What follows belongs to an exercise in optimizing a design on an open flow for a short achievable clock period and few clock cycles; a production flow would make more cautious choices. RTL that was checked went through simulation tests only; none was proved equivalent to the original. Some runs may be left out. An edit can pass the tests and still lose a function that they never use. Function not checked in runs 2, 3, 6, 10 and 11: the RTL went through the layout flow alone.

### design.v
module alu(
	input logic [5:0] alucode,
	input logic [31:0] op1,
	input logic [31:0] op2,
	output logic [31:0] alu_result,
	output logic br_taken
	);
	always_comb begin
		alu_result = 32'b0;
		br_taken = 1'b0;
		case (alucode)
		6'd17, 6'd9, 6'd10, 6'd11, 6'd12, 6'd13, 6'd14, 6'd15, 6'd16: begin
			alu_result = op1 + op2;
			br_taken = 1'b0;
		end
		6'd18: begin
			alu_result = op1 - op2;
			br_taken = 1'b0;
		end
		6'd24: begin
			alu_result = op1 <<  op2[4:0];  
			br_taken = 1'b0;
		end
		6'd19: begin
			alu_result = {31'b0, $signed(op1) < $signed(op2)};
			br_taken = 1'b0;
		end
		6'd20: begin
			alu_result = {31'b0, op1 < op2};
			br_taken = 1'b0;
		end
		6'd21: begin
			alu_result = op1 ^ op2;
			br_taken = 1'b0;
		end
		6'd25: begin
			alu_result = op1 >> op2[4:0];  
			br_taken = 1'b0;
		end
		6'd26: begin
			alu_result = $signed(op1) >>> $signed(op2[4:0]);  
			br_taken = 1'b0;
		end
		6'd22: begin
			alu_result = op1 | op2;
			br_taken = 1'b0;
		end
		6'd23: begin
			alu_result = op1 & op2;
			br_taken = 1'b0;
		end
		6'd0: begin
			alu_result = op2;
			br_taken = 1'b0;
		end
		6'd1: begin
			alu_result = op2 + 32'h4;
			br_taken = 1'b1;
		end
		6'd2: begin
			alu_result = op2 + 32'h4;
			br_taken = 1'b1;
		end
		6'd3, 6'd4, 6'd5, 6'd6, 6'd7, 6'd8: begin
			alu_result = 32'b0;
			case (alucode)
				6'd3: br_taken = op1 == op2 ? 1'b1 : 1'b0;
				6'd4: br_taken = op1 == op2 ? 1'b0 : 1'b1;
				6'd5: br_taken = $signed(op1) < $signed(op2) ?  1'b1 : 1'b0;
				6'd6: br_taken = $signed(op1) < $signed(op2) ? 1'b0 : 1'b1;
				6'd7: br_taken = op1 < op2 ? 1'b1 : 1'b0;
				6'd8: br_taken = op1 < op2 ?  1'b0 : 1'b1;
				default: ;
			endcase
		end
		default: ;
		endcase
	end
endmodule
module decoder(
	input logic clk,
	input logic en,
	input logic [31:0] inst,
	output logic [4:0] rs1_src,
	output logic [4:0] rs2_src,
	output logic [4:0] rd_src,
	output logic [31:0] imm,
	output logic [5:0] alucode,
	output logic [1:0] aluop1_type,
	output logic [1:0] aluop2_type,
	output logic reg_we,
	output logic is_load,
	output logic is_store,
	output logic is_halt
	);
	always_ff @(posedge clk) begin
		if (en == 1'b1)
		case(inst[6:0])
			7'b0110011: begin
				rs1_src <= inst[19:15];
				rs2_src <= inst[24:20];
				rd_src <= inst[11:7];
				imm <= 32'b0;
				case ({inst[31:25], inst[14:12]})
					10'b0000000000:  alucode <= 6'd17;
					10'b0100000000: alucode <= 6'd18;
					10'b0000000010: alucode <= 6'd19;
					10'b0000000011: alucode <= 6'd20;
					10'b0000000100: alucode <= 6'd21;
					10'b0000000110: alucode <= 6'd22;
					10'b0000000111: alucode <= 6'd23;
					10'b0000000001: alucode <= 6'd24;
					10'b0000000101: alucode <= 6'd25;
					10'b0100000101: alucode <= 6'd26;
					default: alucode <= 6'd63;
				endcase
				aluop1_type <= 2'd1;
				aluop2_type <= 2'd1;
				reg_we <= 1'b1;
				is_load <= 1'b0;
				is_store <= 1'b0;
				is_halt <= 1'b0;
			end
			7'b0010011: begin
				rs1_src <= inst[19:15];
				rs2_src <= 5'b0;
				rd_src <= inst[11:7];
				case ({inst[31:25], inst[14:12]})
					10'b0000000001, 10'b0000000101, 10'b0100000101: begin
						imm <=  {{27'b0}, inst[24:20]};
						case ({inst[31:25], inst[14:12]})
							10'b0000000001: alucode <= 6'd24;
							10'b0000000101: alucode <= 6'd25;
							10'b0100000101: alucode <= 6'd26;
							default: alucode <= 6'd63;
						endcase
					 end
					 default: begin
						imm <= {{20{inst[31]}}, inst[31:20]};
						case (inst[14:12])
							3'b000: alucode <= 6'd17;
							3'b010: alucode <= 6'd19;
							3'b011: alucode <= 6'd20;
							3'b100: alucode <= 6'd21;
							3'b110: alucode <= 6'd22;
							3'b111: alucode <= 6'd23;
							default: alucode <= 6'd63;
						endcase
					 end
				endcase
				aluop1_type <= 2'd1;
				aluop2_type <= 2'd2;
				reg_we <= 1'b1;
				is_load <= 1'b0;
				is_store <= 1'b0;
				is_halt <= 1'b0;
			end
			7'b0110111: begin
				rs1_src <= 5'b0;
				rs2_src <= 5'b0;
				rd_src <= inst[11:7];
				imm <= {inst[31:12], 12'b0};
				alucode <= 6'd0;
				aluop1_type <= 2'd0;
				aluop2_type <= 2'd2; 
				reg_we <= 1'b1;
				is_load <= 1'b0;
				is_store <= 1'b0;
				is_halt <= 1'b0;
			end
			7'b0010111: begin
				rs1_src <= 5'b0;
				rs2_src <= 5'b0;
				rd_src <= inst[11:7];
				imm <= {inst[31:12], 12'b0};
				alucode <= 6'd17;
				aluop1_type <= 2'd2; 
				aluop2_type <= 2'd3;
				reg_we <= 1'b1;
				is_load <= 1'b0;
				is_store <= 1'b0;
				is_halt <= 1'b0;
			end
			7'b1101111: begin
				rs1_src <= 5'b0;
				rs2_src <= 5'b0;
				rd_src <= inst[11:7];
				imm <= {{11{inst[31]}}, inst[31], inst[19:12], inst[20], inst[30:21], 1'b0};
				alucode <= 6'd1;
				aluop1_type <= 2'd0;
				aluop2_type <= 2'd3;
				reg_we <= inst[11:7] != 5'b0 ? 1'b1 : 1'b0;  
				is_load <= 1'b0;
				is_store <= 1'b0;
				is_halt <= 1'b0;
			end
			7'b1100111: begin
				rs1_src <= inst[19:15];
				rs2_src <= 5'b0;
				rd_src <= inst[11:7];
				imm <= {{20{inst[31]}}, inst[31:20]};
				alucode <= 6'd2;
				aluop1_type <= 2'd1;
				aluop2_type <= 2'd3;
				reg_we <= inst[11:7] != 5'b0 ? 1'b1 : 1'b0;  
				is_load <= 1'b0;
				is_store <= 1'b0;
				is_halt <= 1'b0;
			end
			7'b1100011: begin
				rs1_src <= inst[19:15];
				rs2_src <= inst[24:20];
				rd_src <= 5'b0;
				imm <= {{19{inst[31]}}, inst[31], inst[7], inst[30:25], inst[11:8], 1'b0};
				case (inst[14:12])
					3'b000: alucode <= 6'd3;
					3'b001: alucode <= 6'd4;
					3'b100: alucode <= 6'd5;
					3'b101: alucode <= 6'd6;
					3'b110: alucode <= 6'd7;
					3'b111: alucode <= 6'd8;
					default: alucode <= 6'd63;
				endcase
				aluop1_type <= 2'd1;
				aluop2_type <= 2'd1;
				reg_we <= 1'b0;
				is_load <= 1'b0;
				is_store <= 1'b0;
				is_halt <= 1'b0;
			end
			7'b0100011: begin
				rs1_src <= inst[19:15];
				rs2_src <= inst[24:20];
				rd_src <= 5'b0;
				imm <= {{20{inst[31]}}, inst[31:25], inst[11:7]};
				case (inst[14:12])
					3'b000: alucode <= 6'd14;
					3'b001: alucode <= 6'd15;
					3'b010: alucode <= 6'd16;
					default: alucode <= 6'd63;
			   endcase
			   aluop1_type <= 2'd1;
			   aluop2_type <= 2'd2;
			   reg_we <= 1'b0;
			   is_load <= 1'b0;
			   is_store <= 1'b1;
			   is_halt <= 1'b0;
			 end
			7'b0000011: begin
				rs1_src <= inst[19:15];
				rs2_src <= 5'b0;
				rd_src <= inst[11:7];
				imm <= {{20{inst[31]}}, inst[31:20]};
				case (inst[14:12])
					3'b000: alucode <= 6'd9;
					3'b001: alucode <= 6'd10;
					3'b010: alucode <= 6'd11;
					3'b100: alucode <= 6'd12;
					3'b101: alucode <= 6'd13;
					default: alucode <= 6'd63;
				endcase
			   aluop1_type <= 2'd1;
			   aluop2_type <= 2'd2;
			   reg_we <= 1'b1;
			   is_load <= 1'b1;
			   is_store <= 1'b0;
			   is_halt <= 1'b0;
			end
			default: ;
		endcase
	end
endmodule
module execute(
	input logic clk,
	input logic en,
	input logic [31:0] pc,
	input logic [5:0] alucode,
	input logic [1:0] aluop1_type,
	input logic [1:0] aluop2_type,
	input logic [31:0] rs1,
	input logic [31:0] rs2,
	input logic [31:0] imm,
	output logic [31:0] pc_next,
	output logic [31:0] alu_result
	);
	logic [31:0] op1;
	logic [31:0] op2;
	logic br_taken;
	logic [31:0] alu_result_rg;
	alu alu(
		.alucode,
		.op1,
		.op2,
		.alu_result(alu_result_rg),
		.br_taken
	);
	always_comb begin
		op1 = 32'b0;
		op2 = 32'b0;
		case(aluop1_type)
			2'd1: op1 = rs1;
			2'd2: op1 = imm;
			2'd3: op1 = pc;
			default: ;
		endcase
		case(aluop2_type)
			2'd1: op2 = rs2;
			2'd2: op2 = imm;
			2'd3: op2 = pc;
			default: ;
		endcase
	end
	always_ff @(posedge clk) begin
		if (en == 1'b1) begin
		alu_result <= alu_result_rg;
		if (br_taken == 1'b1) begin
			pc_next <= alucode != 6'd2 ? pc + imm : rs1 + imm;
		end else begin
			pc_next <= pc + 32'b100;
		end
		end
	end
endmodule
module regfile(
	input logic clk,
	input logic en,
	input logic reg_we,
	input logic [4:0] rd_src,
	input logic [31:0] rd,
	input logic [4:0] rs1_src,
	input logic [4:0] rs2_src,
	output logic [31:0] rs1,
	output logic [31:0] rs2
	);
	logic [31:0] register [1:31];
	assign rs1 = rs1_src == 5'b0 ? 32'b0 : register[rs1_src];
	assign rs2 = rs2_src == 5'b0 ? 32'b0 : register[rs2_src];
	always_ff @( posedge clk) begin
	    if (en == 1'b1 && reg_we == 1'b1 && rd_src != 5'b0) begin
			register[rd_src] <= rd;
		end
	end
endmodule
module data_mem(
	input logic en,
	input logic [5:0] alucode,
	input logic is_load,
	input logic is_store,
	input logic [31:0] addr_w, addr_r,
	input [31:0] data_w,
	output logic [31:0] data_r,
	output logic [31:0] dmem_addr,
	output logic [31:0] dmem_wdata,
	output logic [3:0] dmem_wstrb,
	output logic dmem_ren,
	input logic [31:0] dmem_rdata
	);
	assign dmem_addr = addr_w;
	assign dmem_ren = en & is_load;
	always_comb begin
		dmem_wstrb = 4'b0000;
		dmem_wdata = data_w;
		if (en == 1'b1 && is_store == 1'b1) begin
			case(alucode)
				6'd14: begin
					case(addr_w[1:0])
						2'b00: begin dmem_wstrb = 4'b0001; dmem_wdata[7:0] = data_w[7:0]; end
						2'b01: begin dmem_wstrb = 4'b0010; dmem_wdata[15:8] = data_w[7:0]; end
						2'b10: begin dmem_wstrb = 4'b0100; dmem_wdata[23:16] = data_w[7:0]; end
						2'b11: begin dmem_wstrb = 4'b1000; dmem_wdata[31:24] = data_w[7:0]; end
						default: ;
					endcase
				end
				6'd15: begin
					case(addr_w[1:0])
						2'b00: begin dmem_wstrb = 4'b0011; dmem_wdata[15:0] = data_w[15:0]; end
						2'b01: begin dmem_wstrb = 4'b0110; dmem_wdata[23:8] = data_w[15:0]; end
						2'b10: begin dmem_wstrb = 4'b1100; dmem_wdata[31:16] = data_w[15:0]; end
						default: ;
					endcase
				end
				6'd16: begin
					dmem_wstrb = 4'b1111;
				end
				default: ;
			endcase
		end
	end
	logic [31:0] word;
	assign word = dmem_rdata;
	always_comb begin
		data_r = 32'b0;
		if (is_load == 1'b1) begin
			case(alucode)
				6'd9: begin
					case (addr_r[1:0])
						2'b00: data_r = {{24{word[7]}}, word[7:0]};
						2'b01: data_r = {{24{word[15]}}, word[15:8]};
						2'b10: data_r = {{24{word[23]}}, word[23:16]};
						2'b11: data_r = {{24{word[31]}}, word[31:24]};
						default: ;
					endcase
				end
				6'd12: begin
					case (addr_r[1:0])
						2'b00: data_r = {24'b0, word[7:0]};
						2'b01: data_r = {24'b0, word[15:8]};
						2'b10: data_r = {24'b0, word[23:16]};
						2'b11: data_r = {24'b0, word[31:24]};
						default: ;
					endcase
				end
				6'd10: begin
					case (addr_r[1:0])
						2'b00: data_r = {{16{word[15]}}, word[15:0]};
						2'b01: data_r = {{16{word[23]}}, word[23:8]};
						2'b10: data_r = {{16{word[31]}}, word[31:16]};
						2'b11: data_r = {24'b0, word[31:24]};
						default: ;
					endcase
				end
				6'd13: begin
					case (addr_r[1:0])
						2'b00: data_r = {16'b0, word[15:0]};
						2'b01: data_r = {16'b0, word[23:8]};
						2'b10: data_r = {16'b0, word[31:16]};
						2'b11: data_r = {24'b0, word[31:24]};
						default: ;
					endcase
				end
				6'd11: begin
					data_r = word;
				end
				default: ;
			endcase
		end
	end
endmodule
module write(
	input logic clk,
	input logic en,
	input logic rst,
	input logic [31:0] pc_next,
	output logic [31:0] pc
	);
	always_ff @(negedge rst or posedge clk) begin
		if (rst == '0) begin
			pc <= 'h08000;
		end else begin
			if (en == 1'b1) pc <= pc_next;
		end
	end
endmodule
module core(
	input logic clk,
	input logic rst,
	output logic [31:0] imem_addr,
	input logic [31:0] imem_rdata,
	output logic [31:0] dmem_addr,
	output logic [31:0] dmem_wdata,
	output logic [3:0] dmem_wstrb,
	output logic dmem_ren,
	input logic [31:0] dmem_rdata
	);
	logic [4:0] pipeline_clk;
	logic [31:0] pc;
	logic [31:0] inst;
	always_ff @(posedge clk or negedge rst) begin
		if(!rst) begin
			pipeline_clk <= 5'b10000;
		end else begin
			pipeline_clk <= pipeline_clk != 5'b10000 ? (pipeline_clk << 1) : 5'b00001;
		end
	end
	assign imem_addr = pc;
	assign inst = imem_rdata;
	logic reg_we;
	logic [31:0] rs1;
	logic [31:0] rs2;
	logic [31:0] rd;
	logic [4:0] rs1_src;
	logic [4:0] rs2_src;
	logic [4:0] rd_src;
	regfile regfile(
		.clk,
		.en(pipeline_clk[3]),
		.*
	);
	logic [31:0] imm;
	logic [5:0] alucode;
	logic [1:0] aluop1_type;
	logic [1:0] aluop2_type;
	logic is_load;
	logic is_store;
	logic is_halt;
	decoder decoder(
		.clk,
		.en(pipeline_clk[0]),
		.*
	);
	logic [31:0] pc_next;
	logic [31:0] alu_result;
	execute execute(
		.clk,
		.en(pipeline_clk[1]),
		.*
	);
	logic [31:0] data_r;
	logic [31:0] data_w;
	assign data_w = rs2;
	logic [31:0] addr_w, addr_r;
	assign addr_w = alu_result;
	assign addr_r = alu_result;
	data_mem data_mem(
		.en(pipeline_clk[2]),
		.*
	);
	write write(
		.clk,
		.en(pipeline_clk[3]),
		.*
	);
	assign rd = is_load == 1'b1 ? data_r : alu_result;
endmodule
### run.sh
#!/bin/bash
# synth_recipe.tcl (not shown) runs the flow's synth.tcl, then flattens the netlist and writes it again
# the make line also repeats each setting of config.mk as NAME=value (left out here)
make -C /OpenROAD-flow-scripts/flow DESIGN_CONFIG=/design/flow/config.mk WORK_HOME=/design/flow/orfs CLKGATE_MAP_FILE= SYNTH_SCRIPT=/design/flow/synth_recipe.tcl finish
### config.mk
export PLATFORM = sky130hd
export DESIGN_NAME = core
export DESIGN_NICKNAME = core
export VERILOG_FILES = /design/flow/design.v
export SDC_FILE = /design/flow/constraint.sdc
export NUM_CORES = 4
export LEC_CHECK = 0
export CAP_MARGIN = 35
export CORE_MARGIN = 2
export CORE_UTILIZATION = 40
export PLACE_DENSITY = 0.6
export SLEW_MARGIN = 35
### constraint.sdc
create_clock -name core_clock -period 10.0 [get_ports {clk}]
set_input_delay 2.0000 -clock core_clock [delete_from_list [all_inputs] [get_ports {clk}]]
set_output_delay 2.0000 -clock core_clock [all_outputs]
set_load 0.01 [all_outputs]
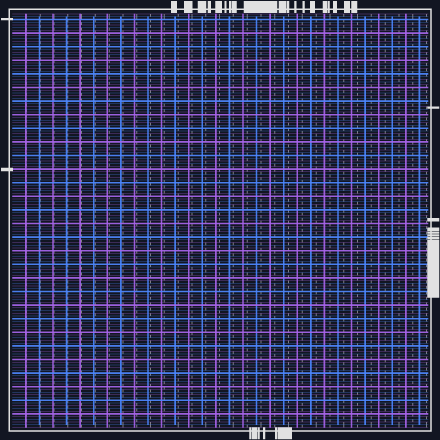
Figure 1: run 1, power grid.
Scale: 1 px per um. Pins as bars on the die edge. Tap cells in gray.
legend:
  VSS:
    color: purple
  VDD:
    color: blue
rows: 152
met4 straps: 30

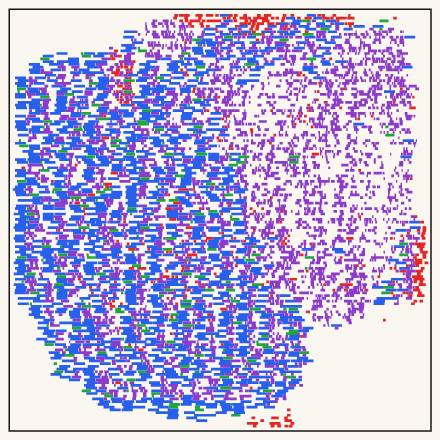
Figure 2: run 1, cell classes on the final placement.
Scale: 1 px per um.
legend:
  remaining logic cells:
    color: purple
    cells: 4001
  clock drivers and dummy loads:
    color: green
    cells: 225
  sequential cells:
    color: blue
    cells: 1163
  remaining buffers and delay cells:
    color: red
    cells: 388

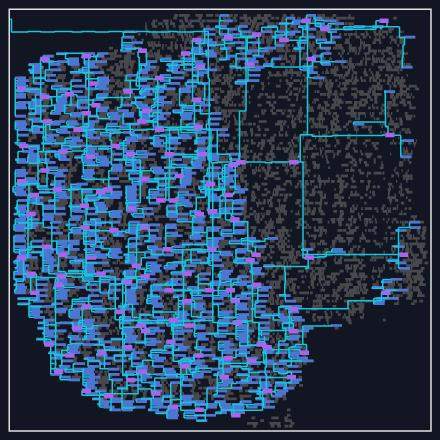
Figure 3: run 1, clock network drawn from the DEF.
Scale: 1 px per um.
legend:
  clock-net drivers:
    color: purple
    count: 121
  clock wires:
    color: cyan
    length: 14800 um
  flip-flops:
    color: blue
    count: 1163
routed clock nets: 122

==> flow_summary_export.csv, run 1 <==
group,metric,value,unit
outcome,status,"complete, no violations",
sta,fin_skew,0.0633,ns
job,cap_violations,0,
synth,synth_area,69300,sq um
hold_path,hold_path_depth,2,
final_layout,seqAreaFraction,44.3,%
placement,dp_hpwl,211,mm
final_layout,final_cell_mix,"edfxtp_1, mux2i_1, a21oi_1, nor2_1, a22oi_1",
synth,synth_top_area_share,48.4,%
final_layout,inv_count,133,
worst_setup_path,worstRegToRegCells,22,
detailed_routing,wl_met2,140,mm
sta,relSlewSlack,21.8,%
detailed_routing,vias,55100,
synth,synth_adder_area_share,2.60,%
detailed_routing,first_iter_violations,7914,
final_layout,mostFrequentLayoutCell,"edfxtp_1",
synth,avgSynthCellArea,12.4,sq um
final_layout,area_growth,13.0,%
clocking,cts_resized,0,
clocking,cts_sinks,1163,
detailed_routing,route.detailed.drc,0,
die,fp.dieW,420,um
die,dieArea,177000,sq um
detailed_routing,wl_per_cell,38.2,um
detailed_routing,wl_met3,30.3,mm
sta,period_needed,8.43,ns
clocking,cts-buffers-inserted,121,
final_layout,multi_input_gates,3868,
worst_setup_path,cp_slowest_cell,"a211oi_1",
final_layout,fin_area,78300,sq um
global_route,grt_max_degree,110,
global_route,top_usage_layer,"met2",
worst_setup_path,worstSetupPathType,"reg -> reg",
synth,synthMuxAreaShare,19.7,%
clocking,clk_latency,0.78,ns
synth,ys_top_cells_by_count,"edfxtp_1, mux2i_1, a21oi_1",
sta,rsz0062_at_grt,"no",
synth,ys_seq_area_share,50.0,%
die,nWellTaps,2310,
final_layout,layout-drive-gt1-share,15.6,%
final_layout,regArea,34700,sq um
synth,synth-simple-area-share,7.34,%
global_route,met1_usage,42.1,%
hold_path,hp-class,"reg -> reg",
final_layout,final_cells,8095,
clocking,cts_setup_buffers,0,
detailed_routing,routed_wl,310,mm
worst_setup_path,r2r_slack,1.57,ns
final_layout,n_antenna_cell,8,
synth,synth-compound-area-share,15.2,%
detailed_routing,ant_nets,0,
sta,worst_pin_slew,1.16,ns
global_route,grt-ovfl-total,0,
clocking,cts_tree,"done",
placement,place_ws,1.88,ns
final_layout,largest_reg_flops,992,
worst_setup_path,cp_num_cells,22,
synth,synth_top_family_by_area,"multiplexers",
final_layout,biggestCellCategory,"registers",
final_layout,clockBufferCount,147,
synth,synthXorXnorAreaFrac,1.09,%
Figure 4. Signal wires by layer (run 1).
Scale: 1 px per um. Only two layers are drawn.
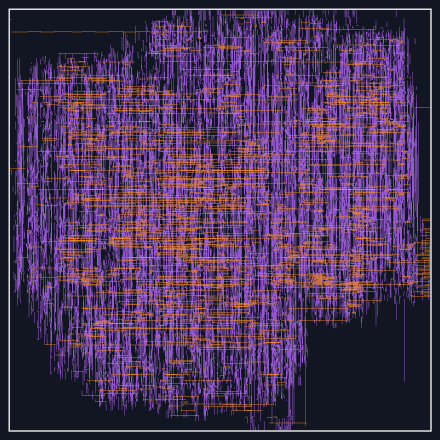

==> run 2: a larger rewrite; changed files in full <==
==> design.v <==
module core(
	input logic clk,
	input logic rst,
	output logic [31:0] imem_addr,
	input logic [31:0] imem_rdata,
	output logic [31:0] dmem_addr,
	output logic [31:0] dmem_wdata,
	output logic [3:0] dmem_wstrb,
	output logic dmem_ren,
	input logic [31:0] dmem_rdata
	);
	logic [31:0] fpc;
	logic        d_valid;
	logic [31:0] d_pc;
	logic        e_valid;
	logic [31:0] e_a, e_b, e_sd;
	logic [3:0]  fa, fb, fs;         
	logic [4:0]  e_rd;
	logic        e_we, e_load, e_store, e_branch, e_jalr, e_pred;
	logic [2:0]  e_f3;
	logic        e_sub;
	logic [6:0]  e_rsel;             
	logic        e_slt_s;            
	logic [1:0]  e_shk;              
	logic [31:0] e_pc4, e_alt;
	logic [31:0] m_res;
	logic [4:0]  m_rd;
	logic        m_we, m_load;
	logic [2:0]  m_f3;
	logic [31:0] m_wdata;
	logic [3:0]  m_wstrb;
	logic [31:0] w_res;
	logic [4:0]  w_rd;
	logic        w_we, w_load;
	logic [2:0]  w_f3;
	logic [1:0]  w_alow;
	logic [31:0] x_val;
	logic [31:0] rf [1:31];
	assign imem_addr  = fpc;
	assign dmem_addr  = m_res;
	assign dmem_wdata = m_wdata;
	assign dmem_wstrb = m_wstrb;
	assign dmem_ren   = m_load;
	logic [31:0] ld;
	logic [31:0] wb_val;
	always_comb begin
		logic [7:0] by;
		logic [15:0] hw;
		case (w_alow)
			2'd0: by = dmem_rdata[7:0];
			2'd1: by = dmem_rdata[15:8];
			2'd2: by = dmem_rdata[23:16];
			default: by = dmem_rdata[31:24];
		endcase
		case (w_alow)
			2'd0: hw = dmem_rdata[15:0];
			2'd1: hw = dmem_rdata[23:8];
			default: hw = dmem_rdata[31:16];
		endcase
		ld = 32'b0;
		case (w_f3)
			3'b000: ld = {{24{by[7]}}, by};
			3'b100: ld = {24'b0, by};
			3'b001: ld = (w_alow == 2'd3) ? {24'b0, by} : {{16{hw[15]}}, hw};
			3'b101: ld = (w_alow == 2'd3) ? {24'b0, by} : {16'b0, hw};
			3'b010: ld = dmem_rdata;
			default: ld = 32'b0;
		endcase
		wb_val = w_load ? ld : w_res;
	end
	always_ff @(posedge clk) begin
		if (w_we) rf[w_rd] <= wb_val;
	end
	logic [31:0] a, b, sd;
	assign a  = ({32{fa[0]}} & m_res) | ({32{fa[1]}} & w_res) | ({32{fa[2]}} & x_val) | ({32{fa[3]}} & e_a);
	assign b  = ({32{fb[0]}} & m_res) | ({32{fb[1]}} & w_res) | ({32{fb[2]}} & x_val) | ({32{fb[3]}} & e_b);
	assign sd = ({32{fs[0]}} & m_res) | ({32{fs[1]}} & w_res) | ({32{fs[2]}} & x_val) | ({32{fs[3]}} & e_sd);
	logic [32:0] sum33;
	logic [31:0] sum;
	assign sum33 = {1'b0, a} + {1'b0, b ^ {32{e_sub}}} + {32'b0, e_sub};
	assign sum = sum33[31:0];
	logic eq, ltu, lts;
	assign eq  = (a == b);
	assign ltu = ~sum33[32];
	assign lts = (a[31] ^ b[31]) ? a[31] : sum[31];
	logic [31:0] shl, shr;
	assign shl = a << b[4:0];
	assign shr = $unsigned($signed({e_shk[0] & a[31], a}) >>> b[4:0]);
	logic [31:0] res;
	assign res = ({32{e_rsel[0]}} & sum)
	           | {31'b0, e_rsel[1] & (e_slt_s ? lts : ltu)}
	           | ({32{e_rsel[2]}} & (a ^ b))
	           | ({32{e_rsel[3]}} & (a | b))
	           | ({32{e_rsel[4]}} & (a & b))
	           | ({32{e_rsel[5]}} & (e_shk[1] ? shr : shl))
	           | ({32{e_rsel[6]}} & e_pc4);
	logic taken;
	always_comb begin
		case (e_f3)
			3'b000: taken = eq;
			3'b001: taken = ~eq;
			3'b100: taken = lts;
			3'b101: taken = ~lts;
			3'b110: taken = ltu;
			default: taken = ~ltu;
		endcase
	end
	logic e_redir;
	logic [31:0] e_tgt;
	assign e_redir = e_valid & (e_jalr | (e_branch & (taken ^ e_pred)));
	assign e_tgt = e_jalr ? sum : e_alt;
	logic [3:0] st_strb;
	logic [31:0] st_data;
	always_comb begin
		st_strb = 4'b0000;
		case (e_f3[1:0])
			2'b00: st_strb = 4'b0001 << sum[1:0];
			2'b01: st_strb = (sum[1:0] == 2'd3) ? 4'b0000 : (4'b0011 << sum[1:0]);
			2'b10: st_strb = 4'b1111;
			default: st_strb = 4'b0000;
		endcase
		if (e_f3[2]) st_strb = 4'b0000;
		if (e_f3[1]) st_data = sd;
		else case (sum[1:0])
			2'd0: st_data = sd;
			2'd1: st_data = {sd[23:0], 8'b0};
			2'd2: st_data = {sd[15:0], 16'b0};
			default: st_data = {sd[7:0], 24'b0};
		endcase
	end
	logic [31:0] inst;
	assign inst = imem_rdata;
	logic [6:0] opc;
	logic [2:0] f3;
	logic [4:0] rs1, rs2, rd;
	assign opc = inst[6:0];
	assign f3  = inst[14:12];
	assign rs1 = inst[19:15];
	assign rs2 = inst[24:20];
	assign rd  = inst[11:7];
	logic is_op, is_opimm, is_lui, is_auipc, is_jal, is_jalr, is_br, is_ld, is_st;
	assign is_op    = opc == 7'b0110011;
	assign is_opimm = opc == 7'b0010011;
	assign is_lui   = opc == 7'b0110111;
	assign is_auipc = opc == 7'b0010111;
	assign is_jal   = opc == 7'b1101111;
	assign is_jalr  = opc == 7'b1100111;
	assign is_br    = opc == 7'b1100011;
	assign is_ld    = opc == 7'b0000011;
	assign is_st    = opc == 7'b0100011;
	logic use1, use2, b_is_rs2, wr;
	assign use1 = is_op | is_opimm | is_jalr | is_br | is_ld | is_st;
	assign b_is_rs2 = is_op | is_br;
	assign use2 = is_op | is_br | is_st;
	assign wr = (is_op | is_opimm | is_lui | is_auipc | is_jal | is_jalr | is_ld) & (rd != 5'd0);
	logic [31:0] imm_i, imm_s, imm_u, imm;
	assign imm_i = {{20{inst[31]}}, inst[31:20]};
	assign imm_s = {{20{inst[31]}}, inst[31:25], inst[11:7]};
	assign imm_u = {inst[31:12], 12'b0};
	assign imm = is_st ? imm_s : (is_lui | is_auipc) ? imm_u : imm_i;
	logic [31:0] r1, r2;
	assign r1 = (rs1 == 5'd0) ? 32'b0 : rf[rs1];
	assign r2 = (rs2 == 5'd0) ? 32'b0 : rf[rs2];
	logic m1, w1, x1, m2, w2, x2;
	assign m1 = e_valid & e_we & (e_rd == rs1);
	assign w1 = m_we & (m_rd == rs1);
	assign x1 = w_we & (w_rd == rs1);
	assign m2 = e_valid & e_we & (e_rd == rs2);
	assign w2 = m_we & (m_rd == rs2);
	assign x2 = w_we & (w_rd == rs2);
	logic [3:0] fa_n, f2_n;
	assign fa_n = use1 ? {~(m1 | w1 | x1), x1 & ~m1 & ~w1, w1 & ~m1, m1} : 4'b1000;
	assign f2_n = {~(m2 | w2 | x2), x2 & ~m2 & ~w2, w2 & ~m2, m2};
	logic hazard;
	assign hazard = (use1 & ((m1 & e_load) | (~m1 & w1 & m_load)))
	              | (use2 & ((m2 & e_load) | (~m2 & w2 & m_load)));
	logic alu_sub, alu_slt, alu_sltu, alu_xor, alu_or, alu_and, alu_sh, alu_add;
	logic is_alu;
	assign is_alu = is_op | is_opimm;
	assign alu_sub  = (is_op & f3 == 3'b000 & inst[30]) | (is_alu & (f3 == 3'b010 | f3 == 3'b011)) | is_br;
	assign alu_slt  = is_alu & (f3 == 3'b010 | f3 == 3'b011);
	assign alu_xor  = is_alu & f3 == 3'b100;
	assign alu_or   = is_alu & f3 == 3'b110;
	assign alu_and  = is_alu & f3 == 3'b111;
	assign alu_sh   = is_alu & (f3 == 3'b001 | f3 == 3'b101);
	assign alu_add  = (is_alu & f3 == 3'b000) | is_ld | is_st | is_lui | is_auipc;
	logic [20:0] off;
	assign off = is_jal ? {inst[31], inst[19:12], inst[20], inst[30:21], 1'b0}
	                    : {{8{inst[31]}}, inst[31], inst[7], inst[30:25], inst[11:8], 1'b0};
	logic [21:0] lo_sum;
	assign lo_sum = {1'b0, d_pc[20:0]} + {1'b0, off};
	logic [10:0] hi;
	always_comb begin
		case ({lo_sum[21], off[20]})
			2'b10: hi = d_pc[31:21] + 11'd1;
			2'b01: hi = d_pc[31:21] - 11'd1;
			default: hi = d_pc[31:21];
		endcase
	end
	logic [31:0] d_tgt, d_pc4;
	assign d_tgt = {hi, lo_sum[20:0]};
	assign d_pc4 = d_pc + 32'd4;
	logic d_pred;
	assign d_pred = is_br & inst[31];
	logic d_replay, d_redir;
	assign d_replay = d_valid & hazard;
	assign d_redir = d_valid & (hazard | is_jal | d_pred);
	always_ff @(posedge clk or negedge rst) begin
		if (!rst) begin
			fpc <= 32'h0000_8000;
			d_valid <= 1'b0;
			e_valid <= 1'b0;
			m_we <= 1'b0;
			m_load <= 1'b0;
			m_wstrb <= 4'b0;
			w_we <= 1'b0;
			w_load <= 1'b0;
		end else begin
			if (e_redir) fpc <= e_tgt;
			else if (d_redir) fpc <= hazard ? d_pc : d_tgt;
			else fpc <= fpc + 32'd4;
			d_valid <= ~(e_redir | d_redir);
			e_valid <= d_valid & ~e_redir & ~hazard;
			m_we <= e_valid & e_we;
			m_load <= e_valid & e_load;
			m_wstrb <= (e_valid & e_store) ? st_strb : 4'b0;
			w_we <= m_we;
			w_load <= m_load;
		end
	end
	always_ff @(posedge clk) begin
		d_pc <= fpc;
		e_a <= is_auipc ? d_pc : is_lui ? 32'b0 : r1;
		e_b <= b_is_rs2 ? r2 : imm;
		e_sd <= r2;
		fa <= fa_n;
		fb <= b_is_rs2 ? f2_n : 4'b1000;
		fs <= f2_n;
		e_rd <= rd;
		e_we <= wr;
		e_load <= is_ld;
		e_store <= is_st;
		e_branch <= is_br;
		e_jalr <= is_jalr;
		e_pred <= d_pred;
		e_f3 <= f3;
		e_sub <= alu_sub;
		e_rsel <= {is_jal | is_jalr, alu_sh, alu_and, alu_or, alu_xor, alu_slt, alu_add};
		e_slt_s <= ~f3[0];
		e_shk <= {f3[2], inst[30]};
		e_pc4 <= d_pc4;
		e_alt <= d_pred ? d_pc4 : d_tgt;
		m_res <= res;
		m_rd <= e_rd;
		m_f3 <= e_f3;
		m_wdata <= st_data;
		w_res <= m_res;
		w_rd <= m_rd;
		w_f3 <= m_f3;
		w_alow <= m_res[1:0];
		x_val <= wb_val;
	end
endmodule
==> config.mk <==
export PLATFORM = sky130hd
export DESIGN_NAME = core
export DESIGN_NICKNAME = core
export VERILOG_FILES = /design/flow/design.v
export SDC_FILE = /design/flow/constraint.sdc
export NUM_CORES = 4
export LEC_CHECK = 0
export ABC_CLOCK_PERIOD_IN_PS = 3500
export CAP_MARGIN = 35
export CORE_MARGIN = 2
export CORE_UTILIZATION = 40
export PLACE_DENSITY = 0.6
export SETUP_SLACK_MARGIN = 5
export SLEW_MARGIN = 35
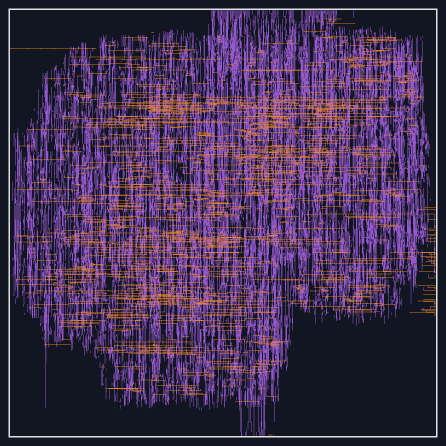
Figure 5: run 2, signal wires by layer.
Scale: 1 px per um. Only two layers are drawn.
legend:
  M3:
    color: orange
    wire_length: 25.5 mm
  M2:
    color: purple
    wire_length: 126 mm

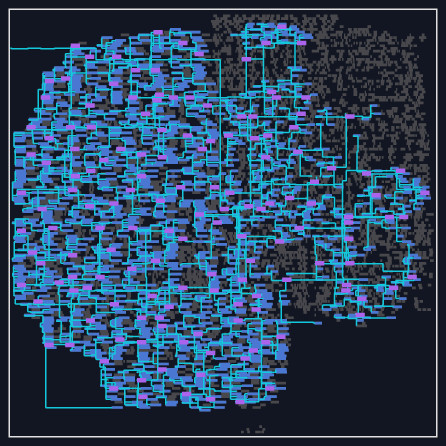
Figure 6: run 2, clock network drawn from the DEF.
Scale: 1 px per um.
legend:
  clock-net drivers:
    color: purple
    count: 152
  flip-flops:
    color: blue
    count: 1405
  clock wires:
    color: cyan
    length: 17700 um
routed clock nets: 153

==> run 2 against run 1 <==
- synthesized area up 2.8%
- wire length down 13%
- sequential share of layout area up 2.2 points
- global-route usage down 5.2 points
- critical path depth up 8
- via count down 5.9%
- first-iteration DRC count down 7.2%
- flip-flop and latch count up 242
- worst hold slack worse by 0.13 ns
==> flow_summary_export.csv, run 2 <==
group,metric,value,unit
hold_path,hold_path_depth,0,
final_layout,n_antenna_cell,11,
sta,fin_crit_sh,66.5,%
final_layout,fin_nets,5743,
detailed_routing,wl_per_cell,33.8,um
final_layout,biggestCellCategory,"registers",
worst_setup_path,cp_slowest_cell,"a2111oi_4",
final_layout,clk_share,6.17,%
synth,synth_top_area_share,41.8,%
sta,relSlewSlack,32.4,%
final_layout,fin_area,82500,sq um
synth,synth-compound-area-share,11.6,%
global_route,grt_max_degree,88,
clocking,cts_sinks,1405,
job,cap_violations,0,
final_layout,multi_input_gates,3459,
detailed_routing,routed.top_layer,"met5",
final_layout,final_cells,8018,
sta,worst_pin_slew,1.01,ns
synth,synthXorXnorAreaFrac,2.10,%
sta,finalHoldViolCount,0,
detailed_routing,routed_wl,271,mm
final_layout,clockBufferCount,187,
hold_path,hp-class,"reg -> reg",
final_layout,layout-drive-gt1-share,21.0,%
worst_setup_path,r2r_slack,4.72,ns
clocking,cts_tree,"done",
worst_setup_path,cp_num_cells,30,
global_route,top_usage_layer,"met2",
synth,yosysWarnings,1,
synth,ys_async_sr_fraction,2.99,%
worst_setup_path,path_common_cell,"o21ai_2",
outcome,status,"complete, no violations",
worst_setup_path,rr_startpoint,"d_pc[2]",
final_layout,largest_reg_flops,992,
synth,synth_cell_types,86,
synth,ys_top_cells_by_count,"edfxtp_1, mux4_2, nand2_1",
clocking,clk_latency,0.82,ns
final_layout,inv_count,147,
detailed_routing,wl_met3,25.5,mm
clocking,cts_resized,112,
placement,place_ws,1.09,ns
synth,synth-simple-area-share,6.29,%
clocking,cts_setup_buffers,22,
final_layout,mostFrequentLayoutCell,"edfxtp_1",
synth,avgSynthCellArea,13.2,sq um
global_route,grt-ovfl-total,0,
sta,fin_skew,0.0677,ns
synth,ys_seq_area_share,53.7,%
detailed_routing,vias,51900,
die,fp.dieW,426,um
clocking,cts-buffers-inserted,152,
worst_setup_path,worstRegToRegCells,25,
final_layout,design.seq.count,1405,
synth,synthMuxAreaShare,20.9,%
die,dieArea,182000,sq um
synth,netlist_top_cells_area,"edfxtp_1, mux4_2, dfxtp_1",
die,nWellTaps,2340,
detailed_routing,wl_met2,126,mm
placement,dp_hpwl,178,mm
detailed_routing,ant_nets,0,
synth,synth_top_family_by_area,"multiplexers",
detailed_routing,route.detailed.drc,0,
final_layout,regArea,38300,sq um
final_layout,area_growth,15.7,%
worst_setup_path,worstSetupPathType,"in -> reg",
sta,rsz0062_at_grt,"yes",
final_layout,seqAreaFraction,46.4,%
final_layout,final_cell_mix,"edfxtp_1, mux4_2, nand2_1, mux2i_1, dfxtp_1",
sta,finalSetupTns,0,ns
synth,synth_area,71300,sq um
sta,period_needed,6.65,ns
synth,synth_adder_area_share,2.44,%
Figure 7. Cell classes on the final placement (run 2).
Scale: 1 px per um.
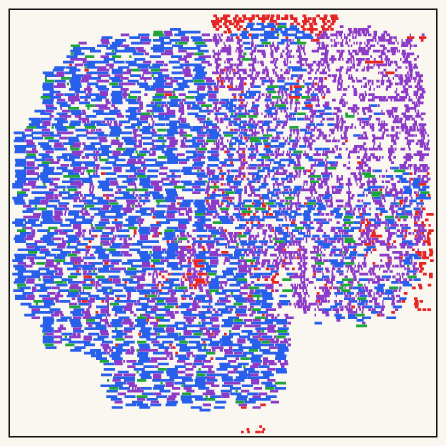

==> run 2 -> run 3 <==
--- a/design.v
+++ b/design.v
@@ -12,2 +12,5 @@
 	logic [31:0] fpc;
+	logic        btb_v, d_bp;      
+	logic [31:0] btb_pc, btb_tgt;
+	logic        e_bpfix;
 	logic        d_valid;
@@ -109,3 +112,3 @@
 	logic [31:0] e_tgt;
-	assign e_redir = e_valid & (e_jalr | (e_branch & (taken ^ e_pred)));
+	assign e_redir = e_valid & (e_jalr | (e_branch & (taken ^ e_pred)) | e_bpfix);
 	assign e_tgt = e_jalr ? sum : e_alt;
@@ -186,17 +189,17 @@
 	assign alu_add  = (is_alu & f3 == 3'b000) | is_ld | is_st | is_lui | is_auipc;
-	logic [20:0] off;
-	assign off = is_jal ? {inst[31], inst[19:12], inst[20], inst[30:21], 1'b0}
-	                    : {{8{inst[31]}}, inst[31], inst[7], inst[30:25], inst[11:8], 1'b0};
-	logic [21:0] lo_sum;
-	assign lo_sum = {1'b0, d_pc[20:0]} + {1'b0, off};
-	logic [10:0] hi;
-	always_comb begin
-		case ({lo_sum[21], off[20]})
-			2'b10: hi = d_pc[31:21] + 11'd1;
-			2'b01: hi = d_pc[31:21] - 11'd1;
-			default: hi = d_pc[31:21];
-		endcase
-	end
-	logic [31:0] d_tgt, d_pc4;
-	assign d_tgt = {hi, lo_sum[20:0]};
+	logic [13:0] bl;
+	assign bl = {1'b0, d_pc[12:0]} + {1'b0, inst[31], inst[7], inst[30:25], inst[11:8], 1'b0};
+	logic [18:0] bh_p, bh_m, bh;
+	assign bh_p = d_pc[31:13] + 19'd1;
+	assign bh_m = d_pc[31:13] - 19'd1;
+	assign bh = (bl[13] & ~inst[31]) ? bh_p : (~bl[13] & inst[31]) ? bh_m : d_pc[31:13];
+	logic [21:0] jl;
+	assign jl = {1'b0, d_pc[20:0]} + {1'b0, inst[31], inst[19:12], inst[20], inst[30:21], 1'b0};
+	logic [10:0] jh_p, jh_m, jh;
+	assign jh_p = d_pc[31:21] + 11'd1;
+	assign jh_m = d_pc[31:21] - 11'd1;
+	assign jh = (jl[21] & ~inst[31]) ? jh_p : (~jl[21] & inst[31]) ? jh_m : d_pc[31:21];
+	logic [31:0] d_bt, d_jt, d_pc4;
+	assign d_bt = {bh, bl[12:0]};
+	assign d_jt = {jh, jl[20:0]};
 	assign d_pc4 = d_pc + 32'd4;
@@ -206,3 +209,5 @@
 	assign d_replay = d_valid & hazard;
-	assign d_redir = d_valid & (hazard | is_jal | d_pred);
+	assign d_redir = d_valid & (hazard | is_jal | (d_pred & ~d_bp));
+	logic f_hit;
+	assign f_hit = btb_v & (fpc == btb_pc);
 	always_ff @(posedge clk or negedge rst) begin
@@ -211,2 +216,3 @@
 			d_valid <= 1'b0;
+			btb_v <= 1'b0;
 			e_valid <= 1'b0;
@@ -219,4 +225,6 @@
 			if (e_redir) fpc <= e_tgt;
-			else if (d_redir) fpc <= hazard ? d_pc : d_tgt;
+			else if (d_redir) fpc <= hazard ? d_pc : is_jal ? d_jt : d_bt;
+			else if (f_hit) fpc <= btb_tgt;
 			else fpc <= fpc + 32'd4;
+			if (d_valid & d_pred & ~d_bp) btb_v <= 1'b1;
 			d_valid <= ~(e_redir | d_redir);
@@ -232,2 +240,8 @@
 		d_pc <= fpc;
+		d_bp <= f_hit;
+		if (d_valid & d_pred & ~d_bp) begin
+			btb_pc <= d_pc;
+			btb_tgt <= d_bt;
+		end
+		e_bpfix <= d_bp & ~d_pred;
 		e_a <= is_auipc ? d_pc : is_lui ? 32'b0 : r1;
@@ -251,3 +265,3 @@
 		e_pc4 <= d_pc4;
-		e_alt <= d_pred ? d_pc4 : d_tgt;
+		e_alt <= (d_pred | d_bp) ? d_pc4 : d_bt;
 		m_res <= res;
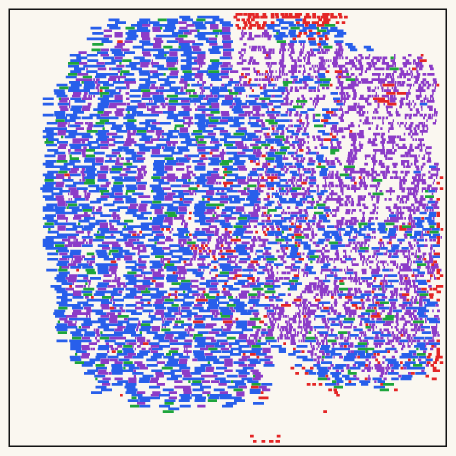
Figure 8: run 3, cell classes on the final placement.
Scale: 1 px per um.
legend:
  remaining logic cells:
    color: purple
    cells: 3768
  clock drivers and dummy loads:
    color: green
    cells: 300
  sequential cells:
    color: blue
    cells: 1471
  remaining buffers and delay cells:
    color: red
    cells: 365

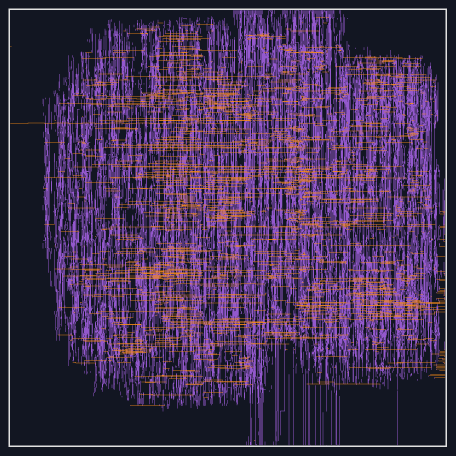
Figure 9: run 3, signal wires by layer.
Scale: 1 px per um. Only two layers are drawn.
legend:
  M2:
    color: purple
    wire_length: 133 mm
  M3:
    color: orange
    wire_length: 25.1 mm

==> run 3 against run 2 <==
- final area rose by 4.5%
- via count rose by 4.2%
- highest routed layer unchanged
- synthesized area rose by 4.5%
- critical path depth fell by 18
- critical endpoint is now fpc[24]
- wire length rose by 4.3%
- count of clock-buffer cells in the layout rose by 22
- sequential share of layout area rose by 0.29 points
- critical path type unchanged
- utilization fell by 0.21 points
- still clean
- non-clock buffer count fell by 10
==> flow_summary_export.csv, run 3 <==
group,metric,value,unit
outcome,status,"complete, no violations",
final_layout,mostFrequentLayoutCell,"edfxtp_1",
worst_setup_path,r2r_slack,5.09,ns
final_layout,multi_input_gates,3649,
worst_setup_path,worstSetupPathType,"in -> reg",
final_layout,fin_nets,5969,
detailed_routing,routed.top_layer,"met5",
synth,ys_seq_area_share,54.0,%
clocking,cts_resized,66,
detailed_routing,route.detailed.drc,0,
synth,synthXorXnorAreaFrac,2.72,%
synth,synth_area,74500,sq um
worst_setup_path,cp_slowest_cell,"o21ai_0",
final_layout,largest_reg_flops,992,
final_layout,fin_area,86100,sq um
sta,relSlewSlack,33.4,%
final_layout,final_cell_mix,"edfxtp_1, mux4_2, nand2_1, dfxtp_1, nor2_1",
global_route,grt_max_degree,117,
detailed_routing,first_iter_violations,7497,
worst_setup_path,rr_startpoint,"fa[0]",
synth,netlist_top_cells_area,"edfxtp_1, mux4_2, dfxtp_1",
die,dieArea,190000,sq um
final_layout,final_cells,8390,
synth,ys_top_cells_by_count,"edfxtp_1, mux4_2, nand2_1",
synth,synth_top_area_share,42.5,%
die,nWellTaps,2480,
final_layout,design.seq.count,1471,
detailed_routing,vias,54100,
clocking,cts-buffers-inserted,160,
clocking,clk_latency,0.84,ns
hold_path,hold_path_depth,0,
placement,dp_hpwl,185,mm
die,fp.dieW,436,um
synth,synth-simple-area-share,7.16,%
global_route,top_usage_layer,"met2",
sta,finalHoldViolCount,0,
detailed_routing,wl_per_cell,33.7,um
global_route,met1_usage,36.6,%
sta,period_needed,4.99,ns
synth,synthMuxAreaShare,20.0,%
clocking,cts_setup_buffers,11,
final_layout,n_antenna_cell,6,
final_layout,regArea,40200,sq um
hold_path,hp-class,"reg -> reg",
detailed_routing,wl_met2,133,mm
sta,fin_crit_sh,49.9,%
placement,place_ws,3.65,ns
sta,rsz0062_at_grt,"yes",
synth,synth_adder_area_share,2.33,%
final_layout,area_growth,15.6,%
worst_setup_path,worstRegToRegCells,14,
synth,avgSynthCellArea,13.2,sq um
sta,worst_pin_slew,0.996,ns
Figure 10. Power grid (run 3).
Pins as bars on the die edge. Tap cells in gray.
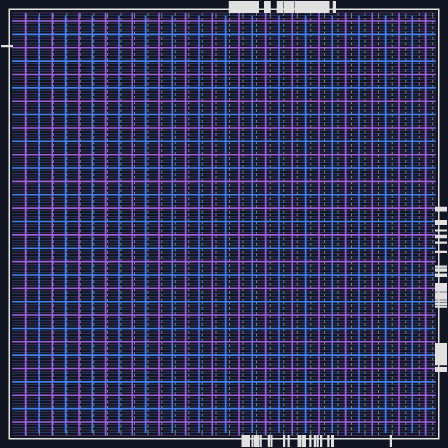

==> run 3 -> run 4 <==
--- a/design.v
+++ b/design.v
@@ -89,4 +89,6 @@
 	logic [31:0] shl, shr;
+	logic [32:0] shr33;
 	assign shl = a << b[4:0];
-	assign shr = $unsigned($signed({e_shk[0] & a[31], a}) >>> b[4:0]);
+	assign shr33 = $signed({e_shk[0] & a[31], a}) >>> b[4:0];
+	assign shr = shr33[31:0];
 	logic [31:0] res;
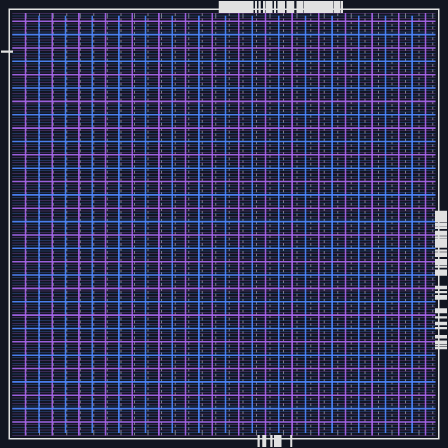
Figure 11: run 4, power grid.
Pins as bars on the die edge. Tap cells in gray.
legend:
  VSS:
    color: purple
  VDD:
    color: blue
tap cells: 2480
signal pins: 167

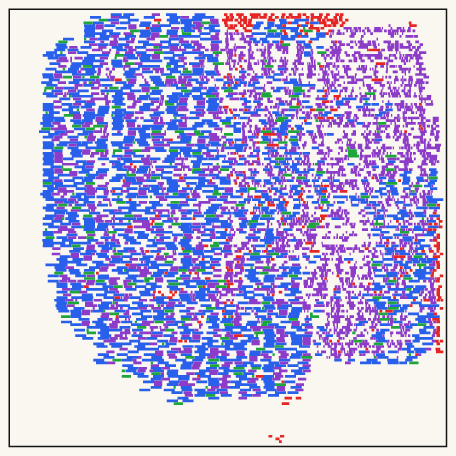
Figure 12: run 4, cell classes on the final placement.
Scale: 1 px per um.
legend:
  remaining logic cells:
    color: purple
    cells: 3741
  clock drivers and dummy loads:
    color: green
    cells: 292
  remaining buffers and delay cells:
    color: red
    cells: 363
  sequential cells:
    color: blue
    cells: 1471

==> run 4 against run 3 <==
- clock skew up 0.024 ns
- register-to-register slack got worse by 0.07 ns
- via count shrank 0.31%
- first-iteration DRC count decreased by 0.40%
- count of clock-buffer cells in the layout up 8
- wire length is essentially flat
- flip-flop and latch count stayed put
- worst setup slack improved by 0.012 ns
==> flow_summary_export.csv, run 4 <==
group,metric,value,unit
clocking,clockBufferDepth,3,
sta,setup_viol_count_final,0,
worst_setup_path,start_kind,"register",
clocking,cts_tree,"done",
placement,dp_hpwl,183,mm
global_route,grt.total_usage,29.0,%
final_layout,clk_share,6.03,%
detailed_routing,routed_wl,282,mm
synth,ys_async_sr_fraction,2.92,%
synth,synth_adder_area_share,2.34,%
worst_setup_path,rr_startpoint,"fa[3]",
final_layout,fin_area,85600,sq um
global_route,top_usage_layer,"met2",
sta,final-max-slew-violation-count,0,
final_layout,layout-drive-gt1-share,19.8,%
final_layout,largest_reg_flops,992,
outcome,status,"complete, no violations",
die,die_y,436,um
sta,fin_skew,0.0680,ns
clocking,cts_sinks,1471,
final_layout,regArea,40300,sq um
clocking,cts-buffers-inserted,157,
synth,synth-compound-area-share,10.7,%
clocking,cts_resized,59,
sta,fin_crit_sh,49.8,%
synth,ys_top_cells_by_count,"edfxtp_1, mux4_2, nand2_1",
synth,avgSynthCellArea,13.2,sq um
detailed_routing,route.detailed.drc,0,
hold_path,hold_path_depth,0,
final_layout,seqAreaFraction,47.0,%
synth,synth_area,74600,sq um
sta,worst_pin_slew,1.06,ns
detailed_routing,wl_met2,130,mm
synth,netlist_top_cells_area,"edfxtp_1, mux4_2, dfxtp_1",
synth,synthXorXnorAreaFrac,2.68,%
sta,finalHoldViolCount,0,
sta,period_needed,4.98,ns
hold_path,hp-class,"reg -> reg",
worst_setup_path,worstSetupPathType,"reg -> reg",
placement,place_ws,3.66,ns
synth,synth_area_leader_cell,"edfxtp_1",
sta,relSlewSlack,28.6,%
worst_setup_path,cp_num_cells,14,
global_route,grt-ovfl-total,0,
detailed_routing,first_iter_violations,7467,
synth,synth_cell_types,87,
final_layout,multi_input_gates,3619,
final_layout,mostFrequentLayoutCell,"edfxtp_1",
synth,synth_top_area_share,42.5,%
global_route,met1_usage,37.4,%
final_layout,biggestCellCategory,"registers",
final_layout,area_growth,14.8,%
final_layout,multi_input_area,33100,sq um
job,cap_violations,0,
detailed_routing,routed.top_layer,"met5",
worst_setup_path,worstRegToRegCells,14,
die,nWellTaps,2480,
worst_setup_path,r2r_slack,5.02,ns
detailed_routing,vias,53900,
die,dieArea,190000,sq um
final_layout,clockBufferCount,217,
worst_setup_path,endpoint_kind,"register",
clocking,clk_latency,0.84,ns
final_layout,fin_nets,5937,
synth,synthCells,5629,
synth,synth_top_family_by_area,"multiplexers",
detailed_routing,wl_met3,28.9,mm
synth,synthMuxAreaShare,20.7,%
detailed_routing,ant_nets,0,
final_layout,final_cell_mix,"edfxtp_1, mux4_2, nand2_1, dfxtp_1, nor2_1",
worst_setup_path,cp_slowest_cell,"a22oi_1",
die,fp.dieW,436,um
worst_setup_path,cp_top_family,"simple AND/OR/NAND/NOR gates",
final_layout,final_cells,8352,
synth,yosysWarnings,1,
final_layout,design.seq.count,1471,
synth,ys_seq_area_share,53.9,%
worst_setup_path,crit_path_end,"fpc[21]",
sta,rsz0062_at_grt,"yes",
final_layout,n_antenna_cell,5,
synth,synth-simple-area-share,6.85,%
clocking,cts_setup_buffers,5,
global_route,grt_max_degree,87,
sta,finalSetupTns,0,ns
Testbench counts for the RTL of run 4, summed over its fixed seeds: cycles 33,886.
Figure 13. Signal wires by layer (run 4).
Scale: 1 px per um. Only two layers are drawn.
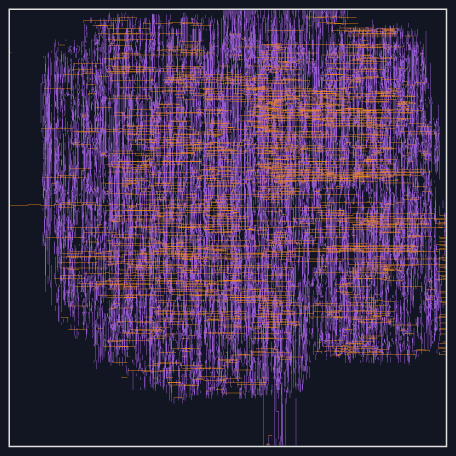

--- run 5 (changed files replaced; the others as in run 4) ---
removed: run.sh
==> design.v <==
module core(
	input logic clk,
	input logic rst,
	output logic [31:0] imem_addr,
	input logic [31:0] imem_rdata,
	output logic [31:0] dmem_addr,
	output logic [31:0] dmem_wdata,
	output logic [3:0] dmem_wstrb,
	output logic dmem_ren,
	input logic [31:0] dmem_rdata
	);
	logic [31:0] fpc;
	logic        btb_v;
	logic [31:0] btb_pc, btb_tgt;
	logic        i_valid, i_bp;
	logic [31:0] i_pc;
	logic        d_valid, d_bp;
	logic [31:0] d_inst, d_pc;
	logic [13:0] d_bl;
	logic [21:0] d_jl;
	logic        e_valid;
	logic [31:0] e_a, e_b, e_sd;
	logic        fa, fb, fs;         
	logic [4:0]  e_rd;
	logic        e_we, e_load, e_store, e_jalr;
	logic [6:0]  e_rc;               
	logic [2:0]  e_f3;
	logic        e_sub;
	logic [6:0]  e_rsel;             
	logic        e_slt_s;
	logic [1:0]  e_shk;              
	logic [31:0] e_pc4, e_alt;
	logic [31:0] m_res;
	logic [4:0]  m_rd;
	logic        m_we, m_load;
	logic [2:0]  m_f3;
	logic [31:0] m_wdata;
	logic [3:0]  m_wstrb;
	logic [31:0] w_res;
	logic [4:0]  w_rd;
	logic        w_we, w_load;
	logic [3:0]  w_b0, w_b1, w_sg;   
	logic        w_b1s, w_hs, w_wd;  
	logic [31:0] rf [1:31];
	assign imem_addr  = fpc;
	assign dmem_addr  = m_res;
	assign dmem_wdata = m_wdata;
	assign dmem_wstrb = m_wstrb;
	assign dmem_ren   = m_load;
	logic [7:0] by0, by1, by2, by3;
	assign {by3, by2, by1, by0} = dmem_rdata;
	logic sgn;
	assign sgn = (w_sg[0] & by0[7]) | (w_sg[1] & by1[7]) | (w_sg[2] & by2[7]) | (w_sg[3] & by3[7]);
	logic [31:0] ld;
	assign ld[7:0]   = ({8{w_b0[0]}} & by0) | ({8{w_b0[1]}} & by1) | ({8{w_b0[2]}} & by2) | ({8{w_b0[3]}} & by3);
	assign ld[15:8]  = ({8{w_b1[0]}} & by0) | ({8{w_b1[1]}} & by1) | ({8{w_b1[2]}} & by2) | ({8{w_b1[3]}} & by3)
	                 | {8{w_b1s & sgn}};
	assign ld[31:16] = ({16{w_wd}} & dmem_rdata[31:16]) | {16{w_hs & sgn}};
	logic [31:0] wb_val;
	assign wb_val = w_load ? ld : w_res;
	always_ff @(posedge clk) begin
		if (w_we) rf[w_rd] <= wb_val;
	end
	logic [31:0] a, b, sd;
	assign a  = fa ? m_res : e_a;
	assign b  = fb ? m_res : e_b;
	assign sd = fs ? m_res : e_sd;
	logic [31:0] sum;
	assign sum = a + (b ^ {32{e_sub}}) + {31'b0, e_sub};
	logic eq, ltu, lts;
	assign eq  = a == b;
	assign ltu = a < b;
	assign lts = $signed(a) < $signed(b);
	logic [31:0] shl, shr;
	logic [32:0] shr33;
	assign shl = a << b[4:0];
	assign shr33 = $signed({e_shk[0] & a[31], a}) >>> b[4:0];
	assign shr = shr33[31:0];
	logic [31:0] res;
	assign res = ({32{e_rsel[0]}} & sum)
	           | {31'b0, e_rsel[1] & (e_slt_s ? lts : ltu)}
	           | ({32{e_rsel[2]}} & (a ^ b))
	           | ({32{e_rsel[3]}} & (a | b))
	           | ({32{e_rsel[4]}} & (a & b))
	           | ({32{e_rsel[5]}} & (e_shk[1] ? shr : shl))
	           | ({32{e_rsel[6]}} & e_pc4);
	logic e_redir;
	logic [31:0] e_tgt;
	assign e_redir = e_valid & ((e_rc[0] & eq) | (e_rc[1] & ~eq) | (e_rc[2] & lts) | (e_rc[3] & ~lts)
	                          | (e_rc[4] & ltu) | (e_rc[5] & ~ltu) | e_rc[6]);
	assign e_tgt = e_jalr ? sum : e_alt;
	logic [3:0] st_strb;
	logic [31:0] st_data;
	always_comb begin
		case (e_f3[1:0])
			2'b00: st_strb = 4'b0001 << sum[1:0];
			2'b01: st_strb = (sum[1:0] == 2'd3) ? 4'b0000 : (4'b0011 << sum[1:0]);
			2'b10: st_strb = 4'b1111;
			default: st_strb = 4'b0000;
		endcase
		if (e_f3[2]) st_strb = 4'b0000;
		if (e_f3[1]) st_data = sd;
		else case (sum[1:0])
			2'd0: st_data = sd;
			2'd1: st_data = {sd[23:0], 8'b0};
			2'd2: st_data = {sd[15:0], 16'b0};
			default: st_data = {sd[7:0], 24'b0};
		endcase
	end
	logic [1:0] ma;
	assign ma = m_res[1:0];
	logic m_w, m_h, m_hs, m_b, m_bs, m_h3;
	assign m_w  = m_f3[1:0] == 2'b10;
	assign m_h  = m_f3[1:0] == 2'b01;
	assign m_b  = m_f3[1:0] == 2'b00;
	assign m_h3 = m_h & (ma == 2'd3);              
	assign m_hs = m_h & ~m_f3[2] & ~m_h3;
	assign m_bs = m_b & ~m_f3[2];
	logic [3:0] ma1h;
	assign ma1h = 4'b0001 << ma;
	logic [6:0] opc;
	logic [2:0] f3;
	logic [4:0] rs1, rs2, rd;
	assign opc = d_inst[6:0];
	assign f3  = d_inst[14:12];
	assign rs1 = d_inst[19:15];
	assign rs2 = d_inst[24:20];
	assign rd  = d_inst[11:7];
	logic is_op, is_opimm, is_lui, is_auipc, is_jal, is_jalr, is_br, is_ld, is_st;
	assign is_op    = opc == 7'b0110011;
	assign is_opimm = opc == 7'b0010011;
	assign is_lui   = opc == 7'b0110111;
	assign is_auipc = opc == 7'b0010111;
	assign is_jal   = opc == 7'b1101111;
	assign is_jalr  = opc == 7'b1100111;
	assign is_br    = opc == 7'b1100011;
	assign is_ld    = opc == 7'b0000011;
	assign is_st    = opc == 7'b0100011;
	logic use1, use2, b_is_rs2, wr;
	assign use1 = is_op | is_opimm | is_jalr | is_br | is_ld | is_st;
	assign b_is_rs2 = is_op | is_br;
	assign use2 = is_op | is_br | is_st;
	assign wr = (is_op | is_opimm | is_lui | is_auipc | is_jal | is_jalr | is_ld) & (rd != 5'd0);
	logic [31:0] imm_i, imm_s, imm_u, imm;
	assign imm_i = {{20{d_inst[31]}}, d_inst[31:20]};
	assign imm_s = {{20{d_inst[31]}}, d_inst[31:25], d_inst[11:7]};
	assign imm_u = {d_inst[31:12], 12'b0};
	assign imm = is_st ? imm_s : (is_lui | is_auipc) ? imm_u : imm_i;
	logic e1, m1, w1, e2, m2, w2;
	assign e1 = e_valid & e_we & (e_rd == rs1);
	assign m1 = m_we & (m_rd == rs1);
	assign w1 = w_we & (w_rd == rs1);
	assign e2 = e_valid & e_we & (e_rd == rs2);
	assign m2 = m_we & (m_rd == rs2);
	assign w2 = w_we & (w_rd == rs2);
	logic [31:0] rf1, rf2;
	assign rf1 = (rs1 == 5'd0) ? 32'b0 : rf[rs1];
	assign rf2 = (rs2 == 5'd0) ? 32'b0 : rf[rs2];
	logic s1m, s1a, s1l, s1r, s2m, s2a, s2l, s2r;
	assign s1m = m1;
	assign s1a = ~m1 & w1 & ~w_load;
	assign s1l = ~m1 & w1 & w_load;
	assign s1r = ~m1 & ~w1;
	assign s2m = m2;
	assign s2a = ~m2 & w2 & ~w_load;
	assign s2l = ~m2 & w2 & w_load;
	assign s2r = ~m2 & ~w2;
	logic [31:0] r1, r2;
	assign r1 = ({32{s1m}} & m_res) | ({32{s1a}} & w_res) | ({32{s1l}} & ld) | ({32{s1r}} & rf1);
	assign r2 = ({32{s2m}} & m_res) | ({32{s2a}} & w_res) | ({32{s2l}} & ld) | ({32{s2r}} & rf2);
	logic hazard;
	assign hazard = (use1 & ((e1 & e_load) | (~e1 & m1 & m_load)))
	              | (use2 & ((e2 & e_load) | (~e2 & m2 & m_load)));
	logic alu_sub, alu_slt, alu_xor, alu_or, alu_and, alu_sh, alu_add;
	logic is_alu;
	assign is_alu = is_op | is_opimm;
	assign alu_sub  = is_op & f3 == 3'b000 & d_inst[30];
	assign alu_slt  = is_alu & (f3 == 3'b010 | f3 == 3'b011);
	assign alu_xor  = is_alu & f3 == 3'b100;
	assign alu_or   = is_alu & f3 == 3'b110;
	assign alu_and  = is_alu & f3 == 3'b111;
	assign alu_sh   = is_alu & (f3 == 3'b001 | f3 == 3'b101);
	assign alu_add  = (is_alu & f3 == 3'b000) | is_ld | is_st | is_lui | is_auipc;
	logic [31:0] d_pc4;
	assign d_pc4 = d_pc + 32'd4;
	logic s_hi;
	assign s_hi = d_inst[31];
	logic [18:0] bh;
	assign bh = (d_bl[13] & ~s_hi) ? d_pc[31:13] + 19'd1 : (~d_bl[13] & s_hi) ? d_pc[31:13] - 19'd1 : d_pc[31:13];
	logic [10:0] jh;
	assign jh = (d_jl[21] & ~s_hi) ? d_pc[31:21] + 11'd1 : (~d_jl[21] & s_hi) ? d_pc[31:21] - 11'd1 : d_pc[31:21];
	logic [31:0] d_tgt;
	assign d_tgt = is_jal ? {jh, d_jl[20:0]} : {bh, d_bl[12:0]};
	logic d_pred, d_taken_pred;
	assign d_pred = is_br & d_inst[31];
	assign d_taken_pred = d_pred | d_bp;
	logic [2:0] bc;                     
	assign bc = f3 ^ {2'b00, d_taken_pred};
	logic [6:0] rc;
	assign rc = {is_jalr | (d_bp & ~is_br),
	             is_br & bc == 3'b111, is_br & bc == 3'b110, is_br & bc == 3'b101,
	             is_br & bc == 3'b100, is_br & bc == 3'b001, is_br & bc == 3'b000};
	logic d_replay, d_redir;
	assign d_replay = d_valid & hazard;
	assign d_redir  = d_valid & (is_jal | (d_pred & ~d_bp));
	logic [31:0] inst;
	assign inst = imem_rdata;
	logic [13:0] bl;
	assign bl = {1'b0, i_pc[12:0]} + {1'b0, inst[31], inst[7], inst[30:25], inst[11:8], 1'b0};
	logic [21:0] jl;
	assign jl = {1'b0, i_pc[20:0]} + {1'b0, inst[31], inst[19:12], inst[20], inst[30:21], 1'b0};
	logic f_hit;
	assign f_hit = btb_v & (fpc == btb_pc);
	always_ff @(posedge clk or negedge rst) begin
		if (!rst) begin
			fpc <= 32'h0000_8000;
			btb_v <= 1'b0;
			i_valid <= 1'b0;
			d_valid <= 1'b0;
			e_valid <= 1'b0;
			m_we <= 1'b0;
			m_load <= 1'b0;
			m_wstrb <= 4'b0;
			w_we <= 1'b0;
			w_load <= 1'b0;
		end else begin
			if (e_redir) fpc <= e_tgt;
			else if (d_replay) fpc <= d_pc;
			else if (d_redir) fpc <= d_tgt;
			else if (f_hit) fpc <= btb_tgt;
			else fpc <= fpc + 32'd4;
			if (d_valid & d_pred & ~d_bp) btb_v <= 1'b1;
			i_valid <= ~(e_redir | d_replay | d_redir);
			d_valid <= i_valid & ~(e_redir | d_replay | d_redir);
			e_valid <= d_valid & ~e_redir & ~hazard;
			m_we <= e_valid & e_we;
			m_load <= e_valid & e_load;
			m_wstrb <= (e_valid & e_store) ? st_strb : 4'b0;
			w_we <= m_we;
			w_load <= m_load;
		end
	end
	always_ff @(posedge clk) begin
		i_pc <= fpc;
		i_bp <= f_hit;
		d_inst <= inst;
		d_pc <= i_pc;
		d_bp <= i_bp;
		d_bl <= bl;
		d_jl <= jl;
		if (d_valid & d_pred & ~d_bp) begin
			btb_pc <= d_pc;
			btb_tgt <= d_tgt;
		end
		e_a <= is_auipc ? d_pc : is_lui ? 32'b0 : r1;
		e_b <= b_is_rs2 ? r2 : imm;
		e_sd <= r2;
		fa <= use1 & e1;
		fb <= b_is_rs2 & e2;
		fs <= e2;
		e_rd <= rd;
		e_we <= wr;
		e_load <= is_ld;
		e_store <= is_st;
		e_jalr <= is_jalr;
		e_rc <= rc;
		e_f3 <= f3;
		e_sub <= alu_sub;
		e_rsel <= {is_jal | is_jalr, alu_sh, alu_and, alu_or, alu_xor, alu_slt, alu_add};
		e_slt_s <= ~f3[0];
		e_shk <= {f3[2], d_inst[30]};
		e_pc4 <= d_pc4;
		e_alt <= d_taken_pred ? d_pc4 : d_tgt;
		m_res <= res;
		m_rd <= e_rd;
		m_f3 <= e_f3;
		m_wdata <= st_data;
		w_res <= m_res;
		w_rd <= m_rd;
		w_b0 <= m_w ? 4'b0001 : ma1h;
		w_b1 <= m_w ? 4'b0010 : m_h & ~m_h3 ? {ma1h[2:0], 1'b0} : 4'b0000;
		w_sg <= m_bs ? ma1h : m_hs ? {ma1h[2:0], 1'b0} : 4'b0000;
		w_b1s <= m_b;
		w_hs <= ~m_w;
		w_wd <= m_w;
	end
endmodule
==> flow/run.sh <==
#!/bin/bash
# The standard layout (standard.sh), with repair_timing aiming at a larger
# setup slack margin than config.mk may set. Everything else is unchanged.
set -euo pipefail
sed -e 's/ SETUP_SLACK_MARGIN=[0-9.]*/ SETUP_SLACK_MARGIN=8/' standard.sh > standard_margin.sh
grep -q 'SETUP_SLACK_MARGIN=8' standard_margin.sh
bash standard_margin.sh > standard.log 2>&1
==> standard.sh <==
#!/bin/bash
# synth_recipe.tcl (not shown) runs the flow's synth.tcl, then flattens the netlist and writes it again
# the make line also repeats each setting of config.mk as NAME=value (left out here)
make -C /OpenROAD-flow-scripts/flow DESIGN_CONFIG=/design/flow/config.mk WORK_HOME=/design/flow/orfs CLKGATE_MAP_FILE= SYNTH_SCRIPT=/design/flow/synth_recipe.tcl "${@:-finish}"
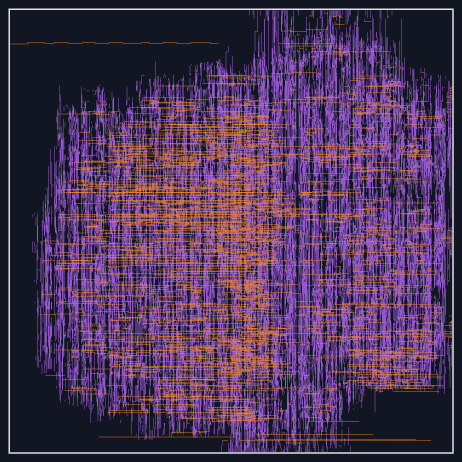
Figure 14: run 5, signal wires by layer.
Scale: 1 px per um. Only two layers are drawn.
legend:
  M3:
    color: orange
    wire_length: 39.3 mm
  M2:
    color: purple
    wire_length: 155 mm

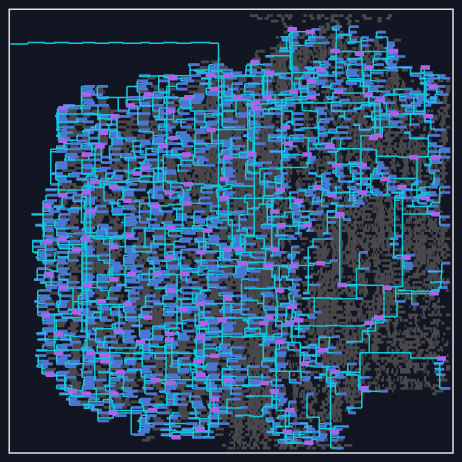
Figure 15: run 5, clock network drawn from the DEF.
Scale: 1 px per um.
Worst-Skew Late Latency: 0.87 ns
Worst Skew: 0.0716 ns

==> run 5 against run 4 <==
- count of clock-buffer cells in the layout is 12 lower
- highest routed layer unchanged
- sequential share of layout area fell by 7.7 points
- critical path type unchanged
- critical path depth grew 5
==> flow_summary_export.csv, run 5 <==
group,metric,value,unit
outcome,status,"complete, no violations",
synth,synthCells,5623,
synth,synth-compound-area-share,8.77,%
die,fp.dieW,442,um
detailed_routing,ant_nets,0,
detailed_routing,wl_met2,155,mm
worst_setup_path,cp_top_family,"buffers and inverters",
hold_path,hp-class,"reg -> reg",
die,nWellTaps,2511,
synth,avgSynthCellArea,13.7,sq um
sta,fin_crit_sh,39.9,%
sta,worst_pin_slew,1.02,ns
sta,setup_viol_count_final,0,
clocking,cts-buffers-inserted,168,
synth,ys_async_sr_fraction,2.84,%
synth,synthMuxAreaShare,21.8,%
global_route,grt.total_usage,33.4,%
sta,final-max-slew-violation-count,0,
die,die_y,442,um
synth,synth_area,76800,sq um
detailed_routing,route.detailed.drc,0,
clocking,cts_sinks,1547,
synth,yosysWarnings,1,
sta,rsz0062_at_grt,"yes",
global_route,met1_usage,39.8,%
worst_setup_path,path_common_cell,"buf_12",
sta,finalHoldViolCount,0,
final_layout,area_growth,39.3,%
clocking,clockBufferDepth,3,
detailed_routing,routed.top_layer,"met5",
job,cap_violations,0,
worst_setup_path,worstRegToRegCells,19,
placement,place_ws,5.00,ns
final_layout,multi_input_gates,3571,
sta,relSlewSlack,32.2,%
final_layout,clockBufferCount,205,
placement,dp_hpwl,182,mm
sta,period_needed,3.99,ns
final_layout,largest_reg_flops,992,
synth,synth_cell_types,94,
Testbench counts for the RTL of run 5, summed over its fixed seeds: cycles 35,907.
Figure 16. Power grid (run 5).
Pins as bars on the die edge. Tap cells in gray.
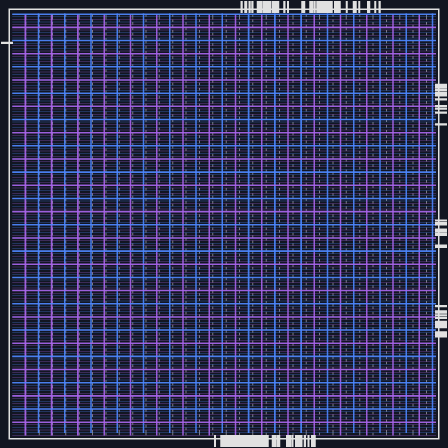

==> run 5 -> run 6 <==
--- a/design.v
+++ b/design.v
@@ -18,7 +18,7 @@
 	logic [31:0] d_inst, d_pc;
-	logic [13:0] d_bl;
-	logic [21:0] d_jl;
+	logic [12:0] d_bl, d_jl;           
 	logic        e_valid;
-	logic [31:0] e_a, e_b, e_sd;
+	logic [31:0] e_a, e_b, e_bx, e_sd;       
 	logic        fa, fb, fs;         
+	logic [3:0]  fsel;               
 	logic [4:0]  e_rd;
@@ -67,8 +67,24 @@
 	assign sd = fs ? m_res : e_sd;
+	logic [31:0] s_nn, s_mn, s_nm, s_mm;
+	logic [3:0]  eq4, ltu4, lts4;
+	logic [31:0] s_nm_a, s_nm_s, s_mm_a;
+	assign s_nn   = e_a + e_bx + {31'b0, e_sub};
+	assign s_mn   = m_res + e_bx + {31'b0, e_sub};
+	assign s_nm_a = e_a + m_res;
+	assign s_nm_s = e_a - m_res;
+	assign s_nm   = e_sub ? s_nm_s : s_nm_a;
+	assign s_mm_a = {m_res[30:0], 1'b0};
+	assign s_mm   = e_sub ? 32'b0 : s_mm_a;
+	cmp u_nn(.a(e_a),   .b(e_b),   .eq(eq4[0]), .ltu(ltu4[0]), .lts(lts4[0]));
+	cmp u_mn(.a(m_res), .b(e_b),   .eq(eq4[1]), .ltu(ltu4[1]), .lts(lts4[1]));
+	cmp u_nm(.a(e_a),   .b(m_res), .eq(eq4[2]), .ltu(ltu4[2]), .lts(lts4[2]));
+	assign eq4[3] = 1'b1;
+	assign ltu4[3] = 1'b0;
+	assign lts4[3] = 1'b0;
 	logic [31:0] sum;
-	assign sum = a + (b ^ {32{e_sub}}) + {31'b0, e_sub};
 	logic eq, ltu, lts;
-	assign eq  = a == b;
-	assign ltu = a < b;
-	assign lts = $signed(a) < $signed(b);
+	assign sum = ({32{fsel[0]}} & s_nn) | ({32{fsel[1]}} & s_mn) | ({32{fsel[2]}} & s_nm) | ({32{fsel[3]}} & s_mm);
+	assign eq  = |(fsel & eq4);
+	assign ltu = |(fsel & ltu4);
+	assign lts = |(fsel & lts4);
 	logic [31:0] shl, shr;
@@ -185,10 +201,7 @@
 	assign d_pc4 = d_pc + 32'd4;
-	logic s_hi;
-	assign s_hi = d_inst[31];
-	logic [18:0] bh;
-	assign bh = (d_bl[13] & ~s_hi) ? d_pc[31:13] + 19'd1 : (~d_bl[13] & s_hi) ? d_pc[31:13] - 19'd1 : d_pc[31:13];
-	logic [10:0] jh;
-	assign jh = (d_jl[21] & ~s_hi) ? d_pc[31:21] + 11'd1 : (~d_jl[21] & s_hi) ? d_pc[31:21] - 11'd1 : d_pc[31:21];
+	logic [19:0] bh, jh;
+	assign bh = d_pc[31:12] + {20{d_inst[31]}} + {19'b0, d_bl[12]};
+	assign jh = d_pc[31:12] + {{12{d_inst[31]}}, d_inst[19:12]} + {19'b0, d_jl[12]};
 	logic [31:0] d_tgt;
-	assign d_tgt = is_jal ? {jh, d_jl[20:0]} : {bh, d_bl[12:0]};
+	assign d_tgt = is_jal ? {jh, d_jl[11:0]} : {bh, d_bl[11:0]};
 	logic d_pred, d_taken_pred;
@@ -207,6 +220,6 @@
 	assign inst = imem_rdata;
-	logic [13:0] bl;
-	assign bl = {1'b0, i_pc[12:0]} + {1'b0, inst[31], inst[7], inst[30:25], inst[11:8], 1'b0};
-	logic [21:0] jl;
-	assign jl = {1'b0, i_pc[20:0]} + {1'b0, inst[31], inst[19:12], inst[20], inst[30:21], 1'b0};
+	logic [12:0] bl;
+	assign bl = {1'b0, i_pc[11:0]} + {1'b0, inst[7], inst[30:25], inst[11:8], 1'b0};
+	logic [12:0] jl;
+	assign jl = {1'b0, i_pc[11:0]} + {1'b0, inst[20], inst[30:21], 1'b0};
 	logic f_hit;
@@ -256,2 +269,3 @@
 		e_b <= b_is_rs2 ? r2 : imm;
+		e_bx <= (b_is_rs2 ? r2 : imm) ^ {32{alu_sub}};
 		e_sd <= r2;
@@ -260,2 +274,3 @@
 		fs <= e2;
+		fsel <= {use1 & e1 & b_is_rs2 & e2, ~(use1 & e1) & b_is_rs2 & e2, use1 & e1 & ~(b_is_rs2 & e2), ~(use1 & e1) & ~(b_is_rs2 & e2)};
 		e_rd <= rd;
@@ -287 +302,12 @@
 endmodule
+module cmp(
+	input logic [31:0] a,
+	input logic [31:0] b,
+	output logic eq,
+	output logic ltu,
+	output logic lts
+	);
+	assign eq  = a == b;
+	assign ltu = a < b;
+	assign lts = $signed(a) < $signed(b);
+endmodule
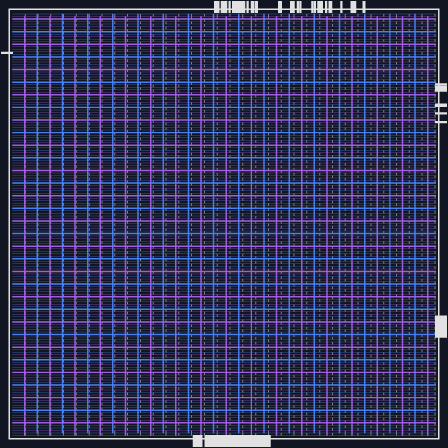
Figure 17: run 6, power grid.
Pins as bars on the die edge. Tap cells in gray.
legend:
  VSS:
    color: purple
  VDD:
    color: blue
tap cells: 2788
met1 rails: 168
met5 straps: 33

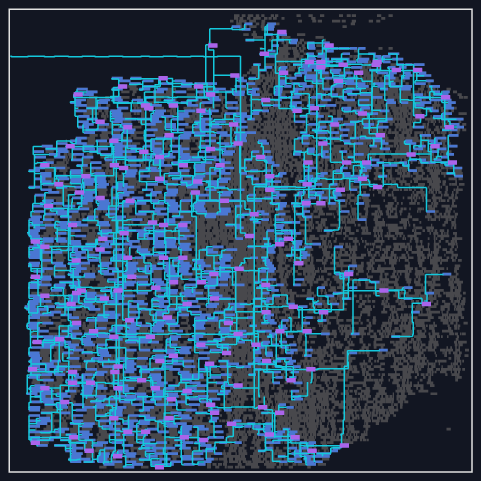
Figure 18: run 6, clock network drawn from the DEF.
Scale: 1 px per um.
Worst Skew: 0.0767 ns
Worst-Skew Late Latency: 0.89 ns

==> run 6 against run 5 <==
- fmax up 2.8%
- largest cell class is now multi-input gates
- still clean on timing, DRC and antenna
- critical path depth down 6
- final area up 9.7%
- highest routed layer unchanged
- non-clock buffer count up 145
- sequential share of layout area down 3.0 points
- via count up 19%
- synthesized area up 8.9%
- count of clock-buffer cells in the layout up 10
- flip-flop and latch count up 26
==> flow_summary_export.csv, run 6 <==
group,metric,value,unit
outcome,status,"complete, no violations",
die,die_y,461,um
worst_setup_path,r2r_slack,6.11,ns
detailed_routing,routed_wl,403,mm
final_layout,area_growth,40.4,%
global_route,grt_max_degree,63,
detailed_routing,wl_met2,173,mm
worst_setup_path,cp_slowest_cell,"or4b_4",
detailed_routing,wl_met3,50.7,mm
sta,relSlewSlack,23.5,%
global_route,met1_usage,44.1,%
final_layout,final_cell_mix,"edfxtp_1, mux4_2, buf_4, nand2_1, nor2_1",
die,num_io_pins,167,
synth,synth_top_area_share,37.9,%
sta,period_needed,3.89,ns
sta,fin_crit_sh,38.9,%
synth,synthMuxAreaShare,17.3,%
die,dieArea,213000,sq um
final_layout,multi_input_area,46400,sq um
die,core_area,207000,sq um
detailed_routing,wl_per_cell,37.2,um
synth,synth_area,83600,sq um
synth,synth_cell_types,91,
job,cap_violations,0,
clocking,cts_sinks,1573,
global_route,grt.total_usage,36.2,%
synth,netlist_top_cells_area,"edfxtp_1, mux4_2, dfxtp_1",
worst_setup_path,crit_path_end,"m_res[30]",
hold_path,hp-class,"reg -> reg",
final_layout,buffers,1355,
global_route,top_usage_layer,"met2",
global_route,grt-ovfl-total,0,
detailed_routing,ant_nets,0,
sta,setup_viol_count_final,0,
final_layout,largest_reg_flops,992,
final_layout,regArea,42600,sq um
final_layout,final_cells,10800,
detailed_routing,routed.top_layer,"met5",
clocking,clockBufferDepth,3,
worst_setup_path,worstRegToRegCells,13,
final_layout,fin_nets,8266,
clocking,cts-buffers-inserted,170,
worst_setup_path,endpoint_kind,"register",
placement,dp_hpwl,216,mm
sta,rsz0062_at_grt,"yes",
final_layout,multi_input_gates,4547,
worst_setup_path,cp_num_cells,13,
sta,finalHoldViolCount,0,
synth,avgSynthCellArea,12.3,sq um
final_layout,mostFrequentLayoutCell,"edfxtp_1",
synth,ys_seq_area_share,50.6,%
placement,port_buffers,166,
detailed_routing,first_iter_violations,10500,
final_layout,inv_count,239,
synth,ys.flop_type,"edfxtp_1",
sta,worst_pin_slew,1.14,ns
worst_setup_path,worstSetupPathType,"reg -> reg",
final_layout,biggestCellCategory,"multi-input gates",
detailed_routing,vias,72600,
sta,final-max-slew-violation-count,0,
clocking,cts_tree,"done",
final_layout,design.seq.count,1573,
die,fp.dieW,461,um
synth,synthXorXnorAreaFrac,2.86,%
synth,synthCells,6795,
placement,place_ws,5.03,ns
die,nWellTaps,2788,
worst_setup_path,rr_startpoint,"m_res[9]",
synth,synth-simple-area-share,7.77,%
final_layout,clockBufferCount,215,
detailed_routing,route.detailed.drc,0,
worst_setup_path,path_common_cell,"buf_4",
hold_path,hold_path_depth,0,
sta,finalSetupTns,0,ns
synth,yosysWarnings,1,
final_layout,seqAreaFraction,36.3,%
synth,ys_top_cells_by_count,"edfxtp_1, mux4_2, nor2_1",
worst_setup_path,start_kind,"register",
clocking,cts_setup_buffers,630,
clocking,cts_resized,2247,
synth,synth_area_leader_cell,"edfxtp_1",
synth,synth-compound-area-share,13.4,%
synth,synth_top_family_by_area,"multiplexers",
final_layout,clk_share,4.73,%
Figure 19. Signal wires by layer (run 6).
Scale: 1 px per um. Only two layers are drawn.
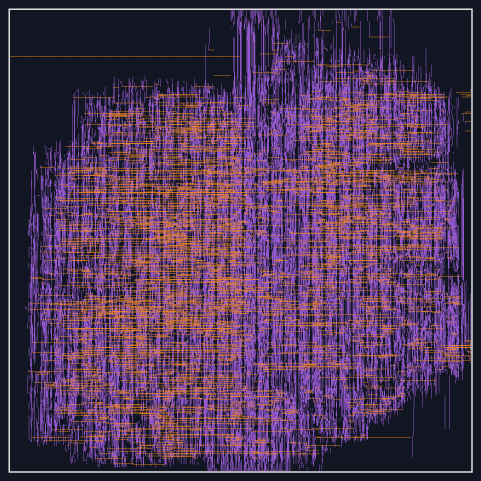

==> run 6 -> run 7 <==
--- a/design.v
+++ b/design.v
@@ -215,4 +215,4 @@
 	             is_br & bc == 3'b100, is_br & bc == 3'b001, is_br & bc == 3'b000};
-	logic d_replay, d_redir;
-	assign d_replay = d_valid & hazard;
+	logic d_stall, d_redir;
+	assign d_stall = d_valid & hazard;
 	assign d_redir  = d_valid & (is_jal | (d_pred & ~d_bp));
@@ -240,3 +240,3 @@
 			if (e_redir) fpc <= e_tgt;
-			else if (d_replay) fpc <= d_pc;
+			else if (d_stall) fpc <= i_valid ? i_pc : fpc;
 			else if (d_redir) fpc <= d_tgt;
@@ -245,4 +245,4 @@
 			if (d_valid & d_pred & ~d_bp) btb_v <= 1'b1;
-			i_valid <= ~(e_redir | d_replay | d_redir);
-			d_valid <= i_valid & ~(e_redir | d_replay | d_redir);
+			i_valid <= ~(e_redir | d_stall | d_redir);
+			d_valid <= ~e_redir & (d_stall | (i_valid & ~d_redir));
 			e_valid <= d_valid & ~e_redir & ~hazard;
@@ -258,7 +258,9 @@
 		i_bp <= f_hit;
-		d_inst <= inst;
-		d_pc <= i_pc;
-		d_bp <= i_bp;
-		d_bl <= bl;
-		d_jl <= jl;
+		if (~d_stall) begin
+			d_inst <= inst;
+			d_pc <= i_pc;
+			d_bp <= i_bp;
+			d_bl <= bl;
+			d_jl <= jl;
+		end
 		if (d_valid & d_pred & ~d_bp) begin
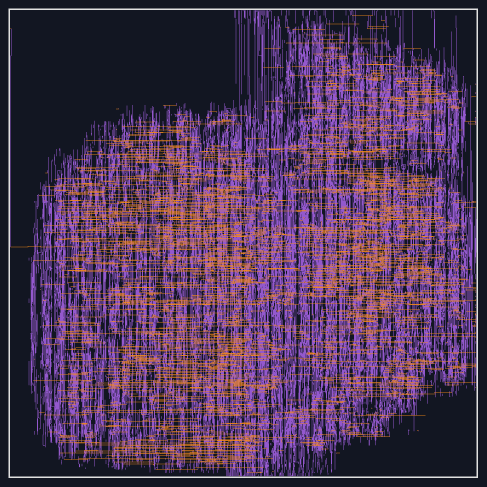
Figure 20: run 7, signal wires by layer.
Scale: 1 px per um. Only two layers are drawn.
post-DR wirelength/cell: 36.8 um
final WL: 398 mm
GRT Overall Usage: 35.0%
routed vias: 72500

==> run 7 against run 6 <==
- die area grew 2.3%
- largest cell class unchanged
- sequential share of layout area grew 0.33 points
- critical path type unchanged
==> flow_summary_export.csv, run 7 <==
group,metric,value,unit
final_layout,final_cell_mix,"edfxtp_1, mux4_2, buf_4, nor2_1, nand2_1",
worst_setup_path,cp_top_family,"compound AO/OA/AOI/OAI gates",
synth,synth-compound-area-share,12.6,%
synth,synth_area_leader_cell,"edfxtp_1",
synth,synthXorXnorAreaFrac,2.72,%
detailed_routing,wl_met3,48.8,mm
die,dieArea,218000,sq um
worst_setup_path,cp_slowest_cell,"dfxtp_4",
worst_setup_path,worstRegToRegCells,18,
final_layout,clockBufferCount,224,
job,cap_violations,0,
final_layout,inv_count,242,
die,die_y,467,um
hold_path,hp-class,"reg -> reg",
worst_setup_path,start_kind,"register",
final_layout,layout-drive-gt1-share,42.2,%
detailed_routing,route.detailed.drc,0,
synth,synth_area,85600,sq um
final_layout,clk_share,4.93,%
synth,ys_seq_area_share,50.7,%
final_layout,seqAreaFraction,36.6,%
detailed_routing,routed.top_layer,"met5",
clocking,cts_sinks,1583,
final_layout,n_antenna_cell,10,
clocking,clk_latency,0.89,ns
die,nWellTaps,2821,
final_layout,biggestCellCategory,"multi-input gates",
placement,port_buffers,166,
die,fp.dieW,467,um
synth,synth_top_area_share,40.2,%
outcome,status,"complete, no violations",
final_layout,fin_nets,8231,
worst_setup_path,rr_startpoint,"m_res[18]",
sta,fin_crit_sh,36.3,%
final_layout,multi_input_area,46400,sq um
final_layout,largest_reg_flops,992,
global_route,grt-ovfl-total,0,
synth,synth-simple-area-share,7.33,%
sta,fin_skew,0.114,ns
synth,ys_top_cells_by_count,"edfxtp_1, mux4_2, nor2_1",
final_layout,buffers,1366,
sta,final-max-slew-violation-count,0,
die,core_area,212000,sq um
final_layout,area_growth,39.2,%
global_route,top_usage_layer,"met2",
sta,finalSetupTns,0,ns
die,num_io_pins,167,
final_layout,fin_area,119000,sq um
synth,yosysWarnings,1,
global_route,met1_usage,41.7,%
Testbench counts for the RTL of run 7, summed over its fixed seeds: cycles 35,802.
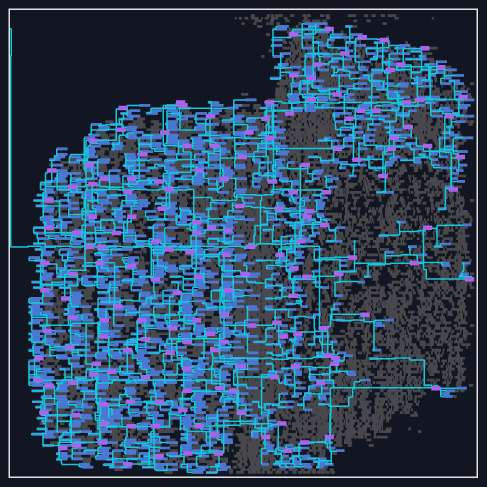
Figure 21: run 7, clock network drawn from the DEF.
Scale: 1 px per um.
legend:
  clock wires:
    color: cyan
    length: 20.8 mm
  clock-net drivers:
    color: purple
    count: 172
  flip-flops:
    color: blue
    count: 1583
flops lie: widely spread
routed clock nets: 173

Figure 22. Power grid (run 7).
Pins as bars on the die edge. Tap cells in gray.
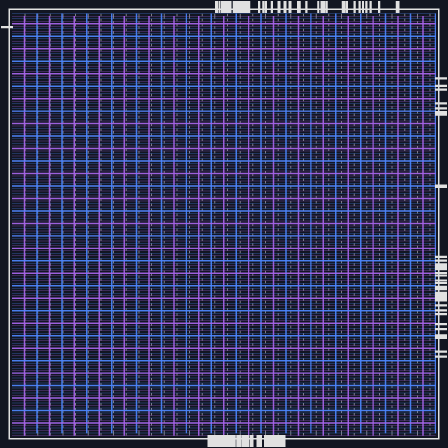

==> run 7 -> run 8 <==
--- a/config.mk
+++ b/config.mk
@@ -11,3 +11,3 @@
 export CORE_UTILIZATION = 40
-export PLACE_DENSITY = 0.6
+export PLACE_DENSITY = 0.7
 export SETUP_SLACK_MARGIN = 5
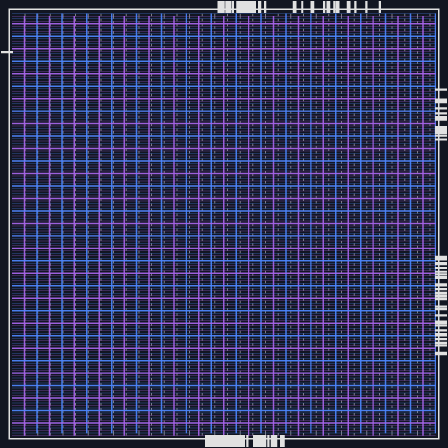
Figure 23: run 8, power grid.
Pins as bars on the die edge. Tap cells in gray.
Die W: 467 um
core area: 212000 sq um

==> run 8 against run 7 <==
- global-route usage grew 1.0 points
- cell count is 0.60% higher
- wire length grew 9.2%
- register-to-register slack worse by 0.07 ns
- clock skew grew 0.030 ns
- non-clock buffer count is 48 higher
- utilization up 0.15 points
- sequential share of layout area shrank 0.072 points
- count of clock-buffer cells in the layout down 10
- flip-flop and latch count stayed put
- critical path depth decreased by 3
- critical path type unchanged
==> flow_summary_export.csv, run 8 <==
group,metric,value,unit
worst_setup_path,r2r_slack,6.30,ns
synth,synth_area,85600,sq um
hold_path,hold_path_depth,0,
synth,synth-compound-area-share,12.6,%
final_layout,mostFrequentLayoutCell,"edfxtp_1",
synth,synthCells,6758,
synth,synthXorXnorAreaFrac,2.72,%
die,dieArea,218000,sq um
final_layout,clockBufferCount,214,
synth,synth-simple-area-share,7.33,%
detailed_routing,first_iter_violations,14500,
worst_setup_path,rr_startpoint,"m_res[7]",
placement,dp_hpwl,215,mm
worst_setup_path,endpoint_kind,"register",
placement,port_buffers,166,
final_layout,fin_area,119000,sq um
final_layout,multi_input_gates,4508,
synth,synth_top_area_share,40.2,%
detailed_routing,wl_met2,178,mm
final_layout,layout-drive-gt1-share,43.6,%
detailed_routing,ant_nets,0,
global_route,grt.total_usage,36.0,%
sta,final-max-slew-violation-count,0,
synth,netlist_top_cells_area,"edfxtp_1, mux4_2, dfxtp_1",
final_layout,inv_count,244,
job,cap_violations,0,
final_layout,biggestCellCategory,"multi-input gates",
worst_setup_path,path_common_cell,"buf_12",
final_layout,fin_nets,8297,
synth,synth_top_family_by_area,"multiplexers",
clocking,cts_resized,2095,
synth,synth_area_leader_cell,"edfxtp_1",
hold_path,hp-class,"reg -> reg",
final_layout,largest_reg_flops,992,
clocking,clk_latency,0.98,ns
clocking,cts_sinks,1583,
synth,ys_top_cells_by_count,"edfxtp_1, mux4_2, nor2_1",
global_route,grt-ovfl-total,0,
detailed_routing,vias,77600,
sta,fin_skew,0.144,ns
final_layout,area_growth,39.6,%
sta,period_needed,3.70,ns
detailed_routing,dr.pass1.iters,11,
synth,avgSynthCellArea,12.7,sq um
worst_setup_path,cp_top_family,"simple AND/OR/NAND/NOR gates",
final_layout,design.seq.count,1583,
final_layout,seqAreaFraction,36.6,%
detailed_routing,wl_met3,72.7,mm
worst_setup_path,cp_slowest_cell,"dfxtp_4",
synth,synth_adder_area_share,4.70,%
detailed_routing,wl_per_cell,39.9,um
clocking,clockBufferDepth,3,
synth,ys_async_sr_fraction,2.78,%
worst_setup_path,worstRegToRegCells,15,
clocking,cts_tree,"done",
final_layout,final_cells,10900,
clocking,cts_setup_buffers,672,
detailed_routing,routed.top_layer,"met5",
outcome,status,"complete, no violations",
final_layout,multi_input_area,47300,sq um
final_layout,n_antenna_cell,19,
worst_setup_path,crit_path_end,"fpc[0]",
detailed_routing,routed_wl,435,mm
detailed_routing,route.detailed.drc,0,
sta,fin_crit_sh,37.0,%
synth,synth_edf_count,1145,
global_route,met1_usage,40.7,%
die,num_io_pins,167,
worst_setup_path,worstSetupPathType,"reg -> reg",
synth,ys.flop_type,"edfxtp_1",
sta,worst_pin_slew,1.25,ns
worst_setup_path,cp_num_cells,15,
synth,yosysWarnings,1,
sta,relSlewSlack,16.6,%
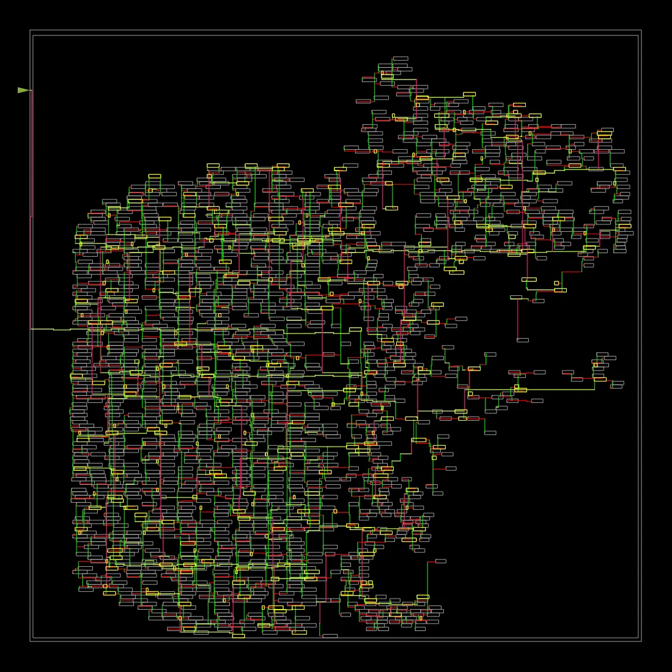
Figure 24: run 8, clock nets.
cts bufs inserted: 166

Figure 25. Cell classes on the final placement (run 8).
Scale: 1 px per um.
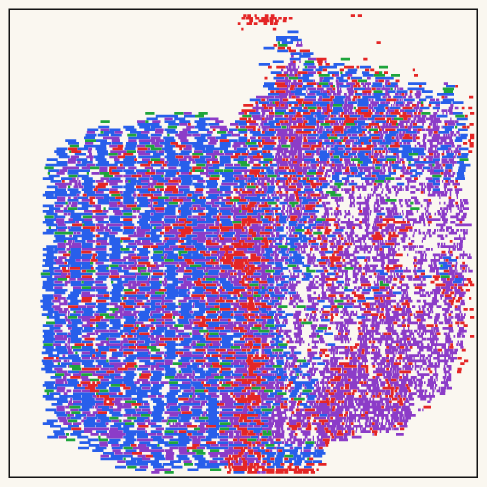

==> run 8 -> run 9 <==
--- a/config.mk
+++ b/config.mk
@@ -10,3 +10,3 @@
 export CORE_MARGIN = 2
-export CORE_UTILIZATION = 40
+export CORE_UTILIZATION = 55
 export PLACE_DENSITY = 0.7
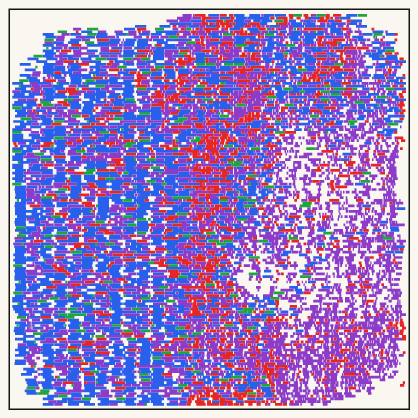
Figure 26: run 9, cell classes on the final placement.
Scale: 1 px per um.
legend:
  sequential cells:
    color: blue
    cells: 1583
  remaining logic cells:
    color: purple
    cells: 4735
  remaining buffers and delay cells:
    color: red
    cells: 1405
  clock drivers and dummy loads:
    color: green
    cells: 306

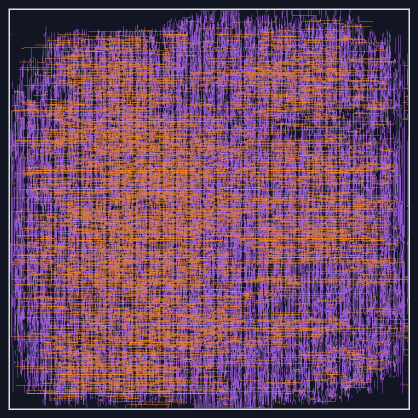
Figure 27: run 9, signal wires by layer.
Scale: 1 px per um. Only two layers are drawn.
GRT Overall Usage: 52.2%
routed vias: 80200

==> run 9 against run 8 <==
- wire length grew 4.6%
- utilization grew 20 points
- non-clock buffer count shrank 9
- synthesized area is the same
- count of clock-buffer cells in the layout grew 6
- critical path type unchanged
- global-route usage grew 16 points
- largest cell class unchanged
- final area shrank 1.5%
- still clean
==> flow_summary_export.csv, run 9 <==
group,metric,value,unit
outcome,status,"complete, no violations",
clocking,cts_tree,"done",
detailed_routing,routed_wl,455,mm
clocking,clockBufferDepth,3,
synth,synthCells,6758,
synth,synth_area,85600,sq um
clocking,cts-buffers-inserted,166,
synth,synth_top_family_by_area,"multiplexers",
die,nWellTaps,2044,
synth,netlist_top_cells_area,"edfxtp_1, mux4_2, dfxtp_1",
synth,synthMuxAreaShare,18.7,%
synth,synth-simple-area-share,7.33,%
detailed_routing,ant_nets,0,
global_route,grt-ovfl-total,0,
final_layout,regArea,43700,sq um
final_layout,nonClkBufAreaFrac,15.7,%
synth,synth_edf_count,1145,
sta,period_needed,3.66,ns
sta,finalHoldViolCount,0,
sta,worst_pin_slew,1.23,ns
synth,synth_adder_area_share,4.70,%
placement,dp_hpwl,215,mm
worst_setup_path,r2r_slack,6.34,ns
final_layout,design.seq.count,1583,
detailed_routing,dr.pass1.iters,12,
clocking,root_buffer,"clkbuf_16",
sta,fin_skew,0.0903,ns
die,dieArea,159000,sq um
detailed_routing,first_iter_violations,15200,
clocking,cts_setup_buffers,638,
final_layout,n_antenna_cell,54,
global_route,grt_max_degree,60,
clocking,cts_sinks,1583,
die,core_area,154000,sq um
worst_setup_path,worstRegToRegCells,9,
detailed_routing,wl_met2,185,mm
worst_setup_path,endpoint_kind,"register",
final_layout,buffers,1405,
worst_setup_path,path_common_cell,"mux4_2",
final_layout,layout-drive-gt1-share,42.3,%
synth,yosysWarnings,1,
global_route,grt.met3_usage,23.4,%
placement,placed_area,91000,sq um
worst_setup_path,cp_top_family,"compound AO/OA/AOI/OAI gates",
synth,ys.flop_type,"edfxtp_1",
detailed_routing,routed.top_layer,"met5",
final_layout,final_cell_mix,"edfxtp_1, buf_4, mux4_2, nor2_1, nand2_1",
clocking,hold_buffers,0,
detailed_routing,route.detailed.drc,0,
final_layout,clk_share,4.67,%
worst_setup_path,start_kind,"register",
sta,final-max-slew-violation-count,0,
hold_path,hold_path_depth,0,
global_route,top_usage_layer,"met2",
global_route,gr-usage-met2,75.4,%
final_layout,fin_area,118000,sq um
worst_setup_path,cp_num_cells,9,
sta,setup_viol_count_final,0,
worst_setup_path,cp_slowest_cell,"mux4_2",
final_layout,final_cells,10100,
worst_setup_path,crit_path_end,"e_a[19]",
final_layout,inv_count,242,
sta,fin_crit_sh,36.6,%
detailed_routing,wl_per_cell,44.9,um
die,die_y,398,um
placement,port_buffers,166,
synth,synth_top_area_share,40.2,%
synth,synth_cell_types,99,
synth,avgSynthCellArea,12.7,sq um
final_layout,multi_input_gates,4493,
synth,ys_top_cells_by_count,"edfxtp_1, mux4_2, nor2_1",
synth,synth_area_leader_cell,"edfxtp_1",
worst_setup_path,worstSetupPathType,"reg -> reg",
final_layout,n_fill_cell,8612,
global_route,met1_usage,56.1,%
final_layout,mostFrequentLayoutCell,"edfxtp_1",
final_layout,seqAreaFraction,37.1,%
die,fp.dieW,398,um
final_layout,clockBufferCount,220,
detailed_routing,wl_met3,74.8,mm
final_layout,multi_input_area,46400,sq um
clocking,cts_resized,2149,
final_layout,biggestCellCategory,"multi-input gates",
clocking,clk_latency,0.91,ns
sta,relSlewSlack,18.0,%
sta,finalSetupTns,0,ns
die,num_io_pins,167,
final_layout,fin_nets,8271,
synth,synth-compound-area-share,12.6,%
synth,ys_async_sr_fraction,2.78,%
final_layout,area_growth,37.5,%
synth,ys_seq_area_share,50.7,%
job,cap_violations,0,
synth,synthXorXnorAreaFrac,2.72,%
sta,rsz0062_at_grt,"yes",
placement,place_ws,5.10,ns
hold_path,hp-class,"reg -> reg",
hold_path,min-delay-start,"m_rd[2]",
final_layout,largest_reg_flops,992,
global_route,antenna_found_initial,50,
Figure 28. Power grid (run 9).
Scale: 1 px per um. Pins as bars on the die edge. Tap cells in gray.
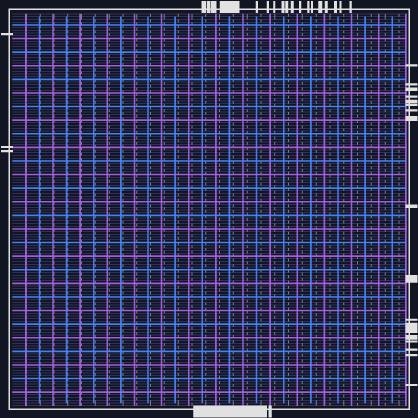

==> run 9 -> run 10 <==
--- a/design.v
+++ b/design.v
@@ -20,3 +20,3 @@
 	logic        e_valid;
-	logic [31:0] e_a, e_b, e_bx, e_sd;       
+	logic [31:0] e_a, e_b, e_sd;
 	logic        fa, fb, fs;         
@@ -70,4 +70,9 @@
 	logic [31:0] s_nm_a, s_nm_s, s_mm_a;
-	assign s_nn   = e_a + e_bx + {31'b0, e_sub};
-	assign s_mn   = m_res + e_bx + {31'b0, e_sub};
+	logic [31:0] s_nn_a, s_nn_s, s_mn_a, s_mn_s;
+	assign s_nn_a = e_a + e_b;
+	assign s_nn_s = e_a - e_b;
+	assign s_mn_a = m_res + e_b;
+	assign s_mn_s = m_res - e_b;
+	assign s_nn   = e_sub ? s_nn_s : s_nn_a;
+	assign s_mn   = e_sub ? s_mn_s : s_mn_a;
 	assign s_nm_a = e_a + m_res;
@@ -271,3 +276,2 @@
 		e_b <= b_is_rs2 ? r2 : imm;
-		e_bx <= (b_is_rs2 ? r2 : imm) ^ {32{alu_sub}};
 		e_sd <= r2;
--- a/config.mk
+++ b/config.mk
@@ -10,4 +10,4 @@
 export CORE_MARGIN = 2
-export CORE_UTILIZATION = 55
-export PLACE_DENSITY = 0.7
+export CORE_UTILIZATION = 40
+export PLACE_DENSITY = 0.6
 export SETUP_SLACK_MARGIN = 5
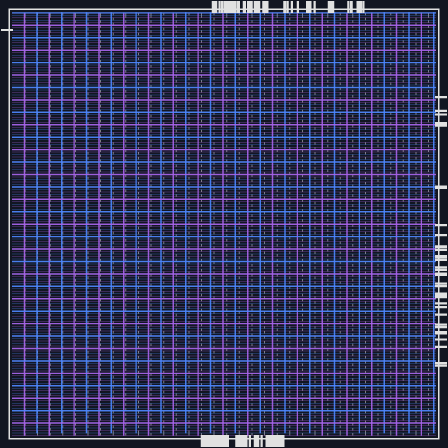
Figure 29: run 10, power grid.
Pins as bars on the die edge. Tap cells in gray.
Die W: 468 um
die height: 468 um
core area: 214000 sq um

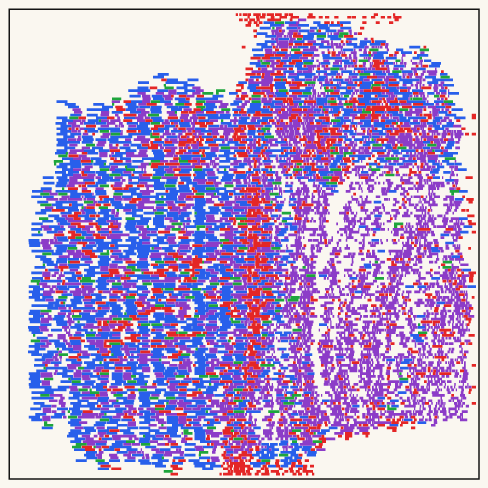
Figure 30: run 10, cell classes on the final placement.
Scale: 1 px per um.
legend:
  sequential cells:
    color: blue
    cells: 1551
  clock drivers and dummy loads:
    color: green
    cells: 314
  remaining buffers and delay cells:
    color: red
    cells: 1490
  remaining logic cells:
    color: purple
    cells: 5047

==> run 10 against run 9 <==
- count of clock-buffer cells in the layout rose by 2
- worst hold slack gained 0.0088 ns
- still clean on timing, DRC and antenna
- critical endpoint is now m_res[30]
- register-to-register slack worse by 0.21 ns
- highest routed layer unchanged
==> flow_summary_export.csv, run 10 <==
group,metric,value,unit
die,dieArea,219000,sq um
hold_path,min-delay-start,"m_rd[4]",
synth,synth_cell_types,107,
worst_setup_path,endpoint_kind,"register",
final_layout,n_antenna_cell,13,
global_route,grt_max_degree,65,
die,num_io_pins,167,
synth,synth-compound-area-share,14.0,%
sta,fin_skew,0.0866,ns
final_layout,mostFrequentLayoutCell,"edfxtp_1",
final_layout,multi_input_area,48900,sq um
synth,synth_top_area_share,39.9,%
final_layout,clockBufferCount,222,
global_route,grt-ovfl-total,0,
placement,placed_area,92700,sq um
detailed_routing,routed_wl,424,mm
synth,synthXorXnorAreaFrac,2.50,%
final_layout,fin_nets,8640,
sta,finalSetupTns,0,ns
worst_setup_path,cp_top_family,"compound AO/OA/AOI/OAI gates",
sta,final-max-slew-violation-count,0,
sta,setup_viol_count_final,0,
worst_setup_path,rr_startpoint,"m_res[0]",
final_layout,regArea,43100,sq um
clocking,clk_latency,0.92,ns
clocking,cts_tree,"done",
final_layout,n_fill_cell,16400,
detailed_routing,wl_met2,183,mm
final_layout,fin_area,122000,sq um
final_layout,biggestCellCategory,"multi-input gates",
synth,synth_area_leader_cell,"edfxtp_1",
final_layout,layout-drive-gt1-share,43.9,%
detailed_routing,route.detailed.drc,0,
placement,dp_hpwl,224,mm
clocking,cts_setup_buffers,726,
final_layout,largest_reg_flops,992,
sta,relSlewSlack,23.2,%
detailed_routing,routed.top_layer,"met5",
worst_setup_path,crit_path_end,"m_res[30]",
worst_setup_path,r2r_slack,6.13,ns
detailed_routing,vias,76100,
sta,finalHoldViolCount,0,
detailed_routing,wl_met3,54.6,mm
placement,port_buffers,166,
synth,yosysWarnings,1,
synth,avgSynthCellArea,12.2,sq um
synth,ys_seq_area_share,49.6,%
sta,rsz0062_at_grt,"yes",
final_layout,design.seq.count,1551,
worst_setup_path,path_common_cell,"a21o_1",
worst_setup_path,cp_num_cells,16,
synth,ys.flop_type,"edfxtp_1",
sta,worst_pin_slew,1.15,ns
outcome,status,"complete, no violations",
detailed_routing,wl_per_cell,37.7,um
detailed_routing,first_iter_violations,12000,
final_layout,buffers,1490,
synth,synth_top_family_by_area,"multiplexers",
synth,synthMuxAreaShare,17.6,%
final_layout,seqAreaFraction,35.3,%
final_layout,inv_count,299,
hold_path,hold_path_depth,0,
synth,netlist_top_cells_area,"edfxtp_1, mux4_2, dfxtp_1",
synth,ys_top_cells_by_count,"edfxtp_1, mux4_2, nor2_1",
clocking,cts-buffers-inserted,168,
global_route,met1_usage,43.7,%
clocking,root_buffer,"clkbuf_16",
clocking,clockBufferDepth,3,
detailed_routing,ant_nets,0,
placement,place_ws,5.22,ns
worst_setup_path,cp_slowest_cell,"dfxtp_4",
final_layout,area_growth,41.6,%
synth,ys_async_sr_fraction,2.84,%
worst_setup_path,worstSetupPathType,"reg -> reg",
clocking,cts_sinks,1551,
Figure 31. Clock nets (run 10).
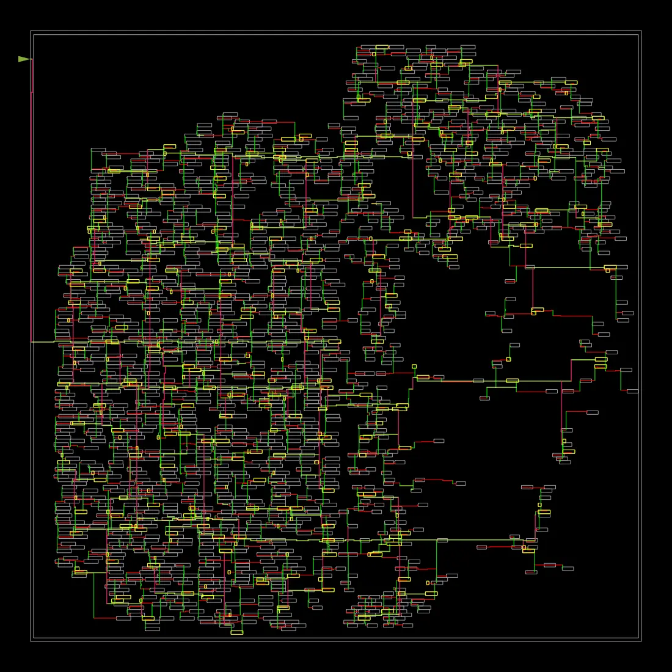

==> run 10 -> run 11 <==
--- a/design.v
+++ b/design.v
@@ -16,2 +16,3 @@
 	logic [31:0] i_pc;
+	logic [19:0] i_pcm;               
 	logic        d_valid, d_bp;
@@ -20,3 +21,3 @@
 	logic        e_valid;
-	logic [31:0] e_a, e_b, e_sd;
+	logic [31:0] e_a, e_b, e_bx, e_sd;       
 	logic        fa, fb, fs;         
@@ -33,2 +34,3 @@
 	logic [31:0] m_res;
+	logic [31:0] m_addr;             
 	logic [4:0]  m_rd;
@@ -45,3 +47,3 @@
 	assign imem_addr  = fpc;
-	assign dmem_addr  = m_res;
+	assign dmem_addr  = m_addr;
 	assign dmem_wdata = m_wdata;
@@ -70,9 +72,4 @@
 	logic [31:0] s_nm_a, s_nm_s, s_mm_a;
-	logic [31:0] s_nn_a, s_nn_s, s_mn_a, s_mn_s;
-	assign s_nn_a = e_a + e_b;
-	assign s_nn_s = e_a - e_b;
-	assign s_mn_a = m_res + e_b;
-	assign s_mn_s = m_res - e_b;
-	assign s_nn   = e_sub ? s_nn_s : s_nn_a;
-	assign s_mn   = e_sub ? s_mn_s : s_mn_a;
+	assign s_nn   = e_a + e_bx + {31'b0, e_sub};
+	assign s_mn   = m_res + e_bx + {31'b0, e_sub};
 	assign s_nm_a = e_a + m_res;
@@ -222,3 +219,3 @@
 	assign d_stall = d_valid & hazard;
-	assign d_redir  = d_valid & (is_jal | (d_pred & ~d_bp));
+	assign d_redir  = d_valid & is_jal;
 	logic [31:0] inst;
@@ -229,2 +226,7 @@
 	assign jl = {1'b0, i_pc[11:0]} + {1'b0, inst[20], inst[30:21], 1'b0};
+	logic i_pred, i_redir;
+	assign i_pred  = inst[6:0] == 7'b1100011 && inst[31];
+	assign i_redir = i_valid & i_pred & ~i_bp;
+	logic [31:0] i_bt;
+	assign i_bt = {bl[12] ? i_pc[31:12] : i_pcm, bl[11:0]};
 	logic f_hit;
@@ -247,6 +249,7 @@
 			else if (d_redir) fpc <= d_tgt;
+			else if (i_redir) fpc <= i_bt;
 			else if (f_hit) fpc <= btb_tgt;
 			else fpc <= fpc + 32'd4;
-			if (d_valid & d_pred & ~d_bp) btb_v <= 1'b1;
-			i_valid <= ~(e_redir | d_stall | d_redir);
+			if (i_redir) btb_v <= 1'b1;
+			i_valid <= ~(e_redir | d_stall | d_redir | i_redir);
 			d_valid <= ~e_redir & (d_stall | (i_valid & ~d_redir));
@@ -263,2 +266,3 @@
 		i_bp <= f_hit;
+		i_pcm <= fpc[31:12] - 20'd1;
 		if (~d_stall) begin
@@ -270,5 +274,5 @@
 		end
-		if (d_valid & d_pred & ~d_bp) begin
-			btb_pc <= d_pc;
-			btb_tgt <= d_tgt;
+		if (i_redir) begin
+			btb_pc <= i_pc;
+			btb_tgt <= i_bt;
 		end
@@ -276,2 +280,3 @@
 		e_b <= b_is_rs2 ? r2 : imm;
+		e_bx <= (b_is_rs2 ? r2 : imm) ^ {32{alu_sub}};
 		e_sd <= r2;
@@ -295,2 +300,3 @@
 		m_res <= res;
+		if (e_load | e_store) m_addr <= sum;
 		m_rd <= e_rd;
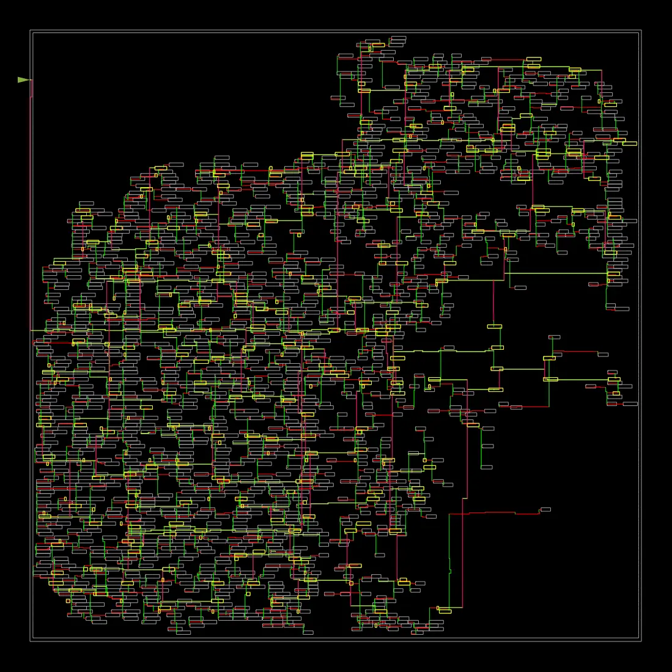
Figure 32: run 11, clock nets.
Worst Skew: 0.103 ns
clkbuf count: 230

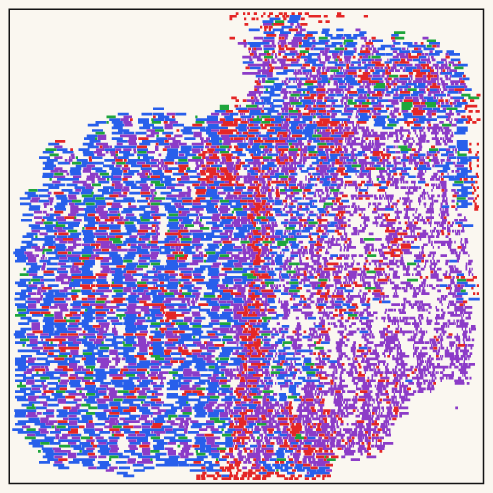
Figure 33: run 11, cell classes on the final placement.
Scale: 1 px per um.
row count: 172
Final Util: 55.4%
final instance area: 121000 sq um
core area: 219000 sq um
Seq area share: 37.1%

==> run 11 against run 10 <==
- largest cell class unchanged
- critical path type unchanged
- utilization fell by 1.6 points
- via count shrank 2.9%
- global-route usage fell by 1.1 points
- fmax up 0.83%
- flip-flop and latch count up 83
- final area fell by 0.68%
- synthesized area is 1.9% higher
- critical path depth down 2
- synthesized cell count fell by 1.5%
- critical endpoint is now fpc[22]
- first-iteration DRC count down 9.3%
==> flow_summary_export.csv, run 11 <==
group,metric,value,unit
sta,final-max-slew-violation-count,0,
synth,avgSynthCellArea,12.6,sq um
placement,place_ws,4.20,ns
worst_setup_path,cp_top_family,"multiplexers",
final_layout,inv_count,249,
synth,netlist_top_cells_area,"edfxtp_1, mux4_2, dfxtp_1",
synth,synthCells,6966,
synth,synth_top_family_by_area,"multiplexers",
synth,synthXorXnorAreaFrac,2.70,%
final_layout,clk_share,4.93,%
final_layout,fin_nets,8408,
synth,synth_cell_types,99,
detailed_routing,vias,73900,
synth,ys_top_cells_by_count,"edfxtp_1, mux4_2, nor2_1",
detailed_routing,routed_wl,414,mm
final_layout,layout-drive-gt1-share,41.7,%
detailed_routing,first_iter_violations,10900,
synth,ys_async_sr_fraction,2.69,%
worst_setup_path,worstRegToRegCells,14,
hold_path,hp-class,"reg -> reg",
die,fp.dieW,473,um
clocking,root_buffer,"clkbuf_16",
worst_setup_path,max_stage_delay,0.54,ns
worst_setup_path,r2r_slack,6.16,ns
hold_path,min-delay-start,"m_rd[3]",
final_layout,multi_input_gates,4640,
synth,synth-simple-area-share,7.74,%
detailed_routing,wl_met3,52.8,mm
global_route,top_usage_layer,"met2",
worst_setup_path,cp_slowest_cell,"dfxtp_2",
synth,synthMuxAreaShare,18.6,%
sta,setup_viol_count_final,0,
final_layout,nonClkBufAreaFrac,14.6,%
final_layout,largest_reg_flops,992,
final_layout,biggestCellCategory,"multi-input gates",
synth,ys.flop_type,"edfxtp_1",
sta,relSlewSlack,21.9,%
clocking,hold_buffers,0,
sta,period_needed,3.84,ns
sta,worst_pin_slew,1.17,ns
sta,finalSetupTns,0,ns
outcome,status,"complete, no violations",
sta,finalHoldViolCount,0,
synth,yosysWarnings,1,
sta,rsz0062_at_grt,"yes",
job,cap_violations,0,
synth,ys_seq_area_share,50.9,%
final_layout,area_growth,38.0,%
detailed_routing,wl_met2,180,mm
worst_setup_path,endpoint_kind,"register",
global_route,grt.met3_usage,10.2,%
final_layout,mostFrequentLayoutCell,"edfxtp_1",
hold_path,hold_path_depth,0,
synth,synth-compound-area-share,12.2,%
global_route,grt_max_degree,80,
final_layout,multi_input_area,47800,sq um
die,num_io_pins,167,
placement,port_buffers,166,
worst_setup_path,start_kind,"register",
synth,synth_area,87900,sq um
worst_setup_path,crit_path_end,"fpc[22]",
global_route,gr-usage-met2,53.1,%
worst_setup_path,cp.arrival,4.56,ns
synth,synth_top_area_share,40.2,%
global_route,antenna_found_initial,19,
worst_setup_path,rr_startpoint,"e_a[31]",
clocking,cts_tree,"done",
die,dieArea,223000,sq um
clocking,cts_sinks,1634,
final_layout,buffers,1327,
global_route,met1_usage,43.4,%
clocking,clockBufferDepth,3,
final_layout,final_cells,11100,
detailed_routing,route.detailed.drc,0,
detailed_routing,dr.pass1.iters,9,
placement,dp_hpwl,227,mm
worst_setup_path,worstSetupPathType,"reg -> reg",
placement,placed_area,94500,sq um
final_layout,final_cell_mix,"edfxtp_1, mux4_2, buf_4, nand2_1, nor2_1",
final_layout,design.seq.count,1634,
synth,synth_edf_count,1176,
final_layout,regArea,45000,sq um
clocking,cts_resized,2244,
synth,synth_adder_area_share,4.60,%
die,die_y,473,um
worst_setup_path,cp_num_cells,14,
final_layout,n_antenna_cell,6,
synth,synth_area_leader_cell,"edfxtp_1",
detailed_routing,ant_nets,0,

==> screenshots <==
Clock network drawn from the DEF.
Scale: 1 px per um.
(a)
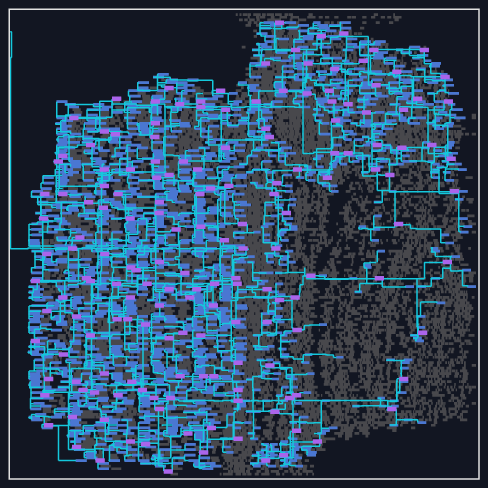
(b)
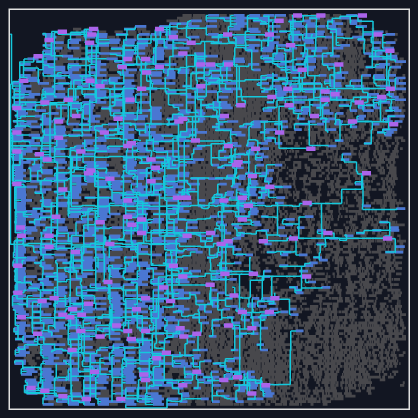
(c)
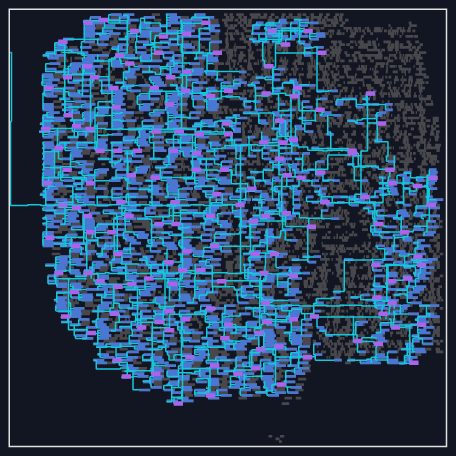
run 10: (a)
run 9: (b)
run 4: (c)
Of these, smallest die: (b)
Of these, largest die: (a)


==> notes/layouts.md <==
Pictures saved along the way, in no particular order.

Clock network drawn from the DEF.
Scale: 1 px per um.
panel A
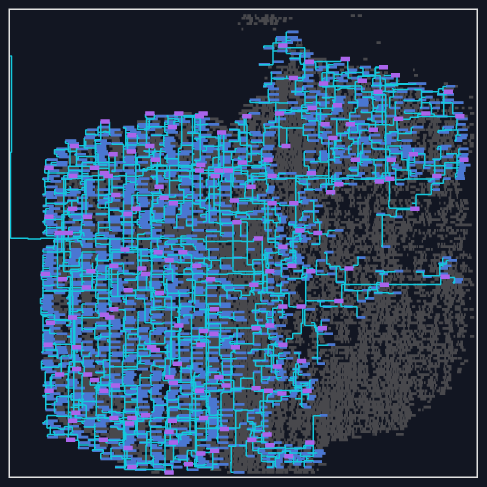
panel B
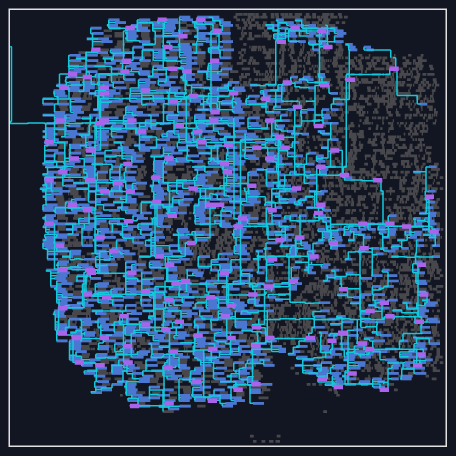
run 8: panel A
run 3: panel B

-- separate check: timing with driven ports --
In the flow no input, the clock included, has a driving cell. The finished layouts below were timed again as built, in two steps.
Step 1 sets driving cells, clkbuf_16 on the clock port and buf_2 on the other inputs (assumed; they add their load-dependent delay and slew).
Step 2 moves the port delays by t, midway between the first and last clock arrival at a register: inputs arrive t later, outputs are due t later. That takes back most of the time a late clock gives input paths.
Slacks: no drivers / after step 1 / after step 2; pairs: no drivers / after step 1.
| run | shift t [ns] | setup slack, ns | hold slack, ns |
|---|---|---|---|
| run 1 | 0.836 | 1.573 / 1.573 / 1.573 | 0.464 / 0.464 / 0.464 |
| run 2 | 0.885 | 3.345 / 3.385 / 2.499 | 0.331 / 0.331 / 0.331 |
| run 3 | 0.903 | 5.007 / 5.002 / 4.099 | 0.327 / 0.327 / 0.327 |
| run 4 | 0.884 | 5.018 / 4.893 / 4.009 | 0.330 / 0.330 / 0.330 |
| run 5 | 0.928 | 6.006 / 6.006 / 5.791 | 0.325 / 0.325 / 0.325 |
| run 6 | 0.936 | 6.114 / 6.114 / 5.871 | 0.303 / 0.303 / 0.303 |
| run 7 | 0.915 | 6.365 / 6.290 / 5.713 | 0.373 / 0.373 / 0.373 |
| run 8 | 1.005 | 6.296 / 6.296 / 5.511 | 0.394 / 0.394 / 0.394 |
| run 9 | 0.959 | 6.336 / 6.322 / 5.541 | 0.381 / 0.381 / 0.381 |
| run 10 | 0.964 | 6.129 / 6.129 / 5.817 | 0.390 / 0.390 / 0.390 |
| run 11 | 0.934 | 6.161 / 6.161 / 5.338 | 0.392 / 0.392 / 0.392 |
After both steps every run listed still meets setup and hold. The setup slack of run 4, which loses most, moves by -0.125 ns with the drivers and by -1.009 ns with both steps.
